Context: an optimization exercise on an open-source flow, tuned for small area. The choices shown serve that exercise and are no tape-out recipe.
Function was checked by simulation only, so behaviour that the tests miss may differ from the original.
Some runs may be left out. An edit can pass the tests and still lose a function that they never use.
No driver is modelled on the clock port, so clocking that relies on it looks cheaper here than on a real chip.
Power figures rest on the tool's default switching activity, not on a simulated workload.

File: flow/run.sh
#!/bin/bash
# synth_recipe.tcl (not shown) runs the flow's synth.tcl, then flattens the netlist and writes it again
# the make line also repeats each setting of config.mk as NAME=value (left out here)
make -C /OpenROAD-flow-scripts/flow DESIGN_CONFIG=/design/flow/config.mk WORK_HOME=/design/flow/orfs CLKGATE_MAP_FILE= SYNTH_SCRIPT=/design/flow/synth_recipe.tcl finish
File: flow/config.mk
export PLATFORM = sky130hd
export DESIGN_NAME = snake_top
export DESIGN_NICKNAME = snake_top
export VERILOG_FILES = /design/flow/design.v
export SDC_FILE = /design/flow/constraint.sdc
export NUM_CORES = 4
export LEC_CHECK = 0
export CAP_MARGIN = 20
export CORE_MARGIN = 2
export CORE_UTILIZATION = 40
export SLEW_MARGIN = 20
File: flow/constraint.sdc
create_clock -name core_clock -period 5.0 [get_ports {clk}]
set_input_delay 1.0000 -clock core_clock [delete_from_list [all_inputs] [get_ports {clk}]]
set_output_delay 1.0000 -clock core_clock [all_outputs]
set_load 0.01 [all_outputs]
File: flow/design.v
module colors(sw, Rout, Gout, Bout);
  input[7:0] sw;
  output[3:0] Rout, Gout, Bout;
  reg[3:0] R, G, B;
  reg colorsIndex;
  assign {Rout, Gout, Bout} = {R, G, B};
  always@(*) begin 
    case(sw)
      1: begin {R, G, B} <= 12'h000; end
      2: begin {R, G, B} <= 12'hF0F; end
      4: begin {R, G, B} <= 12'h040; end
      8: begin {R, G, B} <= 12'h00F; end
      16: begin {R, G, B} <= 12'hF00; end
      32: begin {R, G, B} <= 12'hF60; end
      64: begin {R, G, B} <= 12'hFF0; end
      128: begin {R, G, B} <= 12'hFFF; end
      default: begin {R, G, B} <= 12'h000; end
    endcase
  end
endmodule
module vga_ctlr(pxlClk25Mhz, rst, Rin, Gin, Bin, R, G, B, hSync, vSync, x, y);
  input pxlClk25Mhz;
  input rst;
  input[3:0] Rin, Gin, Bin;
  output reg[3:0] R, G, B;
  output reg hSync, vSync;
  output[9:0] x, y;
  wire[3:0] RInternal, GInternal, BInternal; 
  reg[9:0] hSyncCtr;
  reg[9:0] vSyncCtr;  
  assign x = hSyncCtr;
  assign y = vSyncCtr;
  always@(posedge pxlClk25Mhz) begin
    if(rst) begin
      hSyncCtr <= 0;
      vSyncCtr <= 0;
      hSync <= 1;
      vSync <= 1;
      {R, G, B} <= {4'h0, 4'h0, 4'h0};
    end else begin
    hSyncCtr <= (hSyncCtr == 799)? 0: hSyncCtr + 1;
    hSync <= (hSyncCtr < 659 - 1)
              || (hSyncCtr >= 755);
    if(hSyncCtr == 799) begin 
      vSyncCtr <= (vSyncCtr == 524)? 0: vSyncCtr + 1;
    end
    vSync <= !(vSyncCtr == 493 - 1);
    {R, G, B} <= (((hSyncCtr < 639)
                || (hSyncCtr == 799))  
                && ((vSyncCtr < 479)
                ||(hSyncCtr == 524)))? {Rin, Gin, Bin}
                : {4'h0, 4'h0, 4'h0};      
    end
  end
endmodule
module snake_ctlr(start, pause, resume, stop, u, d, l, r, sw, x, y, clk, rst, tick, Rout, Gout, Bout);
  input start, pause, resume, stop, u, d, l, r, clk, rst, tick;
  input[7:0] sw;
  input[9:0] x, y;
  output[3:0] Rout, Gout, Bout;
  integer i;
  wire[7:0] pxl_color;
  reg[9:0] snakeX[0:20 - 1];
  reg[9:0] snakeY[0:20 - 1];
  reg[0:20 - 1] drawSnake;
  localparam[2:0] snakeSize = 5;
  reg[1:0] gameState;
  reg paused;
  reg gameOverState;
  reg stopped;
  reg[7:0] dir;
  reg[0:20 - 1] gameOver;
  reg[1:0] frameCtr;
  always@(posedge clk) begin
   if(rst) begin
    frameCtr <= 0;
    gameState <= 0;
    paused <= 0;
    gameOverState <= 0;
    stopped <= 1;
    dir <= 8'h74;
    for(i = 20 - 1; i >= 0; i = i - 1) begin 
      if(i < snakeSize) begin
          snakeX[(snakeSize - 1) - i] <= i * 10;
          snakeY[(snakeSize - 1) - i] <= 0;
      end
    end
   end else if(tick) begin
    frameCtr <= (frameCtr == 3)? 0: frameCtr + 1;
    case(gameState)
      0: begin
        if(paused) begin 
          if(resume) begin 
            paused <= 0;
            gameState <= 1;
          end
        end else if(gameOverState) begin 
            if(start) begin 
              gameOverState <= 0;  
            end
        end else if(stopped) begin
            if(start) begin 
                stopped <= 0;
            end
        end else begin
            dir <= 8'h74;
            for(i = 20 - 1; i >= 0; i = i - 1) begin 
              if(i < snakeSize) begin
                  snakeX[(snakeSize - 1) - i] <= i * 10;
                  snakeY[(snakeSize - 1) - i] <= 0;
              end
            end
            gameState <= 1;
        end    
      end
      1: begin
        if(start) begin 
            gameState <= 0;
        end else if(stop) begin 
          stopped <= 1;
          gameState <= 0;
        end else if(pause) begin 
          paused <= 1;
          gameState <= 0;
        end else if(|gameOver) begin
          gameOverState <= 1;
          gameState <= 0;
        end else begin
          if(u && (dir != 8'h72)) begin
            dir <= 8'h75;
          end if(r && (dir != 8'h6B)) begin 
            dir <= 8'h74;
          end if(l && (dir != 8'h74)) begin 
            dir <= 8'h6B;
          end if(d && (dir != 8'h75)) begin
            dir <= 8'h72;
          end
          if(frameCtr == 0) begin
              if(dir == 8'h75) begin 
                  snakeY[0] <= snakeY[0]
                                                  - 10;
                end if(dir == 8'h74) begin 
                  snakeX[0] <= snakeX[0]
                                                  + 10;
                end if(dir == 8'h6B) begin 
                  snakeX[0] <= snakeX[0]
                                                  - 10;
                end if(dir == 8'h72) begin 
                  snakeY[0] <= snakeY[0]
                                                  + 10;
                end
              for(i = 1; i < 20; i = i + 1) begin 
                if(i < snakeSize) begin
                    snakeX[i] <= snakeX[i - 1];
                    snakeY[i] <= snakeY[i - 1];
                end
              end
          end
        end
      end
    endcase
   end
  end
  always@(*) begin 
    drawSnake = 0;
    if(!stopped && (x < 640)
       && (y < 480)) begin
      for(i = 0; i < 20; i = i + 1) begin 
        if(i < snakeSize) begin
          drawSnake[i] = ((x < (snakeX[i] + 10)
                                 && x > snakeX[i]) &&
                                 (y < (snakeY[i] + 10)
                                 && y > snakeY[i]));
        end                           
      end 
    end
  end
  assign pxl_color = (|drawSnake)? 16: sw;
  colors vga_color(pxl_color, Rout, Gout, Bout);
  always@(*) begin 
    gameOver = ((snakeX[0] > 640)
                 || (snakeY[0] > 480));
    for(i = 1; i < 20; i = i + 1) begin 
      if(i < snakeSize) begin
        gameOver[i] = ((snakeX[0] < (snakeX[i] + 10)
                     && snakeX[0] > snakeX[i]) &&
                     (snakeY[0] < (snakeY[i] + 10)
                     && snakeY[0] > snakeY[i]));
      end
    end 
  end
endmodule
module snake_top(clk, rst, tick, start, pause, resume, stop, up, down, left, right,
                 sw, vgaRed, vgaGreen, vgaBlue, Hsync, Vsync);
  input clk, rst, tick;
  input start, pause, resume, stop, up, down, left, right;
  input[7:0] sw;
  output[3:0] vgaRed, vgaGreen, vgaBlue;
  output Hsync, Vsync;
  wire[9:0] x, y;
  wire[3:0] R, G, B;
  vga_ctlr top_vga_ctlr(clk, rst, R, G, B, vgaRed, vgaGreen, vgaBlue, Hsync, Vsync, x, y);
  snake_ctlr top_snake_ctlr(start, pause, resume, stop, up, down, left, right,
                            sw, x, y, clk, rst, tick, R, G, B);
endmodule
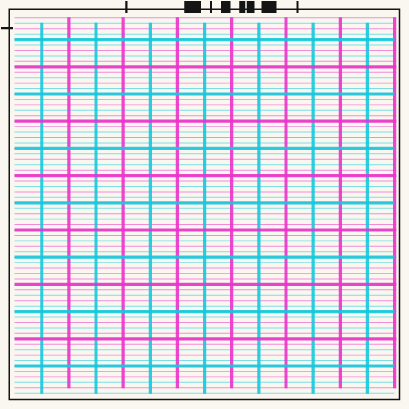
**Above:** run 1 (floorplan with the power grid).
Scale: 2 px per um. Pins as bars on the die edge.
[cyan] VSS
[magenta] VDD
met4 straps: 14
signal pins: 33
met1 rails: 70
x dimension of the die: 194 um
IR Drop Worst-Case VDD: 0.227 mV
core area: 35700 um2
vertical die dimension: 194 um

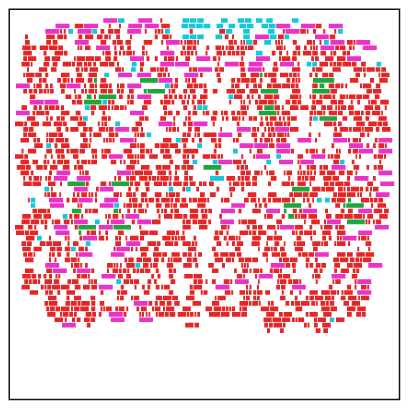
**Above:** run 1 (cell classes on the final placement).
Scale: 2 px per um.
[cyan] remaining buffers and delay cells | cells: 80 | share of their area: 4.5%
[green] clock drivers and dummy loads | cells: 31 | share of their area: 3.6%
[magenta] sequential cells | cells: 128 | share of their area: 17%
[red] combinational and other logic | cells: 1627 | share of their area: 75%
post-route core utilization: 0.446
fraction of area in registers: 0.161

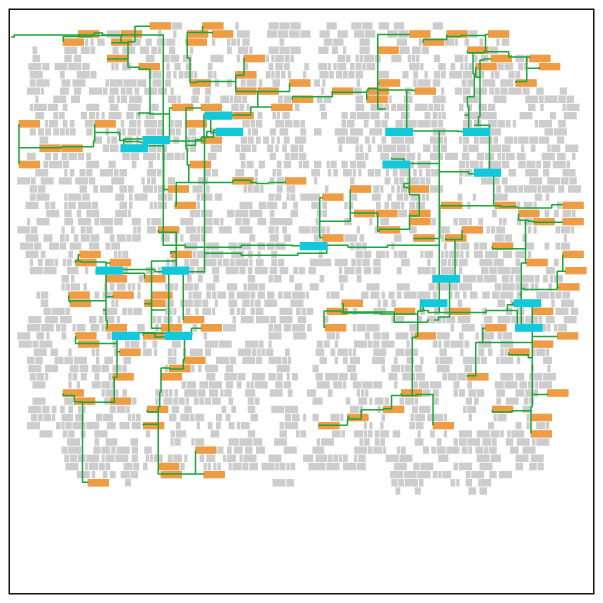
**Above:** run 1 (clock network drawn from the DEF).
Scale: 3 px per um.
[green] clock wires | length: 2230 um
[orange] flip-flops | count: 128
[cyan] clock drivers | count: 17
flops lie: widely spread
Worst Skew: 9.68 ps
clock share of power: 0.495

==> notes.md, run 1 <==
----------------------------------------------------
[Outcome]
  Status ... finished clean

[Placement]
  Final weighted congestion of routability-driven global placement ... 0.957
  Port buffer count ... 32
  Placed cell count ... 2296
  Placed wire-length estimate ... 39.2 mm

[Setup path]
  Capture point of the worst path ... top_snake_ctlr.snakeY[2][1]$_SDFFE_PP0P_
  CP cell instances ... ha_1 -> o2111ai_1 -> nor3_1 -> xnor2_1 -> ha_1 -> o21a_1 -> o22ai_1 -> a221o_1 -> or2_1 -> nand4b_1 -> nand3_2 -> nor2_4 -> buf_12 -> o221ai_1
  Startpoint of the worst setup timing path ... top_snake_ctlr.snakeX[2][1]$_SDFFE_PP0P_
  Slowest cell on the critical path ... sky130_fd_sc_hd__nor2_4
  Required time worst endpoint ... 5290 ps
  Start-to-end type of the worst setup path ... reg -> reg
  Worst Setup End Kind ... flop
  Reg2reg start ... top_snake_ctlr.snakeX[2][1]$_SDFFE_PP0P_
  Cell repeated most along the worst path ... sky130_fd_sc_hd__ha_1
  Startpoint class of the critical path ... flop
  Data arrival, critical path ... ~4600 ps
  Crit-path max cell delay ... 780 ps
  Count of cells along the worst register-to-register path ... 14
  Worst r2r dst ... top_snake_ctlr.snakeY[2][1]$_SDFFE_PP0P_
  Flop2flop setup slack ... approximately 650 ps
  Max Fanout on Critical Path ... 35

[Global route]
  Global-route wire length before repair ... 80.5 mm
  Global router's overall resource usage ... 0.270
  Largest net degree at the start of global routing ... 76
  Via count of the first global-routing pass ... 13900
  Overflow left after global routing ... 0
  Met2 usage ... 0.428
  GR Layer Usage met3 ... 0.0423
  Grt met1 use ... 0.373
  Gr busiest metal ... met2
  Number of antenna violations at the first check in global routing ... 2

[STA]
  Peak clock frequency supported by timing ... 230 MHz
  Max-slew headroom at the worst pin ... 0.134
  Share of the cycle needed by the critical path after routing ... 0.870
  RSZ-0062 raised after global routing ... false
  Transition at the pin with the smallest max-transition slack ... 1290 ps
  Final Slew Violations ... 0
  Count of final hold-check violations ... 0
  Final count of negative-setup-slack endpoints ... 0
  Setup TNS ... 0 ps
  Min Clock Period, post-route ... 4350 ps

[Clock network]
  Clock slew at the register clock pins of the worst setup and hold paths ... 60 ps
  Number of buffers added by the clock tree synthesis step ... 17
  Number of gates given a new drive strength after cts ... 0
  Setup fix buffers added after clock tree synthesis ... 0
  Clock tree from TritonCTS ... built
  Max H-tree Level ... 4
  Bufs on Longest Clock Path ... 2
  Root buffer cell ... sky130_fd_sc_hd__clkbuf_16
  Number of buffers inserted for hold repair after clock tree synthesis ... 0
  Sink count of the clock tree ... 128
  Clock network latency to the later pin of the worst-skew pair ... 440 ps

[Route]
  Via-to-Cell Ratio ... 6.33
  First drt pass iteration count ... 6
  Routed vias ... ~15000
  Number of nets with antenna violations after routing ... 0
  Routed wire length per instance ... 22.2 um
  Number of DRC violations after detailed-routing iteration 0 ... 1426
  Residual DRC count ... 0
  Overall routed net length ... 51.7 mm

[Floorplan]
  Overall die area ... 37800 um2
  FP Rows ... 69
  Effective utilization at floorplan ... 0.406
  Top-level I/O count ... 33

[Cells and area]
  Leading cell type in the layout, fill and taps excluded ... sky130_fd_sc_hd__ha_1
  P&R area growth vs syn ... 9.82%
  Final instance count without filler cells ... 2327
  Share of cells above drive strength 1 ... 0.0584
  Antenna cell count ... 0
  Final net count ... 2137
  Leading cell types in the layout, fill and taps excluded ... 264 x sky130_fd_sc_hd__ha_1, 149 x sky130_fd_sc_hd__nand2_1, 128 x sky130_fd_sc_hd__dfxtp_1, 119 x sky130_fd_sc_hd__inv_1, 115 x sky130_fd_sc_hd__nor2_1
  Number of filler cells placed in the layout ... roughly 3600

[Logic synthesis]
  Post-Synthesis Mean Instance Area ... approximately 7.8 um2
  Share of synthesized area occupied by flip-flops and latches ... 0.177
  Dominant register cell in the synthesized netlist ... sky130_fd_sc_hd__dfxtp_1
  Post-synthesis cell area ... 14500 um2
  Number of standard cells after synthesis ... 1856
  Number of flops mapped to enable cells by yosys ... 0
  Async S/R FF share, synth ... 0
  Count of warnings emitted by yosys ... 5
  Mapped Nets ... approximately 2100
  Flip-flop and latch count after synthesis ... about 130
  Yosys cell types ... 84

[Worst hold path]
  Type of the worst min-delay path ... reg -> reg

[Pwr]
  Total power per unit cell area ... 154 nW/um2
  P_leak ... 0.00664 uW

[Run]
  Max-capacitance violation count ... 0

----------------------------------------------------
[run 1: synthesized netlist by cell type, types with 22 or more instances]
library cell	n	area share
sky130_fd_sc_hd__ha_1	264	0.23
sky130_fd_sc_hd__a31oi_1	24	0.010
sky130_fd_sc_hd__a211oi_1	27	0.014
sky130_fd_sc_hd__a21o_1	59	0.031
sky130_fd_sc_hd__a21oi_1	76	0.026
sky130_fd_sc_hd__o221ai_1	70	0.042
sky130_fd_sc_hd__o21ai_0	89	0.031
sky130_fd_sc_hd__inv_1	119	0.031
sky130_fd_sc_hd__dfxtp_1	128	0.18
sky130_fd_sc_hd__clkbuf_1	75	0.019
sky130_fd_sc_hd__nand2b_1	24	0.010
sky130_fd_sc_hd__nand4_1	49	0.021
sky130_fd_sc_hd__nand2_1	149	0.039
sky130_fd_sc_hd__nor3_1	47	0.016
sky130_fd_sc_hd__xnor2_1	67	0.041
sky130_fd_sc_hd__nand3_1	108	0.037
sky130_fd_sc_hd__nor2_1	117	0.030
sky130_fd_sc_hd__o211ai_1	22	0.011
[run 1: worst min path at each step]
stage               depth (start not counted)  slack, ps                             endpoint                           startpoint
floorplan                                   2        450  top_snake_ctlr.stopped$_SDFFE_PP1P_  top_snake_ctlr.stopped$_SDFFE_PP1P_
global placement                            2        470  top_snake_ctlr.stopped$_SDFFE_PP1P_  top_snake_ctlr.stopped$_SDFFE_PP1P_
detailed placement                          2        470  top_snake_ctlr.stopped$_SDFFE_PP1P_  top_snake_ctlr.stopped$_SDFFE_PP1P_
CTS                                         2        490  top_snake_ctlr.stopped$_SDFFE_PP1P_  top_snake_ctlr.stopped$_SDFFE_PP1P_
global route                                2        540  top_snake_ctlr.stopped$_SDFFE_PP1P_  top_snake_ctlr.stopped$_SDFFE_PP1P_
finish                                      2        490  top_snake_ctlr.stopped$_SDFFE_PP1P_  top_snake_ctlr.stopped$_SDFFE_PP1P_
[run 1: flip-flops by register name, indices dropped and copies added, names as in the netlist, 2 cells and up]
signal,cells
top_vga_ctlr.G,3
top_snake_ctlr.snakeY,45
top_snake_ctlr.snakeX,45
top_snake_ctlr.dir,5
top_snake_ctlr.frameCtr,2
top_vga_ctlr.hSyncCtr,10
top_vga_ctlr.vSyncCtr,10
[run 1: critical path: cells and delay by family (launching register included)]
kind	cells	cell delay, ps
and+or+nand+nor	5	1800
AOI/OAI and AO/OA	5	940
adders and majority gates	2	590
DFF	1	450
buffers and inverters	1	290
xor gates and xnor gates	1	130
[run 1: cell type report]
| type | instances | area, um2 | area share |
|---|---|---|---|
| multi-input combinational | 1502 | 11100 | 0.695 |
| inverter | 125 | 469 | 0.0295 |
| clock buffer | 20 | 457 | 0.0287 |
| timing repair buffer | 80 | 693 | 0.0436 |
| clock inverter | 11 | 91.3 | 0.00574 |
| sequential | 128 | 2560 | 0.161 |
| tap | 461 | 577 | 0.0363 |
[run 1: per-layer routing]
metal / up-vias / share of wire
met4: 2 / 0.033
met2: 611 / 0.44
met5: - / 0.00021
met3: 90 / 0.074
met1: 7016 / 0.45
li1: 7021 / -
[run 1: power by group]
group | total, uW | internal, uW | switching, uW
combinational | 196 | 63.9 | 132
sequential | 1040 | 1030 | 17.9
clock | 1220 | 701 | 515
total | 2460 | 1790 | 665
[run 1: kinds of logic after synthesis]
group	Yosys count	synth area share
adder cells (fa/ha/maj)	270	0.232
multiplexers	10	0.00700
buffers and inverters	226	0.0615
AO/OA/AOI/OAI	528	0.261
AND/OR/NAND/NOR	608	0.209
XOR/XNOR	86	0.0520
flip-flops	128	0.177
[run 1: stage by stage]
stage	hold WS (ps)	utilization	total power, uW	setup WS, ps	cell area, um2
finish	487	0.446	2460	651	15900
global route	536	0.446	2520	342	15900
CTS	486	0.446	2460	739	15900
detailed placement	474	0.431	1260	744	15400
global placement	474	0.431	1260	799	15400
floorplan	449	-	1170	1650	14500
--- run 2 (changed files replaced; the others as in run 1) ---
==> flow/design.v <==
module colors(sw, c);
  input[7:0] sw;
  output reg[4:0] c;
  always@(*) begin
    case(sw)
      2:   c = 5'b1_0_0_0_1;  
      4:   c = 5'b0_0_1_0_0;  
      8:   c = 5'b0_0_0_0_1;  
      16:  c = 5'b1_0_0_0_0;  
      32:  c = 5'b1_0_1_1_0;  
      64:  c = 5'b1_1_1_1_0;  
      128: c = 5'b1_1_1_1_1;  
      default: c = 5'b0_0_0_0_0;
    endcase
  end
endmodule
module vga_ctlr(clk, rst, hit, bg, R, G, B, hSync, vSync, hq, hr, vq, vr);
  input clk, rst;
  input hit;           
  input[4:0] bg;       
  output[3:0] R, G, B;
  output hSync, vSync;
  output reg[6:0] hq;
  output reg[3:0] hr;
  output reg[5:0] vq;
  output reg[3:0] vr;
  reg[4:0] c;
  wire hr9 = hr[3] & hr[0];
  wire hend = hr9 & hq[6] & (&hq[3:0]);             
  wire vr9 = vr[3] & vr[0];
  wire vend = vq[5] & vq[4] & vq[2] & vr[2];        
  always@(posedge clk) begin
    if(rst) begin
      hr <= 0; hq <= 0; vr <= 0; vq <= 0;
    end else begin
      if(hr9) begin
        hr <= 0;
        hq <= hend ? 7'd0 : hq + 7'd1;
      end else
        hr <= hr + 4'd1;
      if(hend) begin
        if(vend) begin
          vr <= 0; vq <= 0;
        end else if(vr9) begin
          vr <= 0; vq <= vq + 6'd1;
        end else
          vr <= vr + 4'd1;
      end
    end
  end
  wire hvis = (hq < 7'd63) | ((hq == 7'd63) & ~hr9) | hend;
  wire vvis = (vq < 6'd47) | ((vq == 6'd47) & ~vr9) | ((hq == 7'd52) & (hr == 4'd4));
  always@(posedge clk) begin
    if(rst | ~(hvis & vvis))
      c <= 0;
    else if(hit)
      c <= 5'b1_0_0_0_0;
    else
      c <= bg;
  end
  assign R = {4{c[4]}};
  assign G = {c[3], c[2], c[1], c[3]};
  assign B = {4{c[0]}};
  assign hSync = ~(((hq == 7'd65) & hr9) | ((hq > 7'd65) & (hq < 7'd75)) |
                   ((hq == 7'd75) & (hr <= 4'd5)));
  wire h0 = (hq == 7'd0) & (hr == 4'd0);
  assign vSync = ~((vq == 6'd49) & (h0 ? (vr == 4'd3) : (vr == 4'd2)));
endmodule
module snake_ctlr(start, pause, resume, stop, u, d, l, r, clk, rst, tick,
                  hq, hr, vq, vr, hit);
  input start, pause, resume, stop, u, d, l, r, clk, rst, tick;
  input[6:0] hq;
  input[3:0] hr;
  input[5:0] vq;
  input[3:0] vr;
  output hit;
  localparam[1:0] RT = 2'b00, LF = 2'b01, UP = 2'b10, DN = 2'b11;
  localparam[2:0] M_RUN = 3'd0, M_PAUSED = 3'd1, M_OVER = 3'd2, M_RESTART = 3'd3,
                  M_STOPPED = 3'd4;
  reg[2:0] mode;
  wire stopped = mode[2];
  reg[1:0] frameCtr;
  reg[1:0] dir;
  reg[6:0] hx;             
  reg[5:0] hy;             
  reg[1:0] md1, md2, md3, md4;   
  wire out = (hx[6] & hx[0]) | (hy[5] & hy[4] & hy[0]);
  reg[1:0] ndir;
  always@(*) begin
    ndir = dir;
    if(u && (dir != DN)) ndir = UP;
    if(r && (dir != LF)) ndir = RT;
    if(l && (dir != RT)) ndir = LF;
    if(d && (dir != UP)) ndir = DN;
  end
  always@(posedge clk) begin
    if(rst) begin
      frameCtr <= 0;
      mode <= M_STOPPED;
      dir <= RT;
      hx <= 7'd4; hy <= 6'd0;
      md1 <= RT; md2 <= RT; md3 <= RT; md4 <= RT;
    end else if(tick) begin
      frameCtr <= frameCtr + 2'd1;
      case(mode)
        M_PAUSED: if(resume) mode <= M_RUN;
        M_OVER, M_STOPPED: if(start) mode <= M_RESTART;
        M_RESTART: begin
          dir <= RT;
          hx <= 7'd4; hy <= 6'd0;
          md1 <= RT; md2 <= RT; md3 <= RT; md4 <= RT;
          mode <= M_RUN;
        end
        default: begin
          if(start) mode <= M_RESTART;
          else if(stop) mode <= M_STOPPED;
          else if(pause) mode <= M_PAUSED;
          else if(out) mode <= M_OVER;
          else begin
            dir <= ndir;
            if(frameCtr == 2'd0) begin
              case(dir)
                RT: hx <= hx + 7'd1;
                LF: hx <= hx - 7'd1;
                UP: hy <= hy - 6'd1;
                DN: hy <= hy + 6'd1;
              endcase
              md1 <= dir; md2 <= md1; md3 <= md2; md4 <= md3;
            end
          end
        end
      endcase
    end
  end
  function [3:0] ox(input[1:0] m);
    ox = (m == RT) ? 4'hF : (m == LF) ? 4'h1 : 4'h0;
  endfunction
  function [3:0] oy(input[1:0] m);
    oy = (m == DN) ? 4'hF : (m == UP) ? 4'h1 : 4'h0;
  endfunction
  wire[3:0] cx1 = ox(md1), cy1 = oy(md1);
  wire[3:0] cx2 = cx1 + ox(md2), cy2 = cy1 + oy(md2);
  wire[3:0] cx3 = cx2 + ox(md3), cy3 = cy2 + oy(md3);
  wire[3:0] cx4 = cx3 + ox(md4), cy4 = cy3 + oy(md4);
  wire[6:0] dx = hq - hx;
  wire[5:0] dy = vq - hy;
  wire near = ((dx[6:3] == 4'h0) | (dx[6:3] == 4'hF)) & ((dy[5:3] == 3'h0) | (dy[5:3] == 3'h7));
  wire on = ((dx[3:0] == 4'h0) & (dy[3:0] == 4'h0)) |
            ((dx[3:0] == cx1) & (dy[3:0] == cy1)) |
            ((dx[3:0] == cx2) & (dy[3:0] == cy2)) |
            ((dx[3:0] == cx3) & (dy[3:0] == cy3)) |
            ((dx[3:0] == cx4) & (dy[3:0] == cy4));
  assign hit = ~stopped & ~hq[6] & ~(vq[5] & vq[4]) & (hr != 4'd0) & (vr != 4'd0) & near & on;
endmodule
module snake_top(clk, rst, tick, start, pause, resume, stop, up, down, left, right,
                 sw, vgaRed, vgaGreen, vgaBlue, Hsync, Vsync);
  input clk, rst, tick;
  input start, pause, resume, stop, up, down, left, right;
  input[7:0] sw;
  output[3:0] vgaRed, vgaGreen, vgaBlue;
  output Hsync, Vsync;
  wire[6:0] hq;
  wire[3:0] hr;
  wire[5:0] vq;
  wire[3:0] vr;
  wire hit;
  wire[4:0] bg;
  vga_ctlr top_vga_ctlr(clk, rst, hit, bg, vgaRed, vgaGreen, vgaBlue, Hsync, Vsync,
                        hq, hr, vq, vr);
  snake_ctlr top_snake_ctlr(start, pause, resume, stop, up, down, left, right,
                            clk, rst, tick, hq, hr, vq, vr, hit);
  colors bg_color(sw, bg);
endmodule
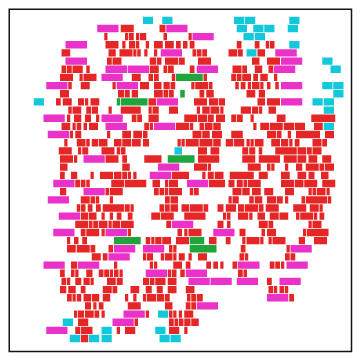
**Above:** run 2 (cell classes on the final placement).
Scale: 3 px per um.
[red] combinational and other logic | cells: 516 | share of their area: 70%
[green] clock drivers and dummy loads | cells: 8 | share of their area: 2.9%
[magenta] sequential cells | cells: 54 | share of their area: 21%
[cyan] remaining buffers and delay cells | cells: 33 | share of their area: 6.4%

==> notes.md, run 2 <==
----------------------------------------------------
[Outcome]
  Status ... finished clean

[STA]
  Setup TNS ... 0 ps (unchanged)
  Peak clock frequency supported by timing ... 273 MHz (+19%)
  Transition at the pin with the smallest max-transition slack ... 871 ps (-416 ps)
  Count of final hold-check violations ... 0 (unchanged)
  Share of the cycle needed by the critical path after routing ... 0.731 (-0.138)
  Max-slew headroom at the worst pin ... 0.418 (+0.283)
  Worst Skew ... 4.40 ps (-5.28 ps)
  Final Slew Violations ... 0 (unchanged)
  Final count of negative-setup-slack endpoints ... 0 (unchanged)
  RSZ-0062 raised after global routing ... false
  Min Clock Period, post-route ... 3660 ps (-692 ps)

[Setup path]
  Startpoint class of the critical path ... flop
  Crit-path max cell delay ... 620 ps (-160 ps)
  CP cell instances ... and2_1 -> xnor2_1 -> ha_1 -> inv_1 -> fa_1 -> inv_1 -> ha_1 -> a21o_1 -> a21oi_1 -> xnor2_1 -> xnor3_1 -> nor3_2 -> nor3_2 -> o211ai_2 -> nor3_1
  Slowest cell on the critical path ... sky130_fd_sc_hd__fa_1
  Flop2flop setup slack ... 1340 ps (+690 ps)
  Worst r2r dst ... top_vga_ctlr.c[2]$_SDFF_PP0_
  Kind of cell with the highest combined delay on the critical path ... adder cells
  Reg2reg start ... top_snake_ctlr.md1[0]$_SDFFE_PP0P_
  Data arrival, critical path ... 3840 ps (-800 ps)
  Count of cells along the worst register-to-register path ... 15 (+1)
  Required time worst endpoint ... 5180 ps (-110 ps)
  Max Fanout on Critical Path ... 7 (-80%)
  Worst Setup End Kind ... flop
  Number of buffers and inverters on the critical path ... 2 (+1)
  Start-to-end type of the worst setup path ... reg -> reg

[Logic synthesis]
  Post-synthesis cell area ... 4800 um2 (-67%)
  Number of standard cells after synthesis ... 607 (-67%)
  Count of warnings emitted by yosys ... 3 (-2)
  Number of flops mapped to enable cells by yosys ... 0 (unchanged)
  Dominant cell type by area after synthesis ... sky130_fd_sc_hd__dfxtp_1
  Synth top area share ... 0.225 (-0.00300)
  Yosys cell types ... 64 (-24%)
  Mapped Nets ... 681 (-68%)
  Dominant register cell in the synthesized netlist ... sky130_fd_sc_hd__dfxtp_1
  Post-Synthesis Mean Instance Area ... 7.92 um2 (+1.4%)
  Most used standard cell by instance count after synthesis ... sky130_fd_sc_hd__dfxtp_1
  Async S/R FF share, synth ... 0 (unchanged)
  Share of synthesized area occupied by flip-flops and latches ... 0.225 (+0.0481)
  Dominant cells by area after synthesis ... sky130_fd_sc_hd__dfxtp_1 23%, sky130_fd_sc_hd__ha_1 12%, sky130_fd_sc_hd__xnor2_1 7.7%
  Flip-flop and latch count after synthesis ... 54 (-58%)
  Commonest cells in the netlist ... 54 x sky130_fd_sc_hd__dfxtp_1, 49 x sky130_fd_sc_hd__nand2_1, 48 x sky130_fd_sc_hd__inv_1, 47 x sky130_fd_sc_hd__a21oi_1, 47 x sky130_fd_sc_hd__ha_1

[Cells and area]
  Leading cell type in the layout, fill and taps excluded ... sky130_fd_sc_hd__dfxtp_1
  Post-route core utilization ... 0.446 (about the same)
  Leading cell types in the layout, fill and taps excluded ... 54 x sky130_fd_sc_hd__dfxtp_1, 49 x sky130_fd_sc_hd__nand2_1, 48 x sky130_fd_sc_hd__inv_1, 47 x sky130_fd_sc_hd__a21oi_1, 47 x sky130_fd_sc_hd__ha_1
  Area of all placed cells without fillers ... 5290 um2 (-67%)
  Final instance count without filler cells ... 758 (-67%)
  Final net count ... 684 (-68%)
  Share of cells above drive strength 1 ... 0.0475 (-0.0110)
  Antenna cell count ... 0 (unchanged)
  P&R area growth vs syn ... 10.2%
  Biggest registers after layout ... top_snake_ctlr.hx: 7 flops, top_vga_ctlr.hq: 7 flops

[Clock network]
  Setup fix buffers added after clock tree synthesis ... 0 (unchanged)
  Number of buffers inserted for hold repair after clock tree synthesis ... 0 (unchanged)
  Number of gates given a new drive strength after cts ... 0 (unchanged)
  Clock slew at the register clock pins of the worst setup and hold paths ... 70 ps (about the same)
  Bufs on Longest Clock Path ... 2 (unchanged)
  Clock tree from TritonCTS ... built
  Sink count of the clock tree ... 54 (-58%)
  Clock network latency to the later pin of the worst-skew pair ... 300 ps (-140 ps)
  Max H-tree Level ... 2 (-2)
  Root buffer cell ... sky130_fd_sc_hd__clkbuf_16
  Number of buffers added by the clock tree synthesis step ... 5 (-12)

[Route]
  First drt pass iteration count ... 4 (-2)
  Number of nets with antenna violations after routing ... 0 (unchanged)
  Number of DRC violations after detailed-routing iteration 0 ... 207 (-85%)
  Via-to-Cell Ratio ... 5.31 (-16%)
  Routed wire length per instance ... 13.5 um (-39%)
  Overall routed net length ... 10.2 mm (-80%)
  Residual DRC count ... 0 (unchanged)
  Routed vias ... 4028 (-73%)

[Placement]
  Placed cell count ... 750 (-67%)
  Placed wire-length estimate ... 7.97 mm (-80%)
  Placement Cell Area ... 5140 um2 (-67%)
  Port buffer count ... 32 (unchanged)
  Final weighted congestion of routability-driven global placement ... 0.803 (-16%)

[Global route]
  Via count of the first global-routing pass ... 3945 (-72%)
  Global router's overall resource usage ... 0.167 (-0.103)
  Global-route wire length before repair ... 17.9 mm (-78%)
  Overflow left after global routing ... 0 (unchanged)
  Largest net degree at the start of global routing ... 27 (-64%)
  Number of antenna violations at the first check in global routing ... 0 (-2)

[Pwr]
  Internal power ... 712 uW (-60%)
  Total power per unit cell area ... 183 nW/um2 (+19%)
  IR Drop Worst-Case VDD ... 0.125 mV (-45%)
  Tot Pwr ... 968 uW (-61%)
  Combinational fraction of design power ... 0.160 (+0.080)
  Clock share of power ... 0.369 (-0.126)
  P_leak ... 0.00207 uW (-69%)
  Fraction of power consumed by sequential logic ... 0.471 (+0.046)
  Switch share ... 0.265 (-0.00617)
  Net switching power ... 256 uW (-61%)

[Floorplan]
  Overall die area ... 12900 um2 (-66%)
  Top-level I/O count ... 33 (unchanged)
  FP Rows ... 40 (-42%)
  Effective utilization at floorplan ... 0.405 (-0.00126)

[Worst hold path]
  Startpoint of the most critical hold path ... top_snake_ctlr.hy[2]$_SDFFE_PP0P_
  Capture endpoint of the worst hold path ... top_snake_ctlr.hy[2]$_SDFFE_PP0P_
  Hold path depth ... 2 (unchanged)
  Type of the worst min-delay path ... reg -> reg

[Run]
  Max-capacitance violation count ... 0 (unchanged)

----------------------------------------------------
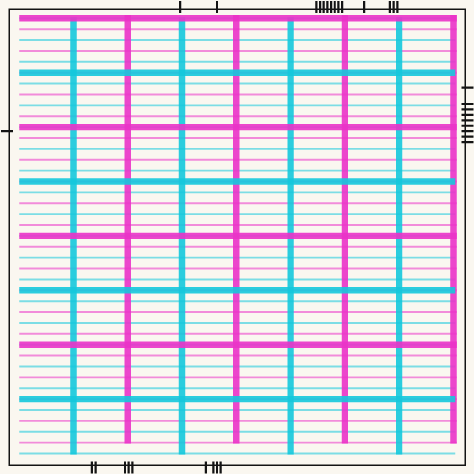
**Above:** run 2 (floorplan with the power grid).
Scale: 4 px per um. Pins as bars on the die edge.
[magenta] VDD
[cyan] VSS
signal pins: 33
met4 straps: 8
rows: 40
x dimension of the die: 114 um
core area: 11900 um2
vertical die dimension: 114 um

-- run 2: cell count changes in the layout (fill, tap and decap cells not counted), sizes merged, moves of 25 or more --
| cell | before | now |
|---|---|---|
| ha | 264 | 47 |
| nand2 | 149 | 50 |
| nand3 | 109 | 26 |
| o21ai | 92 | 16 |
| dfxtp | 128 | 54 |
| inv | 119 | 49 |
| nor2 | 117 | 49 |
| o221ai | 70 | 2 |
| a21o | 59 | 11 |
| buf | 48 | 1 |
| nand4 | 49 | 9 |
| a21oi | 80 | 51 |
| xnor2 | 67 | 42 |
-- run 2: final cells by class --
class	instances	area (um2)
Sequential cell	54	1080
Clock buffer	7	143
Inverter	49	184
Timing Repair Buffer	33	328
Clock inverter	1	5.00
Fill cell	1165	6570
Multi-Input combinational cell	467	3370
Tap cell	147	184
-- run 2: cells by family (layout without fill, tap and decap cells) --
logic type               count (synthesis)  count (layout)  synth area share
multiplexers                             9               9            0.0224
buffers and inverters                   86              90            0.0740
AO/OA/AOI/OAI                          123             123             0.166
AND/OR/NAND/NOR                        215             215             0.230
adder cells (fa/ha/maj)                 55              55             0.156
flip-flops                              54              54             0.225
XOR/XNOR                                65              65             0.127
-- run 2: worst max path at each step --
| stage | from | endpoint | slack [ps] | cells past startpoint |
|---|---|---|---|---|
| after floorplan | top_snake_ctlr.md1[0]$_SDFFE_PP0P_ | top_vga_ctlr.c[2]$_SDFF_PP0_ | 1630 | 16 |
| after global placement | top_snake_ctlr.md1[1]$_SDFFE_PP0P_ | top_vga_ctlr.c[2]$_SDFF_PP0_ | 1460 | 15 |
| after detailed placement | top_snake_ctlr.md1[0]$_SDFFE_PP0P_ | top_vga_ctlr.c[2]$_SDFF_PP0_ | 1340 | 15 |
| after CTS | top_snake_ctlr.md1[0]$_SDFFE_PP0P_ | top_vga_ctlr.c[2]$_SDFF_PP0_ | 1340 | 15 |
| after global routing | top_snake_ctlr.md1[0]$_SDFFE_PP0P_ | top_vga_ctlr.c[1]$_SDFF_PP0_ | 1020 | 15 |
| final | top_snake_ctlr.md1[0]$_SDFFE_PP0P_ | top_vga_ctlr.c[2]$_SDFF_PP0_ | 1340 | 15 |
-- run 2: worst register-to-register path, delay by kind of cell (launching register included) --
kind / cells / cell delay, ps
compound gates: 3 / 570
flops: 1 / 450
xor+xnor: 3 / 520
simple gates: 4 / 600
buf+inv: 2 / 140
fa+ha+maj: 3 / 1250
-- run 2: stage by stage --
stage,setup slack (ps),hold slack [ps]
after global placement,1460,470
final,1340,483
after floorplan,1630,446
after CTS,1340,483
after detailed placement,1340,475
after global routing,1020,500
-- run 2: metal layers --
metal  routed length [um]  track usage  up-vias
li1                     -            -     2104
met1                 4870        0.214     1888
met2                 5150        0.301       32
met3                  146       0.0181        4
met4                   50       0.0423        0
met5                    0            0        -
-- run 2: power groups by stage --
| stage | Sequential [uW] | Combinational, uW | Clock (uW) |
|---|---|---|---|
| 2_1_floorplan | 456 | 123 | 0 |
| 3_3_place_gp | 465 | 152 | 0 |
| 3_5_place_dp | 466 | 156 | 0 |
| 4_1_cts | 456 | 157 | 370 |
| 5_1_grt | 459 | 177 | 387 |
| 6_report | 456 | 155 | 357 |
**Run 2: wiring by layer**

Scale: 3 px per um.
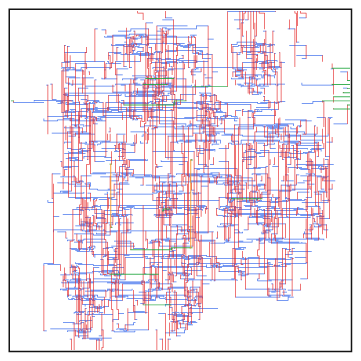

==> run 3: a larger rewrite; changed files in full <==
removed: flow/run.sh
==> flow/design.v <==
module colors(sw, c);
  input[7:0] sw;
  output[2:0] c;
  wire lo0 = ~|sw[3:0];
  wire hi0 = ~|sw[7:4];
  wire lo1 = (sw[0] ^ sw[1]) & ~(sw[2] | sw[3]) | (sw[2] ^ sw[3]) & ~(sw[0] | sw[1]);
  wire hi1 = (sw[4] ^ sw[5]) & ~(sw[6] | sw[7]) | (sw[6] ^ sw[7]) & ~(sw[4] | sw[5]);
  wire oh = lo1 & hi0 | hi1 & lo0;    
  assign c[2] = oh & (sw[2] | sw[5] | sw[6] | sw[7]);    
  assign c[1] = oh & (sw[1] | sw[4] | sw[6] | sw[7]);    
  assign c[0] = oh & (sw[1] | sw[3] | sw[5] | sw[7]);    
endmodule
module vga_ctlr(clk, rst, hit, bg, R, G, B, hSync, vSync, hq, hr, vq, vr);
  input clk, rst;
  input hit;           
  input[2:0] bg;       
  output[3:0] R, G, B;
  output hSync, vSync;
  output reg[6:0] hq;
  output reg[3:0] hr;
  output reg[5:0] vq;
  output reg[3:0] vr;
  reg[2:0] c;          
  function [6:0] inc7(input [6:0] a);
    integer i; reg cy;
    begin
      cy = 1'b1;
      for (i = 0; i < 7; i = i + 1) begin
        inc7[i] = a[i] ^ cy;
        cy = a[i] & cy;
      end
    end
  endfunction
  wire hr9 = hr[3] & hr[0];
  wire hend = hr9 & hq[6] & (&hq[3:0]);             
  wire vr9 = vr[3] & vr[0];
  wire vend = vq[5] & vq[4] & vq[2] & vr[2];        
  wire[6:0] hq1 = inc7(hq);
  wire[6:0] vq1 = inc7({1'b0, vq});
  wire[6:0] hr1 = inc7({3'b0, hr});
  wire[6:0] vr1 = inc7({3'b0, vr});
  always@(posedge clk) begin
    if(rst) begin
      hr <= 0; hq <= 0; vr <= 0; vq <= 0;
    end else begin
      if(hr9) begin
        hr <= 0;
        hq <= hend ? 7'd0 : hq1;
      end else
        hr <= hr1[3:0];
      if(hend) begin
        if(vend) begin
          vr <= 0; vq <= 0;
        end else if(vr9) begin
          vr <= 0; vq <= vq1[5:0];
        end else
          vr <= vr1[3:0];
      end
    end
  end
  wire hvis = ~hq[6] & ~(&hq[5:0] & hr9) | hend;
  wire vvis = ~(vq[5] & vq[4]) & ~(&vq[3:0] & ~vq[4] & vq[5] & vr9) | ((hq == 7'd52) & (hr == 4'd4));
  always@(posedge clk) begin
    if(rst | ~(hvis & vvis))
      c <= 0;
    else if(hit)
      c <= 3'b010;
    else
      c <= bg;
  end
  wire g = c[2], a = c[1], b = c[0];
  wire r4 = a | (g & b);
  wire g3 = g & a;
  wire g1 = g & (a | b);
  wire b4 = b & (~g | a);
  assign R = {4{r4}};
  assign G = {g3, g, g1, g3};
  assign B = {4{b4}};
  assign hSync = ~(((hq == 7'd65) & hr9) | ((hq > 7'd65) & (hq < 7'd75)) |
                   ((hq == 7'd75) & (hr <= 4'd5)));
  wire h0 = (hq == 7'd0) & (hr == 4'd0);
  assign vSync = ~((vq == 6'd49) & (h0 ? (vr == 4'd3) : (vr == 4'd2)));
endmodule
module snake_ctlr(start, pause, resume, stop, u, d, l, r, clk, rst, tick,
                  hq, hr, vq, vr, hit);
  input start, pause, resume, stop, u, d, l, r, clk, rst, tick;
  input[6:0] hq;
  input[3:0] hr;
  input[5:0] vq;
  input[3:0] vr;
  output hit;
  localparam[1:0] RT = 2'b00, LF = 2'b01, UP = 2'b10, DN = 2'b11;
  localparam[2:0] M_RUN = 3'd0, M_PAUSED = 3'd1, M_OVER = 3'd2, M_RESTART = 3'd3,
                  M_STOPPED = 3'd4;
  reg[2:0] mode;
  wire stopped = mode[2];
  reg[1:0] frameCtr;
  reg[1:0] dir;            
  reg[6:0] hxn;            
  reg[5:0] hyn;            
  reg[1:0] md1, md2, md3, md4;   
  function [6:0] step7(input [6:0] a, input s);
    integer i; reg cy;
    begin
      cy = 1'b1;
      for (i = 0; i < 7; i = i + 1) begin
        step7[i] = a[i] ^ cy;
        cy = cy & (a[i] ^ s);
      end
    end
  endfunction
  function [6:0] add7(input [6:0] a, input [6:0] b);
    integer i; reg cy;
    begin
      cy = 1'b0;
      for (i = 0; i < 7; i = i + 1) begin
        add7[i] = a[i] ^ b[i] ^ cy;
        cy = (a[i] & b[i]) | (a[i] & cy) | (b[i] & cy);
      end
    end
  endfunction
  function [3:0] add4(input [3:0] a, input [3:0] b);
    integer i; reg cy;
    begin
      cy = 1'b0;
      for (i = 0; i < 4; i = i + 1) begin
        add4[i] = a[i] ^ b[i] ^ cy;
        cy = (a[i] & b[i]) | (a[i] & cy) | (b[i] & cy);
      end
    end
  endfunction
  wire out = (~hxn[6] & hxn[0]) | (~hyn[5] & ~hyn[4] & hyn[0]);
  reg[1:0] ndir;
  always@(*) begin
    ndir = dir;
    if(u && (dir != DN)) ndir = UP;
    if(r && (dir != LF)) ndir = RT;
    if(l && (dir != RT)) ndir = LF;
    if(d && (dir != UP)) ndir = DN;
  end
  wire[6:0] hxs = step7(hxn, dir == RT);
  wire[6:0] hys = step7({1'b0, hyn}, dir == DN);
  always@(posedge clk) begin
    if(rst) begin
      frameCtr <= 0;
      mode <= M_STOPPED;
      hxn <= 7'd124; hyn <= 6'd0;
      md1 <= RT; md2 <= RT; md3 <= RT; md4 <= RT;
    end else if(tick) begin
      frameCtr <= {frameCtr[1] ^ frameCtr[0], ~frameCtr[0]};
      case(mode)
        M_PAUSED: if(resume) mode <= M_RUN;
        M_OVER, M_STOPPED: if(start) mode <= M_RESTART;
        M_RESTART: begin
          dir <= RT;
          hxn <= 7'd124; hyn <= 6'd0;
          md1 <= RT; md2 <= RT; md3 <= RT; md4 <= RT;
          mode <= M_RUN;
        end
        default: begin
          if(start) mode <= M_RESTART;
          else if(stop) mode <= M_STOPPED;
          else if(pause) mode <= M_PAUSED;
          else if(out) mode <= M_OVER;
          else begin
            dir <= ndir;
            if(frameCtr == 2'd0) begin
              if(dir[1]) hyn <= hys[5:0];
              else hxn <= hxs;
              md1 <= dir; md2 <= md1; md3 <= md2; md4 <= md3;
            end
          end
        end
      endcase
    end
  end
  function [3:0] ox(input[1:0] m);
    ox = (m == RT) ? 4'hF : (m == LF) ? 4'h1 : 4'h0;
  endfunction
  function [3:0] oy(input[1:0] m);
    oy = (m == DN) ? 4'hF : (m == UP) ? 4'h1 : 4'h0;
  endfunction
  wire[3:0] cx1 = ox(md1), cy1 = oy(md1);
  wire[3:0] cx2 = add4(cx1, ox(md2)), cy2 = add4(cy1, oy(md2));
  wire[3:0] cx3 = add4(cx2, ox(md3)), cy3 = add4(cy2, oy(md3));
  wire[3:0] cx4 = add4(cx3, ox(md4)), cy4 = add4(cy3, oy(md4));
  wire[6:0] dx = add7(hq, hxn);
  wire[6:0] dy = add7({1'b0, vq}, {1'b0, hyn});
  wire near = ((dx[6:3] == 4'h0) | (dx[6:3] == 4'hF)) & ((dy[5:3] == 3'h0) | (dy[5:3] == 3'h7));
  wire on = ((dx[3:0] == 4'h0) & (dy[3:0] == 4'h0)) |
            ((dx[3:0] == cx1) & (dy[3:0] == cy1)) |
            ((dx[3:0] == cx2) & (dy[3:0] == cy2)) |
            ((dx[3:0] == cx3) & (dy[3:0] == cy3)) |
            ((dx[3:0] == cx4) & (dy[3:0] == cy4));
  assign hit = ~stopped & ~hq[6] & ~(vq[5] & vq[4]) & (hr != 4'd0) & (vr != 4'd0) & near & on;
endmodule
module snake_top(clk, rst, tick, start, pause, resume, stop, up, down, left, right,
                 sw, vgaRed, vgaGreen, vgaBlue, Hsync, Vsync);
  input clk, rst, tick;
  input start, pause, resume, stop, up, down, left, right;
  input[7:0] sw;
  output[3:0] vgaRed, vgaGreen, vgaBlue;
  output Hsync, Vsync;
  wire[6:0] hq;
  wire[3:0] hr;
  wire[5:0] vq;
  wire[3:0] vr;
  wire hit;
  wire[2:0] bg;
  vga_ctlr top_vga_ctlr(clk, rst, hit, bg, vgaRed, vgaGreen, vgaBlue, Hsync, Vsync,
                        hq, hr, vq, vr);
  snake_ctlr top_snake_ctlr(start, pause, resume, stop, up, down, left, right,
                            clk, rst, tick, hq, hr, vq, vr, hit);
  colors bg_color(sw, bg);
endmodule
==> flow/flow/run.sh <==
#!/bin/bash
# Own layout flow: the standard flow (standard.sh) with three changes.
#  1. Synthesis maps the logic for area: the abc call of the standard
#     synthesis script runs flow/abc_area.script instead of ORFS's script.
#     Everything else in synthesis (registers, flattening, renaming) is the
#     standard script, unchanged.
#  2. Full and half adder cells are not used, so the adder extraction step
#     leaves adders to abc as plain logic.
#  3. Ports are buffered with sky130_fd_sc_hd__buf_1.
# Each tool's log is in orfs/logs/; this script's own output is in run.log.
set -euo pipefail
W=$(pwd)
exec > >(tee -a "$W/run.log") 2>&1

# 1. synthesis script: the standard one, with abc's script replaced
{
  head -1 synth_recipe.tcl
  cat <<EOT
proc abc {args} {
  set i [lsearch -exact \$args -script]
  if { \$i >= 0 } { set args [lreplace \$args [expr {\$i + 1}] [expr {\$i + 1}] $W/flow/abc_area.script] }
  yosys abc {*}\$args
}
EOT
  tail -n +2 synth_recipe.tcl
} > own_synth.tcl

# 2. no adder cells (the platform's own list is appended to this one)
cat >> config.mk <<EOT
export DONT_USE_CELLS = sky130_fd_sc_hd__fa_1 sky130_fd_sc_hd__fa_2 sky130_fd_sc_hd__fa_4 sky130_fd_sc_hd__ha_1 sky130_fd_sc_hd__ha_2 sky130_fd_sc_hd__ha_4
EOT

# 3. port buffers
export BUFFER_PORTS_ARGS="-buffer_cell sky130_fd_sc_hd__buf_1"

bash standard.sh SYNTH_SCRIPT="$W/own_synth.tcl" finish > standard.log 2>&1
grep -c "abc_area.script" orfs/logs/*/*/*/1_2_yosys.log || true
==> flow/flow/abc_area.script <==
strash
&get -n
&deepsyn -T 20
&put
dch -f
amap
topo
==> flow/standard.sh <==
#!/bin/bash
# synth_recipe.tcl (not shown) runs the flow's synth.tcl, then flattens the netlist and writes it again
# the make line also repeats each setting of config.mk as NAME=value (left out here)
make -C /OpenROAD-flow-scripts/flow DESIGN_CONFIG=/design/flow/config.mk WORK_HOME=/design/flow/orfs CLKGATE_MAP_FILE= SYNTH_SCRIPT=/design/flow/synth_recipe.tcl "${@:-finish}"
==> flow/config.mk <==
export PLATFORM = sky130hd
export DESIGN_NAME = snake_top
export DESIGN_NICKNAME = snake_top
export VERILOG_FILES = /design/flow/design.v
export SDC_FILE = /design/flow/constraint.sdc
export NUM_CORES = 4
export LEC_CHECK = 0
export ABC_AREA = 1
export CAP_MARGIN = 20
export CORE_MARGIN = 2
export CORE_UTILIZATION = 40
export CTS_BUF_LIST = sky130_fd_sc_hd__clkbuf_16
export CTS_CLUSTER_DIAMETER = 500
export CTS_CLUSTER_SIZE = 60
export SLEW_MARGIN = 20
export DONT_USE_CELLS = sky130_fd_sc_hd__fa_1 sky130_fd_sc_hd__fa_2 sky130_fd_sc_hd__fa_4 sky130_fd_sc_hd__ha_1 sky130_fd_sc_hd__ha_2 sky130_fd_sc_hd__ha_4
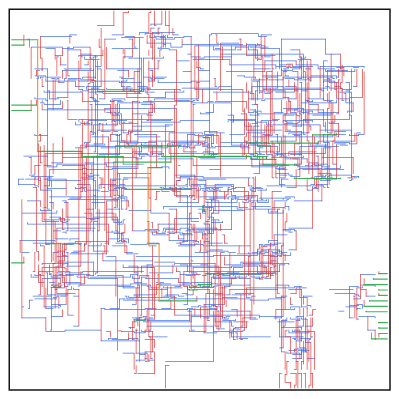
**Above:** run 3 (wiring by layer).
Scale: 4 px per um.
[green] metal 3 | wire length: 289 um
[red] metal 2 | wire length: 3680 um
[orange] metal 4 | wire length: 61.2 um
[blue] metal 1 | wire length: 4090 um
routed wire length per instance: 12.8 um
overall routed net length: 8.12 mm
routed vias: 3444
global router's overall resource usage: 0.187

==> notes.md, run 3 <==
----------------------------------------------------
[Outcome]
  Status ... finished clean

[Pwr]
  Internal power ... 709 uW (-0.42%)
  IR Drop Worst-Case VDD ... 0.168 mV (+35%)
  Net switching power ... 188 uW (-26%)
  Fraction of power consumed by sequential logic ... 0.478 (+0.007)
  Switch share ... 0.210 (-0.0547)
  Total power per unit cell area ... 246 nW/um2 (+34%)
  Combinational fraction of design power ... 0.062 (-0.098)
  Clock share of power ... 0.460 (+0.091)
  P_leak ... 0.00118 uW (-43%)
  Tot Pwr ... 897 uW (-7.3%)

[Placement]
  Placed cell count ... 624 (-17%)
  Placed wire-length estimate ... 6.53 mm (-18%)
  Final weighted congestion of routability-driven global placement ... 0.894 (+11%)
  Port buffer count ... 32 (unchanged)

[Clock network]
  Bufs on Longest Clock Path ... 2 (unchanged)
  Clock tree from TritonCTS ... built
  Clock network latency to the later pin of the worst-skew pair ... 290 ps (about the same)
  Number of buffers inserted for hold repair after clock tree synthesis ... 0 (unchanged)
  Setup fix buffers added after clock tree synthesis ... 0 (unchanged)
  Clock slew at the register clock pins of the worst setup and hold paths ... 70 ps (about the same)
  Number of gates given a new drive strength after cts ... 0 (unchanged)

[Cells and area]
  Final net count ... 545 (-20%)
  Leading cell types in the layout, fill and taps excluded ... 116 x sky130_fd_sc_hd__nor2_1, 73 x sky130_fd_sc_hd__clkinv_1, 50 x sky130_fd_sc_hd__dfxtp_1, 40 x sky130_fd_sc_hd__o21ai_0, 34 x sky130_fd_sc_hd__nor3_1
  Biggest registers after layout ... top_snake_ctlr.hxn: 7 flops, top_vga_ctlr.hq: 7 flops
  Post-route core utilization ... 0.451 (+0.00510)
  Share of cells above drive strength 1 ... 0.0152 (-0.0323)
  Leading cell type in the layout, fill and taps excluded ... sky130_fd_sc_hd__nor2_1
  P&R area growth vs syn ... 10.7%
  Antenna cell count ... 0 (unchanged)
  Final instance count without filler cells ... 632 (-17%)

[Floorplan]
  Overall die area ... 8990 um2 (-30%)
  X dimension of the die ... 94.8 um (-17%)
  Effective utilization at floorplan ... 0.408 (+0.00264)
  Vertical die dimension ... 94.8 um (-17%)
  FP Rows ... 33 (-18%)
  Core area ... 8090 um2 (-32%)
  Top-level I/O count ... 33 (unchanged)

[Logic synthesis]
  Number of flops mapped to enable cells by yosys ... 2 (+2)
  Post-Synthesis Mean Instance Area ... 6.63 um2 (-16%)
  Mapped Nets ... 517 (-24%)
  Async S/R FF share, synth ... 0 (unchanged)
  Dominant cell type by area after synthesis ... sky130_fd_sc_hd__dfxtp_1
  Flip-flop and latch count after synthesis ... 52 (-3.7%)
  Post-synthesis cell area ... 3300 um2 (-31%)
  Share of synthesized area occupied by flip-flops and latches ... 0.322 (+0.0966)
  Synth top area share ... 0.303 (+0.0784)
  Yosys cell types ... 41 (-36%)
  Dominant register cell in the synthesized netlist ... sky130_fd_sc_hd__dfxtp_1
  Count of warnings emitted by yosys ... 2 (-1)
  Commonest cells in the netlist ... 116 x sky130_fd_sc_hd__nor2_1, 73 x sky130_fd_sc_hd__clkinv_1, 50 x sky130_fd_sc_hd__dfxtp_1, 40 x sky130_fd_sc_hd__o21ai_0, 34 x sky130_fd_sc_hd__nor3_1
  Number of standard cells after synthesis ... 498 (-18%)
  Dominant cells by area after synthesis ... sky130_fd_sc_hd__dfxtp_1 30%, sky130_fd_sc_hd__nor2_1 13%, sky130_fd_sc_hd__clkinv_1 8.3%
  Most used standard cell by instance count after synthesis ... sky130_fd_sc_hd__nor2_1

[Run]
  Max-capacitance violation count ... 0 (unchanged)

[Setup path]
  Slowest cell on the critical path ... sky130_fd_sc_hd__a2111oi_0
  Startpoint class of the critical path ... primary input
  Max Fanout on Critical Path ... 6 (-1)
  Data arrival, critical path ... 4280 ps (+440 ps)
  Required time worst endpoint ... 5120 ps (-60 ps)
  Start-to-end type of the worst setup path ... in -> reg
  Kind of cell with the highest combined delay on the critical path ... simple AND/OR/NAND/NOR gates
  Number of buffers and inverters on the critical path ... 3 (+1)
  Reg2reg start ... top_snake_ctlr.md1[1]$_SDFFE_PP0P_
  Worst Setup End Kind ... flop
  Startpoint of the worst setup timing path ... stop
  Crit-path max cell delay ... 710 ps (+90 ps)
  CP cell instances ... buf_1 -> nor2_1 -> o21ai_0 -> nor4_1 -> o211ai_1 -> nor3_1 -> clkinv_1 -> nor2_1 -> clkinv_1 -> a2111oi_0 -> o22ai_1 -> nor3_1 -> or2_0 -> o21ai_0 -> nand2_1 -> o211ai_1

[Route]
  Number of DRC violations after detailed-routing iteration 0 ... 154 (-26%)
  Number of nets with antenna violations after routing ... 0 (unchanged)
  Residual DRC count ... 0 (unchanged)
  First drt pass iteration count ... 5 (+1)
  Via-to-Cell Ratio ... 5.45 (+2.5%)

[Global route]
  Overflow left after global routing ... 0 (unchanged)
  Largest net degree at the start of global routing ... 17 (-37%)
  Number of antenna violations at the first check in global routing ... 0 (unchanged)
  Via count of the first global-routing pass ... 3014 (-24%)
  Global-route wire length before repair ... 13.7 mm (-23%)

[STA]
  Share of the cycle needed by the critical path after routing ... 0.830 (+0.0990)
  Min Clock Period, post-route ... 4150 ps (+495 ps)
  Setup TNS ... 0 ps (unchanged)
  Count of final hold-check violations ... 0 (unchanged)
  Final Slew Violations ... 0 (unchanged)
  Peak clock frequency supported by timing ... 241 MHz (-12%)
  RSZ-0062 raised after global routing ... false
  Max-slew headroom at the worst pin ... 0.462 (+0.0444)
  Transition at the pin with the smallest max-transition slack ... 807 ps (-63.8 ps)
  Final count of negative-setup-slack endpoints ... 0 (unchanged)
  Worst Skew ... 10.5 ps (+6.14 ps)

[Worst hold path]
  Type of the worst min-delay path ... reg -> reg
  Startpoint of the most critical hold path ... top_vga_ctlr.hr[0]$_SDFF_PP0_

----------------------------------------------------
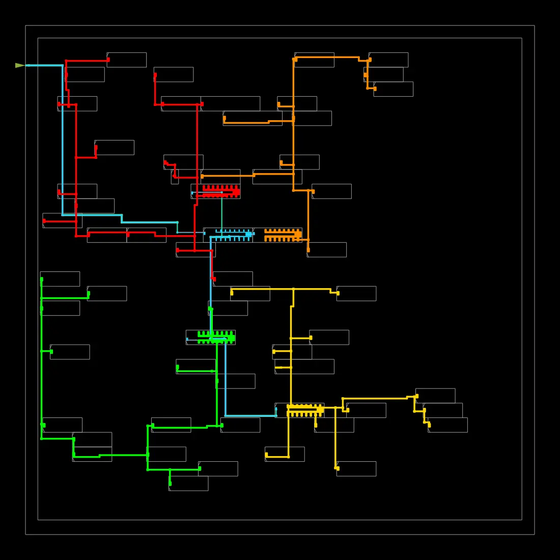
**Above:** run 3 (the clock tree on the layout).
sink count of the clock tree: 52
number of buffers added by the clock tree synthesis step: 5
root buffer cell: sky130_fd_sc_hd__clkbuf_16
Max H-tree Level: 2
Seq Cell Count: 52

[run 3: cell types whose count changed in the layout (fill, tap and decap cells not counted), sizes merged, moves of 17 or more]
| cell | previous run | this run |
|---|---|---|
| inv | 49 | 1 |
| buf | 1 | 33 |
| o21ai | 16 | 40 |
| a21oi | 51 | 25 |
| nand2 | 50 | 33 |
| o22ai | 0 | 22 |
| clkinv | 1 | 73 |
| nor2 | 49 | 116 |
| xnor2 | 42 | 0 |
| clkdlybuf4s50 | 32 | 0 |
| ha | 47 | 0 |
| nand3 | 26 | 5 |
| xor2 | 21 | 0 |
[run 3: power by group through the flow]
stage / logic, uW / registers (uW) / clock network (uW)
2_1_floorplan: 37.4 / 436 / 0
5_1_grt: 63.4 / 429 / 441
6_report: 55.7 / 429 / 413
3_3_place_gp: 54.4 / 438 / 0
3_5_place_dp: 55.6 / 438 / 0
4_1_cts: 55.8 / 428 / 425
[run 3: cell families after synthesis]
family / synth area share
buf+inv: 0.110
simple gates: 0.281
compound gates: 0.287
flops: 0.322
[run 3: worst reg2reg max path, cell delays in order (launching register included)]
cell	delay [ps]
sky130_fd_sc_hd__dfxtp_1	410
sky130_fd_sc_hd__clkinv_1	210
sky130_fd_sc_hd__nor2_1	310
sky130_fd_sc_hd__clkinv_1	140
sky130_fd_sc_hd__o21ai_0	110
sky130_fd_sc_hd__o21ai_0	140
sky130_fd_sc_hd__a221oi_1	560
sky130_fd_sc_hd__nor2_1	80
sky130_fd_sc_hd__a21oi_1	250
sky130_fd_sc_hd__clkinv_1	140
sky130_fd_sc_hd__o22ai_1	200
sky130_fd_sc_hd__o22ai_1	120
sky130_fd_sc_hd__o41ai_1	320
sky130_fd_sc_hd__a21oi_1	120
sky130_fd_sc_hd__or4b_1	540
sky130_fd_sc_hd__nand2_1	110
sky130_fd_sc_hd__a21oi_1	40
[run 3: layout make-up]
class	count	area (um2)
clock buffers	6	150
clock inverters	2	33.8
fillers	895	4440
inverters	73	274
multi-input cells	361	1870
flip-flops and latches	52	1060
well taps	105	131
repair buffers	33	128
[run 3: per-stage QoR]
| step | setup slack (ps) | instance area, um2 | hold slack (ps) |
|---|---|---|---|
| after floorplan | 1250 | 3300 | 431 |
| after global placement | 794 | 3470 | 447 |
| after detailed placement | 621 | 3470 | 453 |
| after CTS | 918 | 3650 | 471 |
| after global routing | 475 | 3650 | 497 |
| final | 848 | 3650 | 464 |
[run 3: path summary, 6_finish.rpt]
kind / to / slack, ps / cells after the start
max: top_snake_ctlr.hxn[6]$_SDFFE_PP1P_ / 850 / 16
min: top_vga_ctlr.hr[0]$_SDFF_PP0_ / 460 / 1
max reg2reg: top_vga_ctlr.c[0]$_SDFF_PP0_ / 1090 / 16
min reg2reg: top_vga_ctlr.hr[0]$_SDFF_PP0_ / 460 / 1
[run 3: per-layer routing]
layer	wire length [um]	global-route usage	up-vias
li1	-	-	1815
met1	4090	0.264	1559
met2	3680	0.312	64
met3	289	0.0192	6
met4	61	0.0362	0
met5	0	0	-
==> run 4: changes to the inputs <==
--- a/flow/config.mk
+++ b/flow/config.mk
@@ -10,7 +10,5 @@
 export CORE_MARGIN = 2
 export CORE_UTILIZATION = 40
-export CTS_BUF_LIST = sky130_fd_sc_hd__clkbuf_16
-export CTS_CLUSTER_DIAMETER = 500
-export CTS_CLUSTER_SIZE = 60
+export CTS_BUF_LIST = sky130_fd_sc_hd__clkbuf_8
 export SLEW_MARGIN = 20
 export DONT_USE_CELLS = sky130_fd_sc_hd__fa_1 sky130_fd_sc_hd__fa_2 sky130_fd_sc_hd__fa_4 sky130_fd_sc_hd__ha_1 sky130_fd_sc_hd__ha_2 sky130_fd_sc_hd__ha_4
==> notes.md, run 4 <==
----------------------------------------------------
[Global route]
  Met2 usage ... 0.311 (-0.000591)
  Gr busiest metal ... met2
  Largest net degree at the start of global routing ... 17 (unchanged)
  GR Layer Usage met3 ... 0.0239 (+0.00479)
  Via count of the first global-routing pass ... 3015 (+0.033%)
  Grt met1 use ... 0.265 (+0.000980)
  Overflow left after global routing ... 0 (unchanged)
  Global router's overall resource usage ... 0.187 (about the same)
  Number of antenna violations at the first check in global routing ... 0 (unchanged)
  Global-route wire length before repair ... 13.7 mm (about the same)

[Logic synthesis]
  Commonest cells in the netlist ... 116 x sky130_fd_sc_hd__nor2_1, 73 x sky130_fd_sc_hd__clkinv_1, 50 x sky130_fd_sc_hd__dfxtp_1, 40 x sky130_fd_sc_hd__o21ai_0, 34 x sky130_fd_sc_hd__nor3_1
  Synth top area share ... 0.303 (unchanged)
  Yosys cell types ... 41 (unchanged)
  Dominant cell type by area after synthesis ... sky130_fd_sc_hd__dfxtp_1
  Flip-flop and latch count after synthesis ... 52 (unchanged)
  Async S/R FF share, synth ... 0 (unchanged)
  Count of warnings emitted by yosys ... 2 (unchanged)
  Post-Synthesis Mean Instance Area ... 6.63 um2 (unchanged)
  Dominant cells by area after synthesis ... sky130_fd_sc_hd__dfxtp_1 30%, sky130_fd_sc_hd__nor2_1 13%, sky130_fd_sc_hd__clkinv_1 8.3%
  Share of synthesized area occupied by flip-flops and latches ... 0.322 (unchanged)
  Number of flops mapped to enable cells by yosys ... 2 (unchanged)
  Number of standard cells after synthesis ... 498 (unchanged)
  Mapped Nets ... 517 (unchanged)
  Dominant register cell in the synthesized netlist ... sky130_fd_sc_hd__dfxtp_1
  Most used standard cell by instance count after synthesis ... sky130_fd_sc_hd__nor2_1
  Post-synthesis cell area ... 3300 um2 (unchanged)

[Cells and area]
  Final net count ... 545 (unchanged)
  Leading cell types in the layout, fill and taps excluded ... 116 x sky130_fd_sc_hd__nor2_1, 73 x sky130_fd_sc_hd__clkinv_1, 50 x sky130_fd_sc_hd__dfxtp_1, 40 x sky130_fd_sc_hd__o21ai_0, 34 x sky130_fd_sc_hd__nor3_1
  Biggest registers after layout ... top_snake_ctlr.hxn: 7 flops, top_vga_ctlr.hq: 7 flops
  Share of cells above drive strength 1 ... 0.0152 (unchanged)
  Area of all placed cells without fillers ... 3600 um2 (-1.4%)
  Leading cell type in the layout, fill and taps excluded ... sky130_fd_sc_hd__nor2_1
  P&R area growth vs syn ... 9.14%
  Antenna cell count ... 0 (unchanged)

[Floorplan]
  Vertical die dimension ... 94.8 um (unchanged)
  FP Rows ... 33 (unchanged)
  Core area ... 8090 um2 (unchanged)
  Top-level I/O count ... 33 (unchanged)
  Overall die area ... 8990 um2 (unchanged)
  X dimension of the die ... 94.8 um (unchanged)
  Effective utilization at floorplan ... 0.408 (unchanged)

[Run]
  Max-capacitance violation count ... 0 (unchanged)

[STA]
  Count of final hold-check violations ... 0 (unchanged)
  Worst Skew ... 11.0 ps (+0.452 ps)
  Peak clock frequency supported by timing ... 243 MHz (+0.99%)
  Final Slew Violations ... 0 (unchanged)
  Final count of negative-setup-slack endpoints ... 0 (unchanged)
  Hold Worst Slack ... 470 ps (+6.11 ps)
  Max-slew headroom at the worst pin ... 0.473 (+0.0114)
  Transition at the pin with the smallest max-transition slack ... 790 ps (-17.1 ps)
  Share of the cycle needed by the critical path after routing ... 0.822 (-0.00816)
  RSZ-0062 raised after global routing ... false

[Worst hold path]
  Startpoint of the most critical hold path ... top_vga_ctlr.hr[0]$_SDFF_PP0_
  Hold path depth ... 1 (unchanged)
  Capture endpoint of the worst hold path ... top_vga_ctlr.hr[0]$_SDFF_PP0_
  Type of the worst min-delay path ... reg -> reg

[Setup path]
  Startpoint class of the critical path ... primary input
  Start-to-end type of the worst setup path ... in -> reg
  Reg2reg start ... top_snake_ctlr.md1[1]$_SDFFE_PP0P_
  Required time worst endpoint ... 5150 ps (+30 ps)
  Worst Setup End Kind ... flop
  Max Fanout on Critical Path ... 6 (unchanged)
  Worst r2r dst ... top_vga_ctlr.c[0]$_SDFF_PP0_
  Data arrival, critical path ... 4260 ps (-20 ps)
  Flop2flop setup slack ... 1110 ps (+20 ps)
  Count of cells along the worst register-to-register path ... 16 (unchanged)

[Clock network]
  Clock tree from TritonCTS ... built
  Bufs on Longest Clock Path ... 2 (unchanged)
  Number of buffers inserted for hold repair after clock tree synthesis ... 0 (unchanged)
  Number of buffers added by the clock tree synthesis step ... 5 (unchanged)
  Sink count of the clock tree ... 52 (unchanged)
  Number of gates given a new drive strength after cts ... 0 (unchanged)
  Clock network latency to the later pin of the worst-skew pair ... 300 ps (about the same)
  Clock slew at the register clock pins of the worst setup and hold paths ... 90 ps (+20 ps)
  Max H-tree Level ... 2 (unchanged)
  Setup fix buffers added after clock tree synthesis ... 0 (unchanged)

[Route]
  Via-to-Cell Ratio ... 5.46 (+0.26%)
  Overall routed net length ... 8.11 mm (-0.14%)
  Routed vias ... 3453 (+0.26%)
  Number of DRC violations after detailed-routing iteration 0 ... 161 (+4.5%)
  First drt pass iteration count ... 5 (unchanged)
  Routed wire length per instance ... 12.8 um (-0.14%)
  Residual DRC count ... 0 (unchanged)
  Number of nets with antenna violations after routing ... 0 (unchanged)

[Pwr]
  P_leak ... 0.00116 uW (-2.0%)
  IR Drop Worst-Case VDD ... 0.150 mV (-11%)
  Total power per unit cell area ... 228 nW/um2 (-7.3%)

[Placement]
  Final weighted congestion of routability-driven global placement ... 0.894 (unchanged)
  Placement Cell Area ... 3470 um2 (unchanged)
  Pre-CTS WS ... 621 ps (unchanged)
  Port buffer count ... 32 (unchanged)
  Placed wire-length estimate ... 6.53 mm (unchanged)

[Outcome]
  Status ... finished clean

----------------------------------------------------
## run 4: cell counts after synthesis
No cell type changed its count.
## run 4: area by class of cell
class	instances	area [um2]
fillers	899	4490
multi-input cells	361	1870
flip-flops and latches	52	1060
inverters	73	274
well taps	105	131
repair buffers	33	128
clock buffers	5	68.8
clock inverters	3	63.8
## run 4: layer usage
metal  part of all wire  routed length, um
met5                  0                  0
met4             0.0059                 48
met3              0.036                295
met2               0.46               3710
met1               0.50               4060
## run 4: worst max-delay path by stage
stage	slack [ps]	to	startpoint
after floorplan	1250	top_snake_ctlr.hxn[6]$_SDFFE_PP1P_	stop
after global routing	500	top_snake_ctlr.hxn[6]$_SDFFE_PP1P_	stop
after global placement	790	top_snake_ctlr.hxn[6]$_SDFFE_PP1P_	stop
after CTS	940	top_snake_ctlr.hxn[6]$_SDFFE_PP1P_	stop
after detailed placement	620	top_snake_ctlr.hxn[6]$_SDFFE_PP1P_	stop
final	890	top_snake_ctlr.hxn[6]$_SDFFE_PP1P_	stop
## run 4: cell families (layout without fill, tap and decap cells)
logic type | count (synthesis) | in the layout | share of synthesized area
DFF | 52 | 52 | 0.322
AOI/OAI and AO/OA | 146 | 146 | 0.287
buffers and inverters | 85 | 114 | 0.110
and+or+nand+nor | 215 | 215 | 0.281
## run 4: through the flow
| step | util | total power (uW) | cells |
|---|---|---|---|
| global placement | 0.429 | 492 | 624 |
| global route | 0.445 | 856 | 632 |
| floorplan | - | 474 | 498 |
| CTS | 0.445 | 830 | 632 |
| finish | 0.445 | 820 | 632 |
| detailed placement | 0.429 | 494 | 624 |
## run 4: report_power, final
group	switching (uW)	internal (uW)	total [uW]
registers	6.05	422	428
logic	34.3	21.5	55.8
clock network	138	198	336
total	178	642	820
## run 4: critical path, stage by stage
cell	delay, ps
sky130_fd_sc_hd__buf_1	80
sky130_fd_sc_hd__nor2_1	140
sky130_fd_sc_hd__o21ai_0	110
sky130_fd_sc_hd__nor4_1	310
sky130_fd_sc_hd__o211ai_1	160
sky130_fd_sc_hd__nor3_1	280
sky130_fd_sc_hd__clkinv_1	170
sky130_fd_sc_hd__nor2_1	220
sky130_fd_sc_hd__clkinv_1	200
sky130_fd_sc_hd__a2111oi_0	700
sky130_fd_sc_hd__o22ai_1	210
sky130_fd_sc_hd__nor3_1	220
sky130_fd_sc_hd__or2_0	160
sky130_fd_sc_hd__o21ai_0	110
sky130_fd_sc_hd__nand2_1	80
sky130_fd_sc_hd__o211ai_1	80
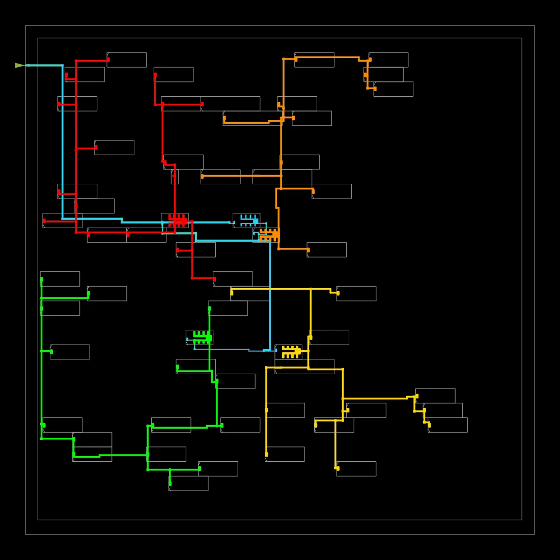
**Above:** run 4 (the clock tree on the layout).
root buffer cell: sky130_fd_sc_hd__clkbuf_8

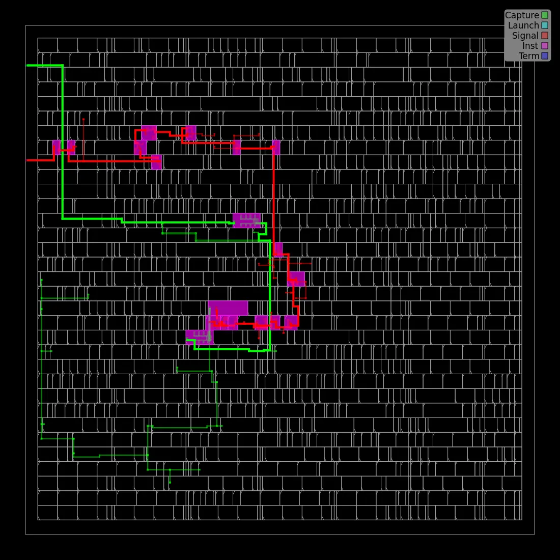
**Above:** run 4 (critical path on the layout).
final instance count without filler cells: 632
Worst Slack Setup Final: 889 ps
Min Clock Period, post-route: 4110 ps
Setup TNS: 0 ps

==> run 5: changes to the inputs <==
--- a/flow/design.v
+++ b/flow/design.v
@@ -1,18 +1,21 @@
 module colors(sw, c);
   input[7:0] sw;
-  output[2:0] c;
+  output[4:0] c;
   wire lo0 = ~|sw[3:0];
   wire hi0 = ~|sw[7:4];
   wire lo1 = (sw[0] ^ sw[1]) & ~(sw[2] | sw[3]) | (sw[2] ^ sw[3]) & ~(sw[0] | sw[1]);
   wire hi1 = (sw[4] ^ sw[5]) & ~(sw[6] | sw[7]) | (sw[6] ^ sw[7]) & ~(sw[4] | sw[5]);
-  wire oh = lo1 & hi0 | hi1 & lo0;    
-  assign c[2] = oh & (sw[2] | sw[5] | sw[6] | sw[7]);    
-  assign c[1] = oh & (sw[1] | sw[4] | sw[6] | sw[7]);    
-  assign c[0] = oh & (sw[1] | sw[3] | sw[5] | sw[7]);    
+  wire lo = lo1 & hi0;    
+  wire hi = hi1 & lo0;    
+  assign c[4] = lo & sw[1] | hi;                     
+  assign c[3] = hi & (sw[6] | sw[7]);                
+  assign c[2] = lo & sw[2] | hi & ~sw[4];            
+  assign c[1] = hi & ~sw[4];                         
+  assign c[0] = lo & (sw[1] | sw[3]) | hi & sw[7];   
 endmodule
 module vga_ctlr(clk, rst, hit, bg, R, G, B, hSync, vSync, hq, hr, vq, vr);
   input clk, rst;
   input hit;           
-  input[2:0] bg;       
+  input[4:0] bg;       
   output[3:0] R, G, B;
   output hSync, vSync;
@@ -21,5 +24,5 @@
   output reg[5:0] vq;
   output reg[3:0] vr;
-  reg[2:0] c;          
+  reg[4:0] c;
   function [6:0] inc7(input [6:0] a);
     integer i; reg cy;
@@ -65,16 +68,11 @@
       c <= 0;
     else if(hit)
-      c <= 3'b010;
+      c <= 5'b1_0_0_0_0;
     else
       c <= bg;
   end
-  wire g = c[2], a = c[1], b = c[0];
-  wire r4 = a | (g & b);
-  wire g3 = g & a;
-  wire g1 = g & (a | b);
-  wire b4 = b & (~g | a);
-  assign R = {4{r4}};
-  assign G = {g3, g, g1, g3};
-  assign B = {4{b4}};
+  assign R = {4{c[4]}};
+  assign G = {c[3], c[2], c[1], c[3]};
+  assign B = {4{c[0]}};
   assign hSync = ~(((hq == 7'd65) & hr9) | ((hq > 7'd65) & (hq < 7'd75)) |
                    ((hq == 7'd75) & (hr <= 4'd5)));
@@ -96,5 +94,5 @@
   wire stopped = mode[2];
   reg[1:0] frameCtr;
-  reg[1:0] dir;            
+  reg[1:0] dir;
   reg[6:0] hxn;            
   reg[5:0] hyn;            
@@ -145,4 +143,5 @@
       frameCtr <= 0;
       mode <= M_STOPPED;
+      dir <= RT;
       hxn <= 7'd124; hyn <= 6'd0;
       md1 <= RT; md2 <= RT; md3 <= RT; md4 <= RT;
@@ -207,5 +206,5 @@
   wire[3:0] vr;
   wire hit;
-  wire[2:0] bg;
+  wire[4:0] bg;
   vga_ctlr top_vga_ctlr(clk, rst, hit, bg, vgaRed, vgaGreen, vgaBlue, Hsync, Vsync,
                         hq, hr, vq, vr);
==> notes.md, run 5 <==
----------------------------------------------------
[Setup path]
  Worst Setup End Kind ... flop
  Start-to-end type of the worst setup path ... reg -> reg
  Slowest cell on the critical path ... sky130_fd_sc_hd__o22ai_1
  Startpoint class of the critical path ... flop
  Data arrival, critical path ... 4190 ps (-70 ps)
  Max Fanout on Critical Path ... 6 (unchanged)
  CP cell instances ... clkinv_1 -> nor2_1 -> nor2_1 -> clkinv_1 -> o22ai_1 -> nand2_1 -> o21ai_0 -> clkinv_1 -> o21a_1 -> nor3_1 -> clkinv_1 -> o311a_1 -> a2111oi_0 -> a311oi_1 -> nor4_1 -> nand2b_1 -> or2_0 -> o22ai_1
  Reg2reg start ... top_snake_ctlr.md1[1]$_SDFFE_PP0P_
  Cell repeated most along the worst path ... sky130_fd_sc_hd__clkinv_1
  Required time worst endpoint ... 5210 ps (+60 ps)
  Startpoint of the worst setup timing path ... top_snake_ctlr.md1[1]$_SDFFE_PP0P_
  Crit-path max cell delay ... 390 ps (-310 ps)

[Pwr]
  Switch share ... 0.258 (+0.0407)
  Internal power ... 594 uW (-7.5%)
  Combinational fraction of design power ... 0.103 (+0.035)
  Clock share of power ... 0.340 (-0.069)
  IR Drop Worst-Case VDD ... 0.0917 mV (-39%)
  Net switching power ... 206 uW (+16%)
  P_leak ... 0.00116 uW (about the same)
  Fraction of power consumed by sequential logic ... 0.557 (+0.035)
  Total power per unit cell area ... 229 nW/um2 (+0.52%)

[STA]
  Share of the cycle needed by the critical path after routing ... 0.797 (-0.0255)
  Setup TNS ... 0 ps (unchanged)
  Min Clock Period, post-route ... 3980 ps (-127 ps)
  Final Slew Violations ... 0 (unchanged)
  Peak clock frequency supported by timing ... 251 MHz (+3.2%)
  RSZ-0062 raised after global routing ... false
  Transition at the pin with the smallest max-transition slack ... 842 ps (+52.2 ps)
  Count of final hold-check violations ... 0 (unchanged)
  Worst Skew ... 8.21 ps (-2.78 ps)
  Max-slew headroom at the worst pin ... 0.433 (-0.0407)
  Final count of negative-setup-slack endpoints ... 0 (unchanged)

[Route]
  Routed wire length per instance ... 13.5 um (+5.4%)
  Residual DRC count ... 0 (unchanged)
  Number of DRC violations after detailed-routing iteration 0 ... 155 (-3.7%)
  Overall routed net length ... 8.24 mm (+1.6%)
  Via-to-Cell Ratio ... 5.50 (+0.74%)
  First drt pass iteration count ... 4 (-1)
  Number of nets with antenna violations after routing ... 0 (unchanged)
  Routed vias ... 3352 (-2.9%)

[Clock network]
  Max H-tree Level ... 2 (unchanged)
  Root buffer cell ... sky130_fd_sc_hd__clkbuf_8
  Sink count of the clock tree ... 54 (+3.8%)
  Number of buffers inserted for hold repair after clock tree synthesis ... 0 (unchanged)
  Clock tree from TritonCTS ... built
  Clock slew at the register clock pins of the worst setup and hold paths ... 100 ps (about the same)
  Bufs on Longest Clock Path ... 2 (unchanged)
  Number of buffers added by the clock tree synthesis step ... 5 (unchanged)
  Clock network latency to the later pin of the worst-skew pair ... 310 ps (about the same)
  Number of gates given a new drive strength after cts ... 0 (unchanged)
  Setup fix buffers added after clock tree synthesis ... 0 (unchanged)

[Logic synthesis]
  Flip-flop and latch count after synthesis ... 54 (+3.8%)
  Dominant cell type by area after synthesis ... sky130_fd_sc_hd__dfxtp_1
  Yosys cell types ... 39 (-4.9%)
  Dominant register cell in the synthesized netlist ... sky130_fd_sc_hd__dfxtp_1
  Post-synthesis cell area ... 3200 um2 (-3.1%)
  Post-Synthesis Mean Instance Area ... 6.74 um2 (+1.8%)
  Async S/R FF share, synth ... 0 (unchanged)
  Mapped Nets ... 493 (-4.6%)
  Number of standard cells after synthesis ... 474 (-4.8%)
  Most used standard cell by instance count after synthesis ... sky130_fd_sc_hd__nor2_1
  Share of synthesized area occupied by flip-flops and latches ... 0.338 (+0.0167)
  Number of flops mapped to enable cells by yosys ... 0 (-2)
  Count of warnings emitted by yosys ... 2 (unchanged)
  Commonest cells in the netlist ... 97 x sky130_fd_sc_hd__nor2_1, 69 x sky130_fd_sc_hd__clkinv_1, 54 x sky130_fd_sc_hd__dfxtp_1, 43 x sky130_fd_sc_hd__nand2_1, 42 x sky130_fd_sc_hd__o21ai_0
  Synth top area share ... 0.338 (+0.0349)
  Dominant cells by area after synthesis ... sky130_fd_sc_hd__dfxtp_1 34%, sky130_fd_sc_hd__nor2_1 11%, sky130_fd_sc_hd__clkinv_1 8.1%

[Floorplan]
  Vertical die dimension ... 93.4 um (-1.5%)
  Overall die area ... 8720 um2 (-3.0%)
  Effective utilization at floorplan ... 0.414 (+0.00584)
  Core area ... 7730 um2 (-4.5%)
  Top-level I/O count ... 33 (unchanged)
  FP Rows ... 32 (-3.0%)
  X dimension of the die ... 93.4 um (-1.5%)

[Global route]
  Global-route wire length before repair ... 13.8 mm (+0.60%)
  Global router's overall resource usage ... 0.196 (+0.00903)
  Via count of the first global-routing pass ... 3007 (-0.27%)
  Largest net degree at the start of global routing ... 17 (unchanged)
  Number of antenna violations at the first check in global routing ... 0 (unchanged)
  Overflow left after global routing ... 0 (unchanged)

[Cells and area]
  Biggest registers after layout ... top_snake_ctlr.hxn: 7 flops, top_vga_ctlr.hq: 7 flops
  Share of cells above drive strength 1 ... 0.0158 (+0.000599)
  P&R area growth vs syn ... 9.40%
  Final net count ... 525 (-3.7%)
  Antenna cell count ... 0 (unchanged)
  Leading cell type in the layout, fill and taps excluded ... sky130_fd_sc_hd__nor2_1
  Leading cell types in the layout, fill and taps excluded ... 97 x sky130_fd_sc_hd__nor2_1, 69 x sky130_fd_sc_hd__clkinv_1, 54 x sky130_fd_sc_hd__dfxtp_1, 43 x sky130_fd_sc_hd__nand2_1, 42 x sky130_fd_sc_hd__o21ai_0

[Placement]
  Placed cell count ... 601 (-3.7%)
  Port buffer count ... 32 (unchanged)
  Pre-CTS WS ... 1050 ps (+432 ps)
  Placed wire-length estimate ... 6.57 mm (+0.71%)
  Final weighted congestion of routability-driven global placement ... 0.875 (-2.1%)

[Outcome]
  Status ... finished clean

[Worst hold path]
  Startpoint of the most critical hold path ... top_snake_ctlr.frameCtr[1]$_SDFFE_PP0P_
  Type of the worst min-delay path ... reg -> reg

[Run]
  Max-capacitance violation count ... 0 (unchanged)

----------------------------------------------------
[run 5: cell types whose count changed in the layout (fill, tap and decap cells not counted), moves of 4 or more]
cell / before / now
sky130_fd_sc_hd__nor2_1: 116 / 97
sky130_fd_sc_hd__nor3_1: 34 / 17
sky130_fd_sc_hd__nand2_1: 33 / 43
sky130_fd_sc_hd__a31oi_1: 2 / 10
sky130_fd_sc_hd__clkinv_1: 73 / 69
sky130_fd_sc_hd__dfxtp_1: 50 / 54
sky130_fd_sc_hd__o211ai_1: 5 / 1
[run 5: worst paths after layout]
| kind | endpoint | cells past startpoint | slack [ps] |
|---|---|---|---|
| max | top_vga_ctlr.c[2]$_SDFF_PP0_ | 18 | 1020 |
| min | top_snake_ctlr.frameCtr[1]$_SDFFE_PP0P_ | 1 | 450 |
| max reg2reg | top_vga_ctlr.c[2]$_SDFF_PP0_ | 18 | 1020 |
| min reg2reg | top_snake_ctlr.frameCtr[1]$_SDFFE_PP0P_ | 1 | 450 |
[run 5: layout make-up]
| type | count | area (um2) |
|---|---|---|
| sequential | 54 | 1080 |
| tap | 102 | 128 |
| clock inverter | 1 | 8.76 |
| fill | 803 | 4230 |
| timing repair buffer | 32 | 120 |
| multi-input combinational | 344 | 1800 |
| inverter | 69 | 259 |
| clock buffer | 7 | 96.3 |
[run 5: kinds of logic (layout without fill, tap and decap cells)]
logic type      after synthesis  in the layout  synth area share
simple gates                192            192             0.259
compound gates              152            152             0.305
buf+inv                      76            109            0.0975
flops                        54             54             0.338
[run 5: stage by stage]
step,hold slack (ps),instance area [um2],power [uW],util
2_1_floorplan,411,3200,512,-
3_3_place_gp,428,3390,536,0.439
3_5_place_dp,435,3390,537,0.439
4_1_cts,452,3500,812,0.452
5_1_grt,502,3500,841,0.452
6_report,455,3500,800,0.452
[run 5: per-layer routing]
metal	track usage	wire length (um)	up-vias	share of wire
li1	-	-	1750	-
met1	0.247	3830	1518	0.46
met2	0.348	3950	74	0.48
met3	0.0274	335	10	0.041
met4	0.0576	127	0	0.015
met5	0	0	-	0
[run 5: critical path: cells and delay by family (launching register included)]
kind | cells | cell delay [ps]
compound gates | 7 | 1620
flops | 1 | 360
buf+inv | 4 | 530
simple gates | 7 | 1380
[run 5: power groups by stage]
| stage | Clock, uW | Combinational [uW] | Sequential [uW] |
|---|---|---|---|
| 2_1_floorplan | 0 | 57.7 | 454 |
| 4_1_cts | 284 | 81.8 | 446 |
| 6_report | 272 | 82.0 | 446 |
| 5_1_grt | 299 | 94.0 | 447 |
| 3_5_place_dp | 0 | 81.3 | 456 |
| 3_3_place_gp | 0 | 80.5 | 456 |
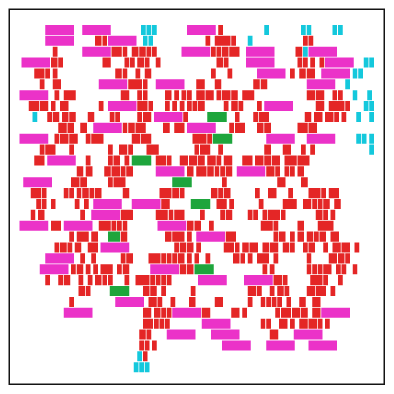
**Above:** run 5 (cell classes on the final placement).
Scale: 4 px per um.
[cyan] remaining buffers and delay cells | cells: 32 | share of their area: 3.6%
[magenta] sequential cells | cells: 54 | share of their area: 32%
[green] clock drivers and dummy loads | cells: 8 | share of their area: 3.1%
[red] combinational and other logic | cells: 413 | share of their area: 61%
area of all placed cells without fillers: 3500 um2
fraction of area in registers: 0.309

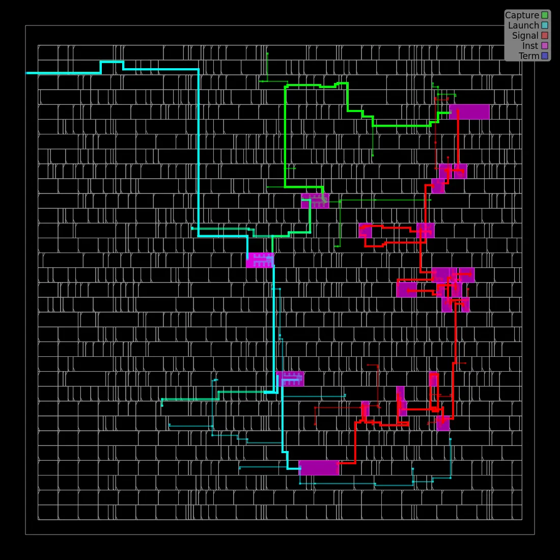
**Above:** run 5 (critical path on the layout).
post-route core utilization: 0.452
final instance count without filler cells: 609
Worst Slack Setup Final: 1020 ps

==> run 6: changes to the inputs <==
==> flow/flow/run.sh (replaced) <==
#!/bin/bash
# Own layout flow: the standard flow (standard.sh) with these changes.
#  1. Synthesis maps the logic for area: the abc call of the standard
#     synthesis script runs abc with each of flow/abc_*.script and keeps the
#     smallest netlist (flow/abc_pick.tcl). Everything else in synthesis
#     (registers, flattening, renaming) is the standard script, unchanged.
#  2. Full and half adder cells are not used, so the adder extraction step
#     leaves adders to abc as plain logic.
#  3. Ports are buffered with sky130_fd_sc_hd__buf_1.
#  4. Clock tree options from flow/cts_args, if that file exists.
# Each tool's log is in orfs/logs/; this script's own output is in run.log,
# standard.sh's in standard.log.
set -euo pipefail
W=$(pwd)
exec > >(tee -a "$W/run.log") 2>&1
export OWN_FLOW_DIR="$W/flow"

{
  head -1 synth_recipe.tcl
  cat flow/abc_pick.tcl
  tail -n +2 synth_recipe.tcl
} > own_synth.tcl

cat >> config.mk <<EOT
export DONT_USE_CELLS = sky130_fd_sc_hd__fa_1 sky130_fd_sc_hd__fa_2 sky130_fd_sc_hd__fa_4 sky130_fd_sc_hd__ha_1 sky130_fd_sc_hd__ha_2 sky130_fd_sc_hd__ha_4
EOT

export BUFFER_PORTS_ARGS="-buffer_cell sky130_fd_sc_hd__buf_1"
if [[ -f flow/cts_args ]]; then
  export CTS_ARGS="$(cat flow/cts_args)"
fi

bash standard.sh SYNTH_SCRIPT="$W/own_synth.tcl" finish > standard.log 2>&1
grep "OWN_FLOW" orfs/logs/*/*/*/1_2_yosys.log || true
==> flow/flow/abc_a.script (new file) <==
strash
&get -n
&deepsyn -T 20
&put
dch -f
amap
topo
==> flow/flow/abc_b.script (new file) <==
strash
&get -n
&deepsyn -T 20
&put
dch
amap
topo
==> flow/flow/abc_c.script (new file) <==
strash
&get -n
&deepsyn -T 20
&put
dch -f
amap
topo
strash
dch -f
amap
topo
==> flow/flow/abc_d.script (new file) <==
strash
&get -n
&deepsyn -T 20
&dch -f
&nf -a -R 1000
&put
topo
==> flow/flow/abc_e.script (new file) <==
strash
dch -f
amap
topo
==> flow/flow/abc_pick.tcl (new file) <==
# Replaces the abc call of the standard synthesis script: runs abc with each
# of the flow's area scripts on the same netlist and keeps the smallest result.
proc abc {args} {
  set i [lsearch -exact $args -script]
  set lib [lindex $args [expr {[lsearch -exact $args -liberty] + 1}]]
  yosys design -save my_pre_abc
  set best_area 1e18
  set best ""
  foreach s [lsort [glob $::env(OWN_FLOW_DIR)/abc_*.script]] {
    yosys design -load my_pre_abc
    yosys abc {*}[lreplace $args [expr {$i + 1}] [expr {$i + 1}] $s]
    set st [yosys tee -q -s result.string stat -liberty $lib]
    if { [regexp {Chip area for module '[^']*': ([0-9.]+)} $st -> area] } {
      puts "OWN_FLOW abc script [file tail $s]: area $area"
      if { $area < $best_area } { set best_area $area; set best $s }
    }
  }
  puts "OWN_FLOW abc script chosen: [file tail $best] ($best_area)"
  yosys design -load my_pre_abc
  yosys abc {*}[lreplace $args [expr {$i + 1}] [expr {$i + 1}] $best]
}
==> flow/flow/cts_args (new file) <==
-sink_clustering_enable -repair_clock_nets -buf_list sky130_fd_sc_hd__clkbuf_8 -sink_buffer_max_cap_derate 1.0
removed: flow/flow/abc_area.script
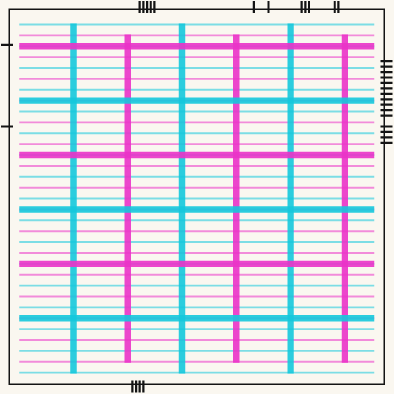
**Above:** run 6 (floorplan with the power grid).
Scale: 4 px per um. Pins as bars on the die edge.
[magenta] VDD
[cyan] VSS
rows: 32
met5 straps: 6
met4 straps: 6

==> notes.md, run 6 <==
----------------------------------------------------
[Placement]
  Placed cell count ... 601 (unchanged)
  Placement Cell Area ... 3390 um2 (unchanged)
  Placed wire-length estimate ... 6.57 mm (unchanged)
  Final weighted congestion of routability-driven global placement ... 0.875 (unchanged)
  Port buffer count ... 32 (unchanged)

[Logic synthesis]
  Flip-flop and latch count after synthesis ... 54 (unchanged)
  Yosys cell types ... 39 (unchanged)
  Count of warnings emitted by yosys ... 2 (unchanged)
  Dominant cells by area after synthesis ... sky130_fd_sc_hd__dfxtp_1 34%, sky130_fd_sc_hd__nor2_1 11%, sky130_fd_sc_hd__clkinv_1 8.1%
  Commonest cells in the netlist ... 97 x sky130_fd_sc_hd__nor2_1, 69 x sky130_fd_sc_hd__clkinv_1, 54 x sky130_fd_sc_hd__dfxtp_1, 43 x sky130_fd_sc_hd__nand2_1, 42 x sky130_fd_sc_hd__o21ai_0
  Dominant register cell in the synthesized netlist ... sky130_fd_sc_hd__dfxtp_1
  Number of flops mapped to enable cells by yosys ... 0 (unchanged)
  Mapped Nets ... 493 (unchanged)
  Post-synthesis cell area ... 3200 um2 (unchanged)
  Post-Synthesis Mean Instance Area ... 6.74 um2 (unchanged)
  Most used standard cell by instance count after synthesis ... sky130_fd_sc_hd__nor2_1
  Share of synthesized area occupied by flip-flops and latches ... 0.338 (unchanged)
  Async S/R FF share, synth ... 0 (unchanged)
  Synth top area share ... 0.338 (unchanged)

[Worst hold path]
  Startpoint of the most critical hold path ... top_snake_ctlr.frameCtr[1]$_SDFFE_PP0P_
  Type of the worst min-delay path ... reg -> reg

[Run]
  Max-capacitance violation count ... 0 (unchanged)

[Cells and area]
  Leading cell types in the layout, fill and taps excluded ... 97 x sky130_fd_sc_hd__nor2_1, 69 x sky130_fd_sc_hd__clkinv_1, 54 x sky130_fd_sc_hd__dfxtp_1, 43 x sky130_fd_sc_hd__nand2_1, 42 x sky130_fd_sc_hd__o21ai_0
  Final net count ... 525 (unchanged)
  Area of all placed cells without fillers ... 3500 um2 (unchanged)
  Final instance count without filler cells ... 609 (unchanged)
  Biggest registers after layout ... top_snake_ctlr.hxn: 7 flops, top_vga_ctlr.hq: 7 flops
  FF+latch area ... 1080 um2 (unchanged)
  Share of cells above drive strength 1 ... 0.0158 (unchanged)
  P&R area growth vs syn ... 9.40% (unchanged)
  Multi-input gate area ... 1800 um2 (unchanged)
  Leading cell type in the layout, fill and taps excluded ... sky130_fd_sc_hd__nor2_1
  Number of filler cells placed in the layout ... 803 (unchanged)

[Pwr]
  Tot Pwr ... 800 uW (unchanged)
  IR Drop Worst-Case VDD ... 0.0917 mV (unchanged)
  P_leak ... 0.00116 uW (unchanged)
  Total power per unit cell area ... 229 nW/um2 (unchanged)

[Setup path]
  Start-to-end type of the worst setup path ... reg -> reg
  Max Fanout on Critical Path ... 6 (unchanged)
  Kind of cell with the highest combined delay on the critical path ... compound AO/OA/AOI/OAI gates
  Data arrival, critical path ... 4190 ps (about the same)
  Crit-path max cell delay ... 390 ps (about the same)
  Cell repeated most along the worst path ... sky130_fd_sc_hd__clkinv_1
  CP cell instances ... clkinv_1 -> nor2_1 -> nor2_1 -> clkinv_1 -> o22ai_1 -> nand2_1 -> o21ai_0 -> clkinv_1 -> o21a_1 -> nor3_1 -> clkinv_1 -> o311a_1 -> a2111oi_0 -> a311oi_1 -> nor4_1 -> nand2b_1 -> or2_0 -> o22ai_1
  Slowest cell on the critical path ... sky130_fd_sc_hd__o22ai_1
  Worst Setup End Kind ... flop
  Reg2reg start ... top_snake_ctlr.md1[1]$_SDFFE_PP0P_
  Startpoint class of the critical path ... flop
  Startpoint of the worst setup timing path ... top_snake_ctlr.md1[1]$_SDFFE_PP0P_
  Flop2flop setup slack ... 1020 ps (about the same)
  Required time worst endpoint ... 5210 ps (about the same)

[Clock network]
  Clock network latency to the later pin of the worst-skew pair ... 310 ps (about the same)
  Max H-tree Level ... 2 (unchanged)
  Root buffer cell ... sky130_fd_sc_hd__clkbuf_8
  Sink count of the clock tree ... 54 (unchanged)
  Number of buffers added by the clock tree synthesis step ... 5 (unchanged)
  Clock tree from TritonCTS ... built
  Setup fix buffers added after clock tree synthesis ... 0 (unchanged)
  Number of buffers inserted for hold repair after clock tree synthesis ... 0 (unchanged)

[Global route]
  Met2 usage ... 0.348 (unchanged)
  Via count of the first global-routing pass ... 3007 (unchanged)
  Global router's overall resource usage ... 0.196 (unchanged)
  GR Layer Usage met3 ... 0.0274 (unchanged)
  Grt met1 use ... 0.247 (unchanged)
  Largest net degree at the start of global routing ... 17 (unchanged)
  Overflow left after global routing ... 0 (unchanged)
  Global-route wire length before repair ... 13.8 mm (unchanged)
  Number of antenna violations at the first check in global routing ... 0 (unchanged)

[Floorplan]
  Top-level I/O count ... 33 (unchanged)
  Vertical die dimension ... 93.4 um (unchanged)
  X dimension of the die ... 93.4 um (unchanged)
  Core area ... 7730 um2 (unchanged)
  Overall die area ... 8720 um2 (unchanged)
  Effective utilization at floorplan ... 0.414 (unchanged)
  FP Rows ... 32 (unchanged)

[STA]
  Final Slew Violations ... 0 (unchanged)
  Final count of negative-setup-slack endpoints ... 0 (unchanged)
  Hold Worst Slack ... 455 ps (unchanged)
  Peak clock frequency supported by timing ... 251 MHz (unchanged)
  Count of final hold-check violations ... 0 (unchanged)
  Min Clock Period, post-route ... 3980 ps (unchanged)
  Share of the cycle needed by the critical path after routing ... 0.797 (unchanged)
  RSZ-0062 raised after global routing ... false
  Setup TNS ... 0 ps (unchanged)

[Route]
  Number of nets with antenna violations after routing ... 0 (unchanged)
  Overall routed net length ... 8.24 mm (unchanged)
  Routed vias ... 3352 (unchanged)
  Number of DRC violations after detailed-routing iteration 0 ... 155 (unchanged)
  First drt pass iteration count ... 4 (unchanged)
  Routed wire length per instance ... 13.5 um (unchanged)
  Residual DRC count ... 0 (unchanged)

[Outcome]
  Status ... finished clean

----------------------------------------------------
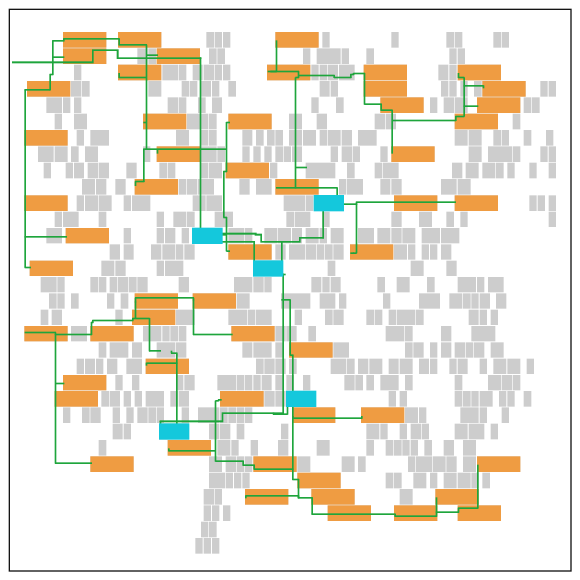
**Above:** run 6 (clock network drawn from the DEF).
Scale: 6 px per um.
[cyan] clock drivers | count: 5
[orange] flip-flops | count: 54
[green] clock wires | length: 682 um
routed clock nets: 6
flops lie: widely spread

-- run 6: cell counts in the layout (fill, tap and decap cells not counted) --
Identical to the previous run, type by type.
-- run 6: stage by stage --
| step | util | setup slack (ps) |
|---|---|---|
| final | 0.452 | 1020 |
| after global routing | 0.452 | 325 |
| after global placement | 0.439 | 1280 |
| after CTS | 0.452 | 1000 |
| after detailed placement | 0.439 | 1050 |
| after floorplan | - | 1690 |
-- run 6: report_power, final --
group	switching (uW)	internal, uW
registers	8.51	437
clock network	145	127
logic	52.8	29.2
total	206	594
-- run 6: area by class of cell --
cell class	count	area share
Sequential cell	54	0.309
Multi-Input combinational cell	344	0.516
Clock inverter	1	0.00251
Timing Repair Buffer	32	0.0344
Tap cell	102	0.0365
Inverter	69	0.0741
Clock buffer	7	0.0276
-- run 6: logic make-up after synthesis --
kind of cell,after synthesis,share of synthesized area
buf+inv,76,0.0975
flops,54,0.338
simple gates,192,0.259
compound gates,152,0.305
-- run 6: worst reg2reg max path, stage by stage, from the launching register on --
cell and delay (ps):
sky130_fd_sc_hd__dfxtp_1 360, sky130_fd_sc_hd__clkinv_1 120, sky130_fd_sc_hd__nor2_1 60, sky130_fd_sc_hd__nor2_1 220, sky130_fd_sc_hd__clkinv_1 180, sky130_fd_sc_hd__o22ai_1 390
sky130_fd_sc_hd__nand2_1 130, sky130_fd_sc_hd__o21ai_0 150, sky130_fd_sc_hd__clkinv_1 110, sky130_fd_sc_hd__o21a_1 170, sky130_fd_sc_hd__nor3_1 240, sky130_fd_sc_hd__clkinv_1 130
sky130_fd_sc_hd__o311a_1 300, sky130_fd_sc_hd__a2111oi_0 330, sky130_fd_sc_hd__a311oi_1 170, sky130_fd_sc_hd__nor4_1 340, sky130_fd_sc_hd__nand2b_1 170, sky130_fd_sc_hd__or2_0 220
sky130_fd_sc_hd__o22ai_1 110
-- run 6: per-layer routing --
| layer | wire (um) | part of all wire | vias up |
|---|---|---|---|
| met5 | 0 | 0 | - |
| met4 | 127 | 0.015 | 0 |
| met3 | 335 | 0.041 | 10 |
| met2 | 3950 | 0.48 | 74 |
| met1 | 3830 | 0.46 | 1518 |
| li1 | - | - | 1750 |
-- run 6: path summary, 6_finish.rpt --
kind,cells after the start,to
max,18,top_vga_ctlr.c[2]$_SDFF_PP0_
min,1,top_snake_ctlr.frameCtr[1]$_SDFFE_PP0P_
max reg2reg,18,top_vga_ctlr.c[2]$_SDFF_PP0_
min reg2reg,1,top_snake_ctlr.frameCtr[1]$_SDFFE_PP0P_
==> run 7: changes to the inputs <==
==> flow/flow/cts_args (replaced) <==
-sink_clustering_enable -repair_clock_nets -buf_list sky130_fd_sc_hd__clkbuf_16 -root_buf sky130_fd_sc_hd__clkbuf_16 -sink_clustering_size 60 -sink_clustering_max_diameter 500 -sink_buffer_max_cap_derate 1.0 -dont_use_dummy_load
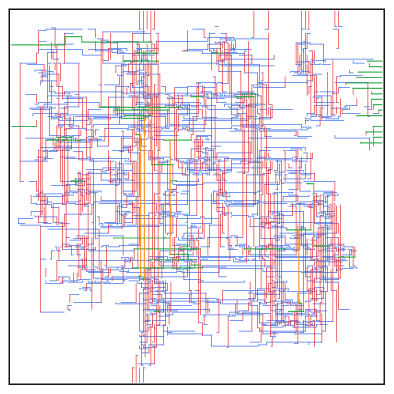
**Above:** run 7 (wiring by layer).
Scale: 4 px per um.
[orange] metal 4 | wire length: 169 um
[blue] metal 1 | wire length: 3840 um
[green] metal 3 | wire length: 311 um
[red] metal 2 | wire length: 3870 um
overall routed net length: 8.19 mm
routed wire length per instance: 13.5 um
routed vias: 3351
global router's overall resource usage: 0.195

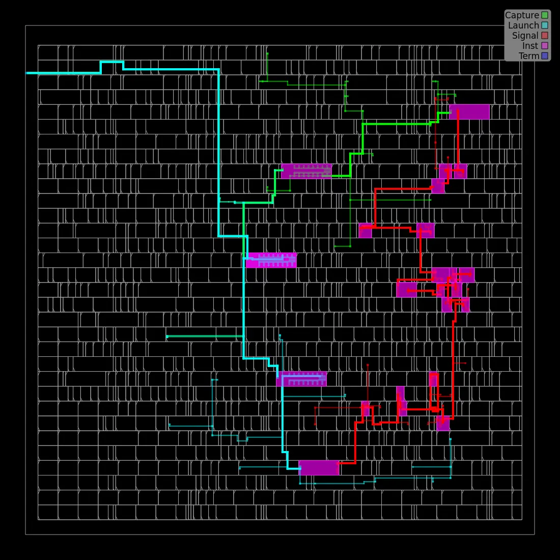
**Above:** run 7 (critical path on the layout).
Worst Slack Setup Final: 1050 ps
final instance count without filler cells: 606

==> notes.md, run 7 <==
----------------------------------------------------
[Logic synthesis]
  Count of warnings emitted by yosys ... 2 (unchanged)
  Dominant register cell in the synthesized netlist ... sky130_fd_sc_hd__dfxtp_1
  Most used standard cell by instance count after synthesis ... sky130_fd_sc_hd__nor2_1
  Multiplexer area fraction after synthesis ... 0 (unchanged)
  Adder-cell area share of the yosys netlist ... 0 (unchanged)
  Yosys cell types ... 39 (unchanged)
  Number of flops mapped to enable cells by yosys ... 0 (unchanged)
  Post-Synthesis Mean Instance Area ... 6.74 um2 (unchanged)
  Flip-flop and latch count after synthesis ... 54 (unchanged)
  Compound-gate portion of the synthesized area ... 0.305 (unchanged)
  Post-synthesis cell area ... 3200 um2 (unchanged)
  Simple-gate area share of the yosys netlist ... 0.259 (unchanged)
  Synth top area share ... 0.338 (unchanged)
  Share of synthesized area occupied by flip-flops and latches ... 0.338 (unchanged)
  Dominant cells by area after synthesis ... sky130_fd_sc_hd__dfxtp_1 34%, sky130_fd_sc_hd__nor2_1 11%, sky130_fd_sc_hd__clkinv_1 8.1%

[Clock network]
  Number of buffers inserted for hold repair after clock tree synthesis ... 0 (unchanged)
  Setup fix buffers added after clock tree synthesis ... 0 (unchanged)
  Root buffer cell ... sky130_fd_sc_hd__clkbuf_16
  Clock tree from TritonCTS ... built
  Number of buffers added by the clock tree synthesis step ... 5 (unchanged)
  Clock network latency to the later pin of the worst-skew pair ... 290 ps (-20 ps)
  Sink count of the clock tree ... 54 (unchanged)

[Cells and area]
  P&R area growth vs syn ... 10.0%
  Share of cells above drive strength 1 ... 0.00992 (-0.00586)
  Leading cell types in the layout, fill and taps excluded ... 97 x sky130_fd_sc_hd__nor2_1, 69 x sky130_fd_sc_hd__clkinv_1, 54 x sky130_fd_sc_hd__dfxtp_1, 43 x sky130_fd_sc_hd__nand2_1, 42 x sky130_fd_sc_hd__o21ai_0
  Final net count ... 525 (unchanged)
  Post-route core utilization ... 0.455 (+0.00259)
  Biggest registers after layout ... top_snake_ctlr.hxn: 7 flops, top_vga_ctlr.hq: 7 flops
  Area of all placed cells without fillers ... 3520 um2 (+0.57%)
  Leading cell type in the layout, fill and taps excluded ... sky130_fd_sc_hd__nor2_1

[Setup path]
  Start-to-end type of the worst setup path ... reg -> reg
  Max Fanout on Critical Path ... 6 (unchanged)
  Data arrival, critical path ... 4120 ps (-70 ps)
  Reg2reg start ... top_snake_ctlr.md1[1]$_SDFFE_PP0P_
  Flop2flop setup slack ... 1050 ps (+40 ps)
  Startpoint class of the critical path ... flop
  Worst r2r dst ... top_vga_ctlr.c[2]$_SDFF_PP0_
  Worst Setup End Kind ... flop

[Route]
  First drt pass iteration count ... 5 (+1)
  Residual DRC count ... 0 (unchanged)

[Global route]
  Number of antenna violations at the first check in global routing ... 0 (unchanged)
  Overflow left after global routing ... 0 (unchanged)
  Largest net degree at the start of global routing ... 17 (unchanged)
  Global-route wire length before repair ... 13.8 mm (-0.20%)
  Via count of the first global-routing pass ... 3034 (+0.90%)

[Outcome]
  Status ... finished clean

[STA]
  Hold Worst Slack ... 451 ps (-3.94 ps)
  Final Slew Violations ... 0 (unchanged)
  Peak clock frequency supported by timing ... 253 MHz (+0.94%)
  Count of final hold-check violations ... 0 (unchanged)
  Share of the cycle needed by the critical path after routing ... 0.789 (-0.00745)
  Min Clock Period, post-route ... 3950 ps (-37.2 ps)
  Final count of negative-setup-slack endpoints ... 0 (unchanged)
  Setup TNS ... 0 ps (unchanged)

[Floorplan]
  Effective utilization at floorplan ... 0.414 (unchanged)
  Core area ... 7730 um2 (unchanged)
  Top-level I/O count ... 33 (unchanged)
  Vertical die dimension ... 93.4 um (unchanged)
  FP Rows ... 32 (unchanged)
  X dimension of the die ... 93.4 um (unchanged)
  Overall die area ... 8720 um2 (unchanged)

[Pwr]
  Switch share ... 0.239 (-0.0186)
  IR Drop Worst-Case VDD ... 0.119 mV (+30%)
  Combinational fraction of design power ... 0.097 (-0.006)
  Clock share of power ... 0.376 (+0.036)
  Net switching power ... 202 uW (-1.8%)
  Fraction of power consumed by sequential logic ... 0.527 (-0.030)
  P_leak ... 0.00116 uW (+0.62%)
  Total power per unit cell area ... 241 nW/um2 (+5.2%)

[Placement]
  Final weighted congestion of routability-driven global placement ... 0.875 (unchanged)
  Placed wire-length estimate ... 6.57 mm (unchanged)
  Port buffer count ... 32 (unchanged)

[Run]
  Max-capacitance violation count ... 0 (unchanged)

[Worst hold path]
  Type of the worst min-delay path ... reg -> reg
  Capture endpoint of the worst hold path ... top_snake_ctlr.frameCtr[1]$_SDFFE_PP0P_

----------------------------------------------------
## run 7: worst max path at each step
stage                                   endpoint  slack (ps)  cells after the start
floorplan           top_vga_ctlr.c[2]$_SDFF_PP0_        1690                     18
global placement    top_vga_ctlr.c[2]$_SDFF_PP0_        1280                     18
detailed placement  top_vga_ctlr.c[2]$_SDFF_PP0_        1050                     18
CTS                 top_vga_ctlr.c[2]$_SDFF_PP0_        1010                     18
global route        top_vga_ctlr.c[2]$_SDFF_PP0_         330                     18
finish              top_vga_ctlr.c[2]$_SDFF_PP0_        1050                     18
## run 7: layout make-up
| class | instances | area [um2] |
|---|---|---|
| Multi-Input combinational cell | 344 | 1800 |
| Tap cell | 102 | 128 |
| Inverter | 69 | 259 |
| Clock buffer | 5 | 125 |
| Timing Repair Buffer | 32 | 120 |
| Fill cell | 801 | 4210 |
| Sequential cell | 54 | 1080 |
## run 7: kinds of logic after synthesis
| kind of cell | after synthesis |
|---|---|
| flops | 54 |
| buf+inv | 76 |
| compound gates | 152 |
| simple gates | 192 |
## run 7: power by group through the flow
stage	clock (uW)	combinational (uW)	sequential [uW]
finish	318	82.1	446
floorplan	0	57.7	454
global placement	0	80.5	456
global route	343	94.0	447
detailed placement	0	81.3	456
CTS	328	81.8	446
## run 7: through the flow
stage                     std cells  total power (uW)
after global placement          601               536
after global routing            606               884
after CTS                       606               856
final                           606               847
after detailed placement        601               537
after floorplan                 474               512
## run 7: worst max-delay path: stages, from the launching register on
cell and delay [ps]:
sky130_fd_sc_hd__dfxtp_1 350, sky130_fd_sc_hd__clkinv_1 110, sky130_fd_sc_hd__nor2_1 60, sky130_fd_sc_hd__nor2_1 220
sky130_fd_sc_hd__clkinv_1 180, sky130_fd_sc_hd__o22ai_1 390, sky130_fd_sc_hd__nand2_1 130, sky130_fd_sc_hd__o21ai_0 150
sky130_fd_sc_hd__clkinv_1 110, sky130_fd_sc_hd__o21a_1 170, sky130_fd_sc_hd__nor3_1 240, sky130_fd_sc_hd__clkinv_1 130
sky130_fd_sc_hd__o311a_1 300, sky130_fd_sc_hd__a2111oi_0 330, sky130_fd_sc_hd__a311oi_1 180, sky130_fd_sc_hd__nor4_1 310
sky130_fd_sc_hd__nand2b_1 170, sky130_fd_sc_hd__or2_0 220, sky130_fd_sc_hd__o22ai_1 110
## run 7: layer usage
layer | global-route usage | part of all wire | vias up
met3 | 0.0250 | 0.038 | 14
met5 | 0 | 0 | -
met4 | 0.0650 | 0.021 | 0
li1 | - | - | 1745
met1 | 0.245 | 0.47 | 1517
met2 | 0.345 | 0.47 | 75
**Run 7: clock network drawn from the DEF**

Scale: 6 px per um.
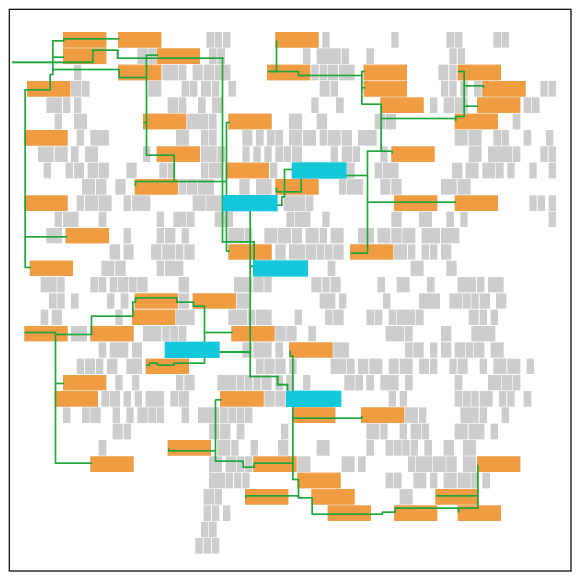

==> run 8: changes to the inputs <==
--- a/flow/flow/run.sh
+++ b/flow/flow/run.sh
@@ -8,5 +8,7 @@
 #     leaves adders to abc as plain logic.
 #  3. Ports are buffered with sky130_fd_sc_hd__buf_1.
-#  4. Clock tree options from flow/cts_args, if that file exists.
+#  4. Clock tree options from flow/cts_args, if that file exists, and
+#     flow/post_cts.tcl run after clock tree synthesis (shrinks the root
+#     clock buffer).
 # Each tool's log is in orfs/logs/; this script's own output is in run.log,
 # standard.sh's in standard.log.
@@ -30,4 +32,7 @@
   export CTS_ARGS="$(cat flow/cts_args)"
 fi
+if [[ -f flow/post_cts.tcl ]]; then
+  export POST_CTS_TCL="$W/flow/post_cts.tcl"
+fi
 
 bash standard.sh SYNTH_SCRIPT="$W/own_synth.tcl" finish > standard.log 2>&1
==> flow/flow/abc_f.script (new file) <==
strash
&get -n
&deepsyn -T 40
&put
dch
amap
topo
==> flow/flow/abc_g.script (new file) <==
strash
&get -n
&deepsyn -T 20
&put
dch -f
map -a
topo
==> flow/flow/abc_h.script (new file) <==
strash
dc2
&get -n
&deepsyn -T 20
&put
dch -f
amap
topo
==> flow/flow/cts_args (replaced) <==
-sink_clustering_enable -repair_clock_nets -buf_list sky130_fd_sc_hd__clkbuf_8 -dont_use_dummy_load
==> flow/flow/post_cts.tcl (new file) <==
# After clock tree synthesis: the root buffer of the clock tree only drives
# the few leaf buffers, so it is made the smallest clock buffer. The leaf
# buffers that drive the registers are left as they are.
foreach inst [[ord::get_db_block] getInsts] {
  if { [[$inst getMaster] getName] eq "sky130_fd_sc_hd__clkbuf_8" && [string match "clkbuf_0_*" [$inst getName]] } {
    puts "post_cts: [$inst getName] -> sky130_fd_sc_hd__clkbuf_1"
    replace_cell [$inst getName] sky130_fd_sc_hd__clkbuf_1
  }
}
estimate_parasitics -placement
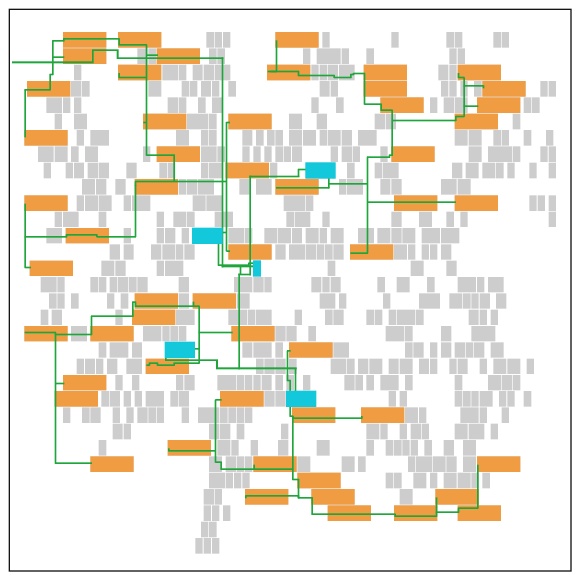
**Above:** run 8 (clock network drawn from the DEF).
Scale: 6 px per um.
Worst Skew: 27.9 ps
clock share of power: 0.280
Clk power: 205 uW
clock network latency to the later pin of the worst-skew pair: 550 ps

==> notes.md, run 8 <==
----------------------------------------------------
[Route]
  Residual DRC count ... 0 (unchanged)
  Number of nets with antenna violations after routing ... 0
  First drt pass iteration count ... 5 (unchanged)
  Via-to-Cell Ratio ... 5.54
  Number of DRC violations after detailed-routing iteration 0 ... 152

[Logic synthesis]
  Dominant cells by area after synthesis ... sky130_fd_sc_hd__dfxtp_1 34%, sky130_fd_sc_hd__nor2_1 11%, sky130_fd_sc_hd__clkinv_1 8.1%
  Yosys cell types ... 39 (unchanged)
  Flip-flop and latch count after synthesis ... 54 (unchanged)
  Dominant cell type by area after synthesis ... sky130_fd_sc_hd__dfxtp_1
  Mapped Nets ... around 490
  Count of warnings emitted by yosys ... 2 (unchanged)
  Dominant register cell in the synthesized netlist ... sky130_fd_sc_hd__dfxtp_1
  Most used standard cell by instance count after synthesis ... sky130_fd_sc_hd__nor2_1
  Post-synthesis cell area ... 3200 um2 (unchanged)
  Synth top area share ... 0.338 (unchanged)
  Number of standard cells after synthesis ... roughly 470
  Number of flops mapped to enable cells by yosys ... 0 (unchanged)
  Post-Synthesis Mean Instance Area ... 6.74 um2 (unchanged)
  Share of synthesized area occupied by flip-flops and latches ... 0.338 (unchanged)
  Async S/R FF share, synth ... 0
  Commonest cells in the netlist ... 97 x sky130_fd_sc_hd__nor2_1, 69 x sky130_fd_sc_hd__clkinv_1, 54 x sky130_fd_sc_hd__dfxtp_1, 43 x sky130_fd_sc_hd__nand2_1, 42 x sky130_fd_sc_hd__o21ai_0

[STA]
  Share of the cycle needed by the critical path after routing ... 0.797 (+0.00773)
  Final count of negative-setup-slack endpoints ... 0 (unchanged)
  Transition at the pin with the smallest max-transition slack ... 844 ps
  Count of final hold-check violations ... 0 (unchanged)
  Hold Worst Slack ... 457 ps (+5.88 ps)
  Min Clock Period, post-route ... 3990 ps (+38.7 ps)
  Peak clock frequency supported by timing ... 251 MHz (-0.97%)
  Setup TNS ... 0 ps (unchanged)
  Max-slew headroom at the worst pin ... 0.432
  RSZ-0062 raised after global routing ... false
  Worst Slack Setup Final ... 1010 ps (-38.7 ps)
  Final Slew Violations ... 0 (unchanged)

[Clock network]
  Clock slew at the register clock pins of the worst setup and hold paths ... 100 ps
  Clock tree from TritonCTS ... built
  Sink count of the clock tree ... 54 (unchanged)

[Global route]
  Overflow left after global routing ... 0 (unchanged)
  Global-route wire length before repair ... 13.8 mm (+0.15%)
  Number of antenna violations at the first check in global routing ... 0 (unchanged)
  Via count of the first global-routing pass ... 3032 (-0.066%)
  Largest net degree at the start of global routing ... 17 (unchanged)

[Cells and area]
  Final net count ... 525 (unchanged)
  Antenna cell count ... 0
  Final instance count without filler cells ... 606 (unchanged)
  Biggest registers after layout ... top_snake_ctlr.hxn: 7 flops, top_vga_ctlr.hq: 7 flops
  P&R area growth vs syn ... 7.95%
  Share of cells above drive strength 1 ... 0.00794 (-0.00198)
  Leading cell type in the layout, fill and taps excluded ... sky130_fd_sc_hd__nor2_1
  Number of filler cells placed in the layout ... 806 (+0.62%)
  Leading cell types in the layout, fill and taps excluded ... 97 x sky130_fd_sc_hd__nor2_1, 69 x sky130_fd_sc_hd__clkinv_1, 54 x sky130_fd_sc_hd__dfxtp_1, 43 x sky130_fd_sc_hd__nand2_1, 42 x sky130_fd_sc_hd__o21ai_0

[Floorplan]
  Top-level I/O count ... 33 (unchanged)
  Overall die area ... 8720 um2 (unchanged)
  FP Rows ... 32 (unchanged)
  Core area ... 7730 um2 (unchanged)
  X dimension of the die ... 93.4 um (unchanged)
  Vertical die dimension ... 93.4 um (unchanged)
  Effective utilization at floorplan ... 0.414 (unchanged)

[Outcome]
  Status ... finished clean

[Pwr]
  P_leak ... 0.00113 uW (-2.7%)
  Tot Pwr ... 733 uW (-13%)
  Total power per unit cell area ... 212 nW/um2 (-12%)
  IR Drop Worst-Case VDD ... 0.101 mV (-15%)

[Setup path]
  Data arrival, critical path ... 4420 ps (+300 ps)
  Required time worst endpoint ... 5440 ps
  Startpoint class of the critical path ... flop
  Flop2flop setup slack ... 1010 ps (-40 ps)
  Worst Setup End Kind ... flop
  Max Fanout on Critical Path ... 6 (unchanged)
  Start-to-end type of the worst setup path ... reg -> reg

[Placement]
  Placed cell count ... 601 (unchanged)
  Placed wire-length estimate ... 6.57 mm (unchanged)
  Final weighted congestion of routability-driven global placement ... 0.875 (unchanged)
  Port buffer count ... 32 (unchanged)
  Pre-CTS WS ... ~1100 ps

[Worst hold path]
  Type of the worst min-delay path ... reg -> reg

[Run]
  Max-capacitance violation count ... 0 (unchanged)

----------------------------------------------------
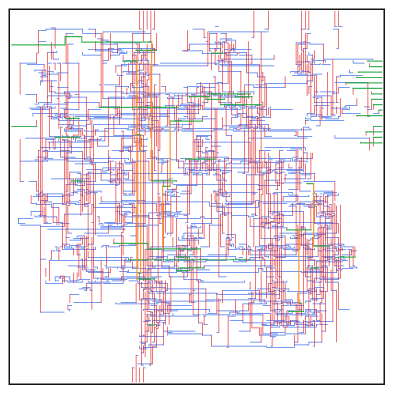
**Above:** run 8 (wiring by layer).
Scale: 4 px per um.
routed wire length per instance: 13.5 um
global router's overall resource usage: 0.196
overall routed net length: 8.20 mm
routed vias: 3360

-- run 8: worst max-delay path, stage by stage, from the launching register on --
cell and delay, ps:
sky130_fd_sc_hd__dfxtp_1 360, sky130_fd_sc_hd__clkinv_1 110, sky130_fd_sc_hd__nor2_1 60, sky130_fd_sc_hd__nor2_1 220, sky130_fd_sc_hd__clkinv_1 180, sky130_fd_sc_hd__o22ai_1 390, sky130_fd_sc_hd__nand2_1 130, sky130_fd_sc_hd__o21ai_0 150
sky130_fd_sc_hd__clkinv_1 110, sky130_fd_sc_hd__o21a_1 170, sky130_fd_sc_hd__nor3_1 240, sky130_fd_sc_hd__clkinv_1 130, sky130_fd_sc_hd__o311a_1 300, sky130_fd_sc_hd__a2111oi_0 330, sky130_fd_sc_hd__a311oi_1 170, sky130_fd_sc_hd__nor4_1 340
sky130_fd_sc_hd__nand2b_1 170, sky130_fd_sc_hd__or2_0 220, sky130_fd_sc_hd__o22ai_1 110
-- run 8: path summary, 6_finish.rpt --
kind | cells after the start | startpoint | to
worst min-delay path | 1 | top_snake_ctlr.frameCtr[1]$_SDFFE_PP0P_ | top_snake_ctlr.frameCtr[1]$_SDFFE_PP0P_
worst min register to register | 1 | top_snake_ctlr.frameCtr[1]$_SDFFE_PP0P_ | top_snake_ctlr.frameCtr[1]$_SDFFE_PP0P_
worst max register to register | 18 | top_snake_ctlr.md1[1]$_SDFFE_PP0P_ | top_vga_ctlr.c[2]$_SDFF_PP0_
worst max-delay path | 18 | top_snake_ctlr.md1[1]$_SDFFE_PP0P_ | top_vga_ctlr.c[2]$_SDFF_PP0_
-- run 8: cell families after synthesis --
group / count (synthesis) / synth area share
simple gates: 192 / 0.259
flops: 54 / 0.338
buf+inv: 76 / 0.0975
compound gates: 152 / 0.305
-- run 8: layout make-up --
type	count	area, um2	share of cell area
inverter	69	259	0.0751
sequential	54	1080	0.313
tap	102	128	0.0370
clock buffer	5	58.8	0.0170
timing repair buffer	32	120	0.0348
multi-input combinational	344	1800	0.523
-- run 8: stage by stage --
stage,area [um2],util
2_1_floorplan,3200,-
3_3_place_gp,3390,0.439
3_5_place_dp,3390,0.439
5_1_grt,3450,0.446
6_report,3450,0.446
-- run 8: routing by layer --
layer	global-route usage	up-vias	part of all wire	wire length [um]
met4	0.0748	0	0.023	189
met3	0.0306	14	0.037	303
met1	0.245	1524	0.47	3820
li1	-	1752	-	-
met2	0.340	70	0.47	3890
met5	0	-	0	0
-- run 8: where the power goes --
group | internal (uW) | leakage [uW] | switching, uW
Sequential | 437 | 0.000437 | 8.46
Combinational | 29.2 | 0.000666 | 52.8
Clock | 73.8 | 0.0000299 | 131
Total | 541 | 0.00113 | 192

## Gallery

Clock network drawn from the DEF.
shot_01.png
Scale: 6 px per um.
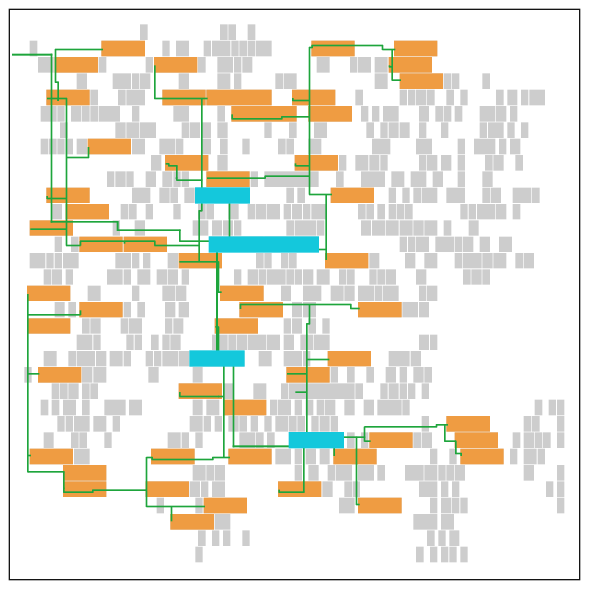
shot_02.png
Scale: 4 px per um.
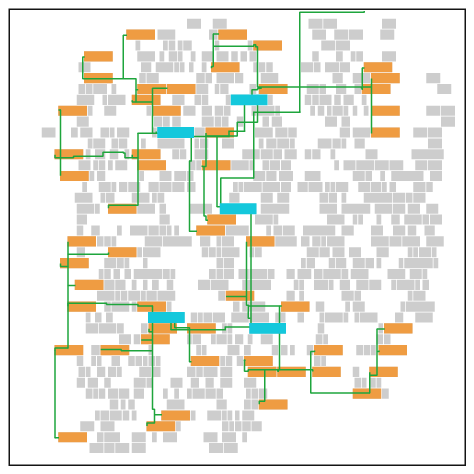
Of these, largest die: shot_02.png
| picture | from |
|---|---|
| shot_02.png | run 2 |
| shot_01.png | run 3 |

Key to shot_01.png:
[orange] flip-flops | count: 52
[green] clock wires | length: 635 um
[cyan] clock drivers | count: 5
routed clock nets: 6


==> gallery <==
The clock tree on the layout.
image #1
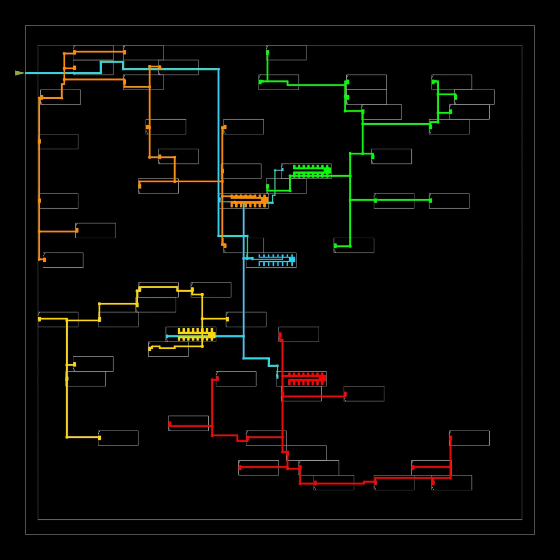
image #2
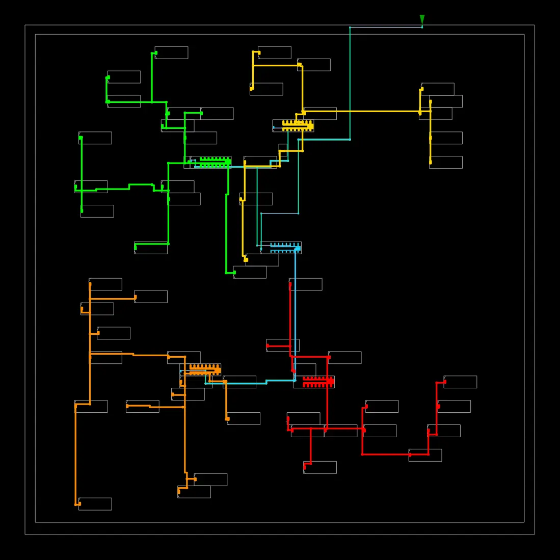
image #3
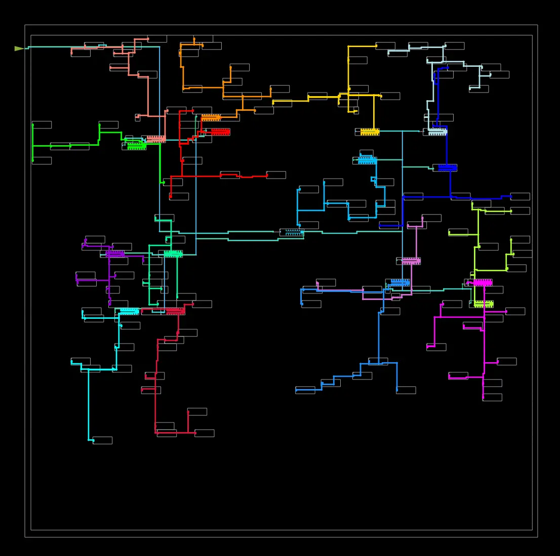
image #1: run 7
image #3: run 1
image #2: run 2

## re-timing with driven ports
The results above use ideal ports. As a check the final layouts listed here were re-extracted and re-timed, cells and wires unchanged. Step 1, drivers: a clkbuf_16 drives clk and a buf_2 each remaining input, both assumed. Step 2 adds t to the input delays and takes it off the output delays; t is the mean of the earliest and latest rising clock arrival at the registers after step 1. Input paths then give back, and output paths get back, about the clock's delay inside the block. Slacks: no drivers / after step 1 / after step 2; pairs: no drivers / after step 1.
run | shift t [ns] | setup WS [ns] | worst data-port slew with drivers (ns)
run 1 | 0.489 | 0.651 / 0.651 / 0.651 | 0.04
run 2 | 0.327 | 1.343 / 1.343 / 1.343 | 0.03
run 3 | 0.316 | 0.848 / 0.859 / 0.543 | 0.03
run 4 | 0.327 | 0.889 / 0.896 / 0.570 | 0.03
run 5 | 0.339 | 1.016 / 1.016 / 1.016 | 0.03
run 6 | 0.339 | 1.016 / 1.016 / 1.016 | 0.03
run 7 | 0.317 | 1.053 / 1.053 / 1.053 | 0.03
run 8 | 0.567 | 1.015 / 1.015 / 1.015 | 0.03
After both steps every run listed still meets setup and hold. For run 4, which loses most, drivers alone change the setup slack by +0.007 ns; drivers and shift together by -0.319 ns.
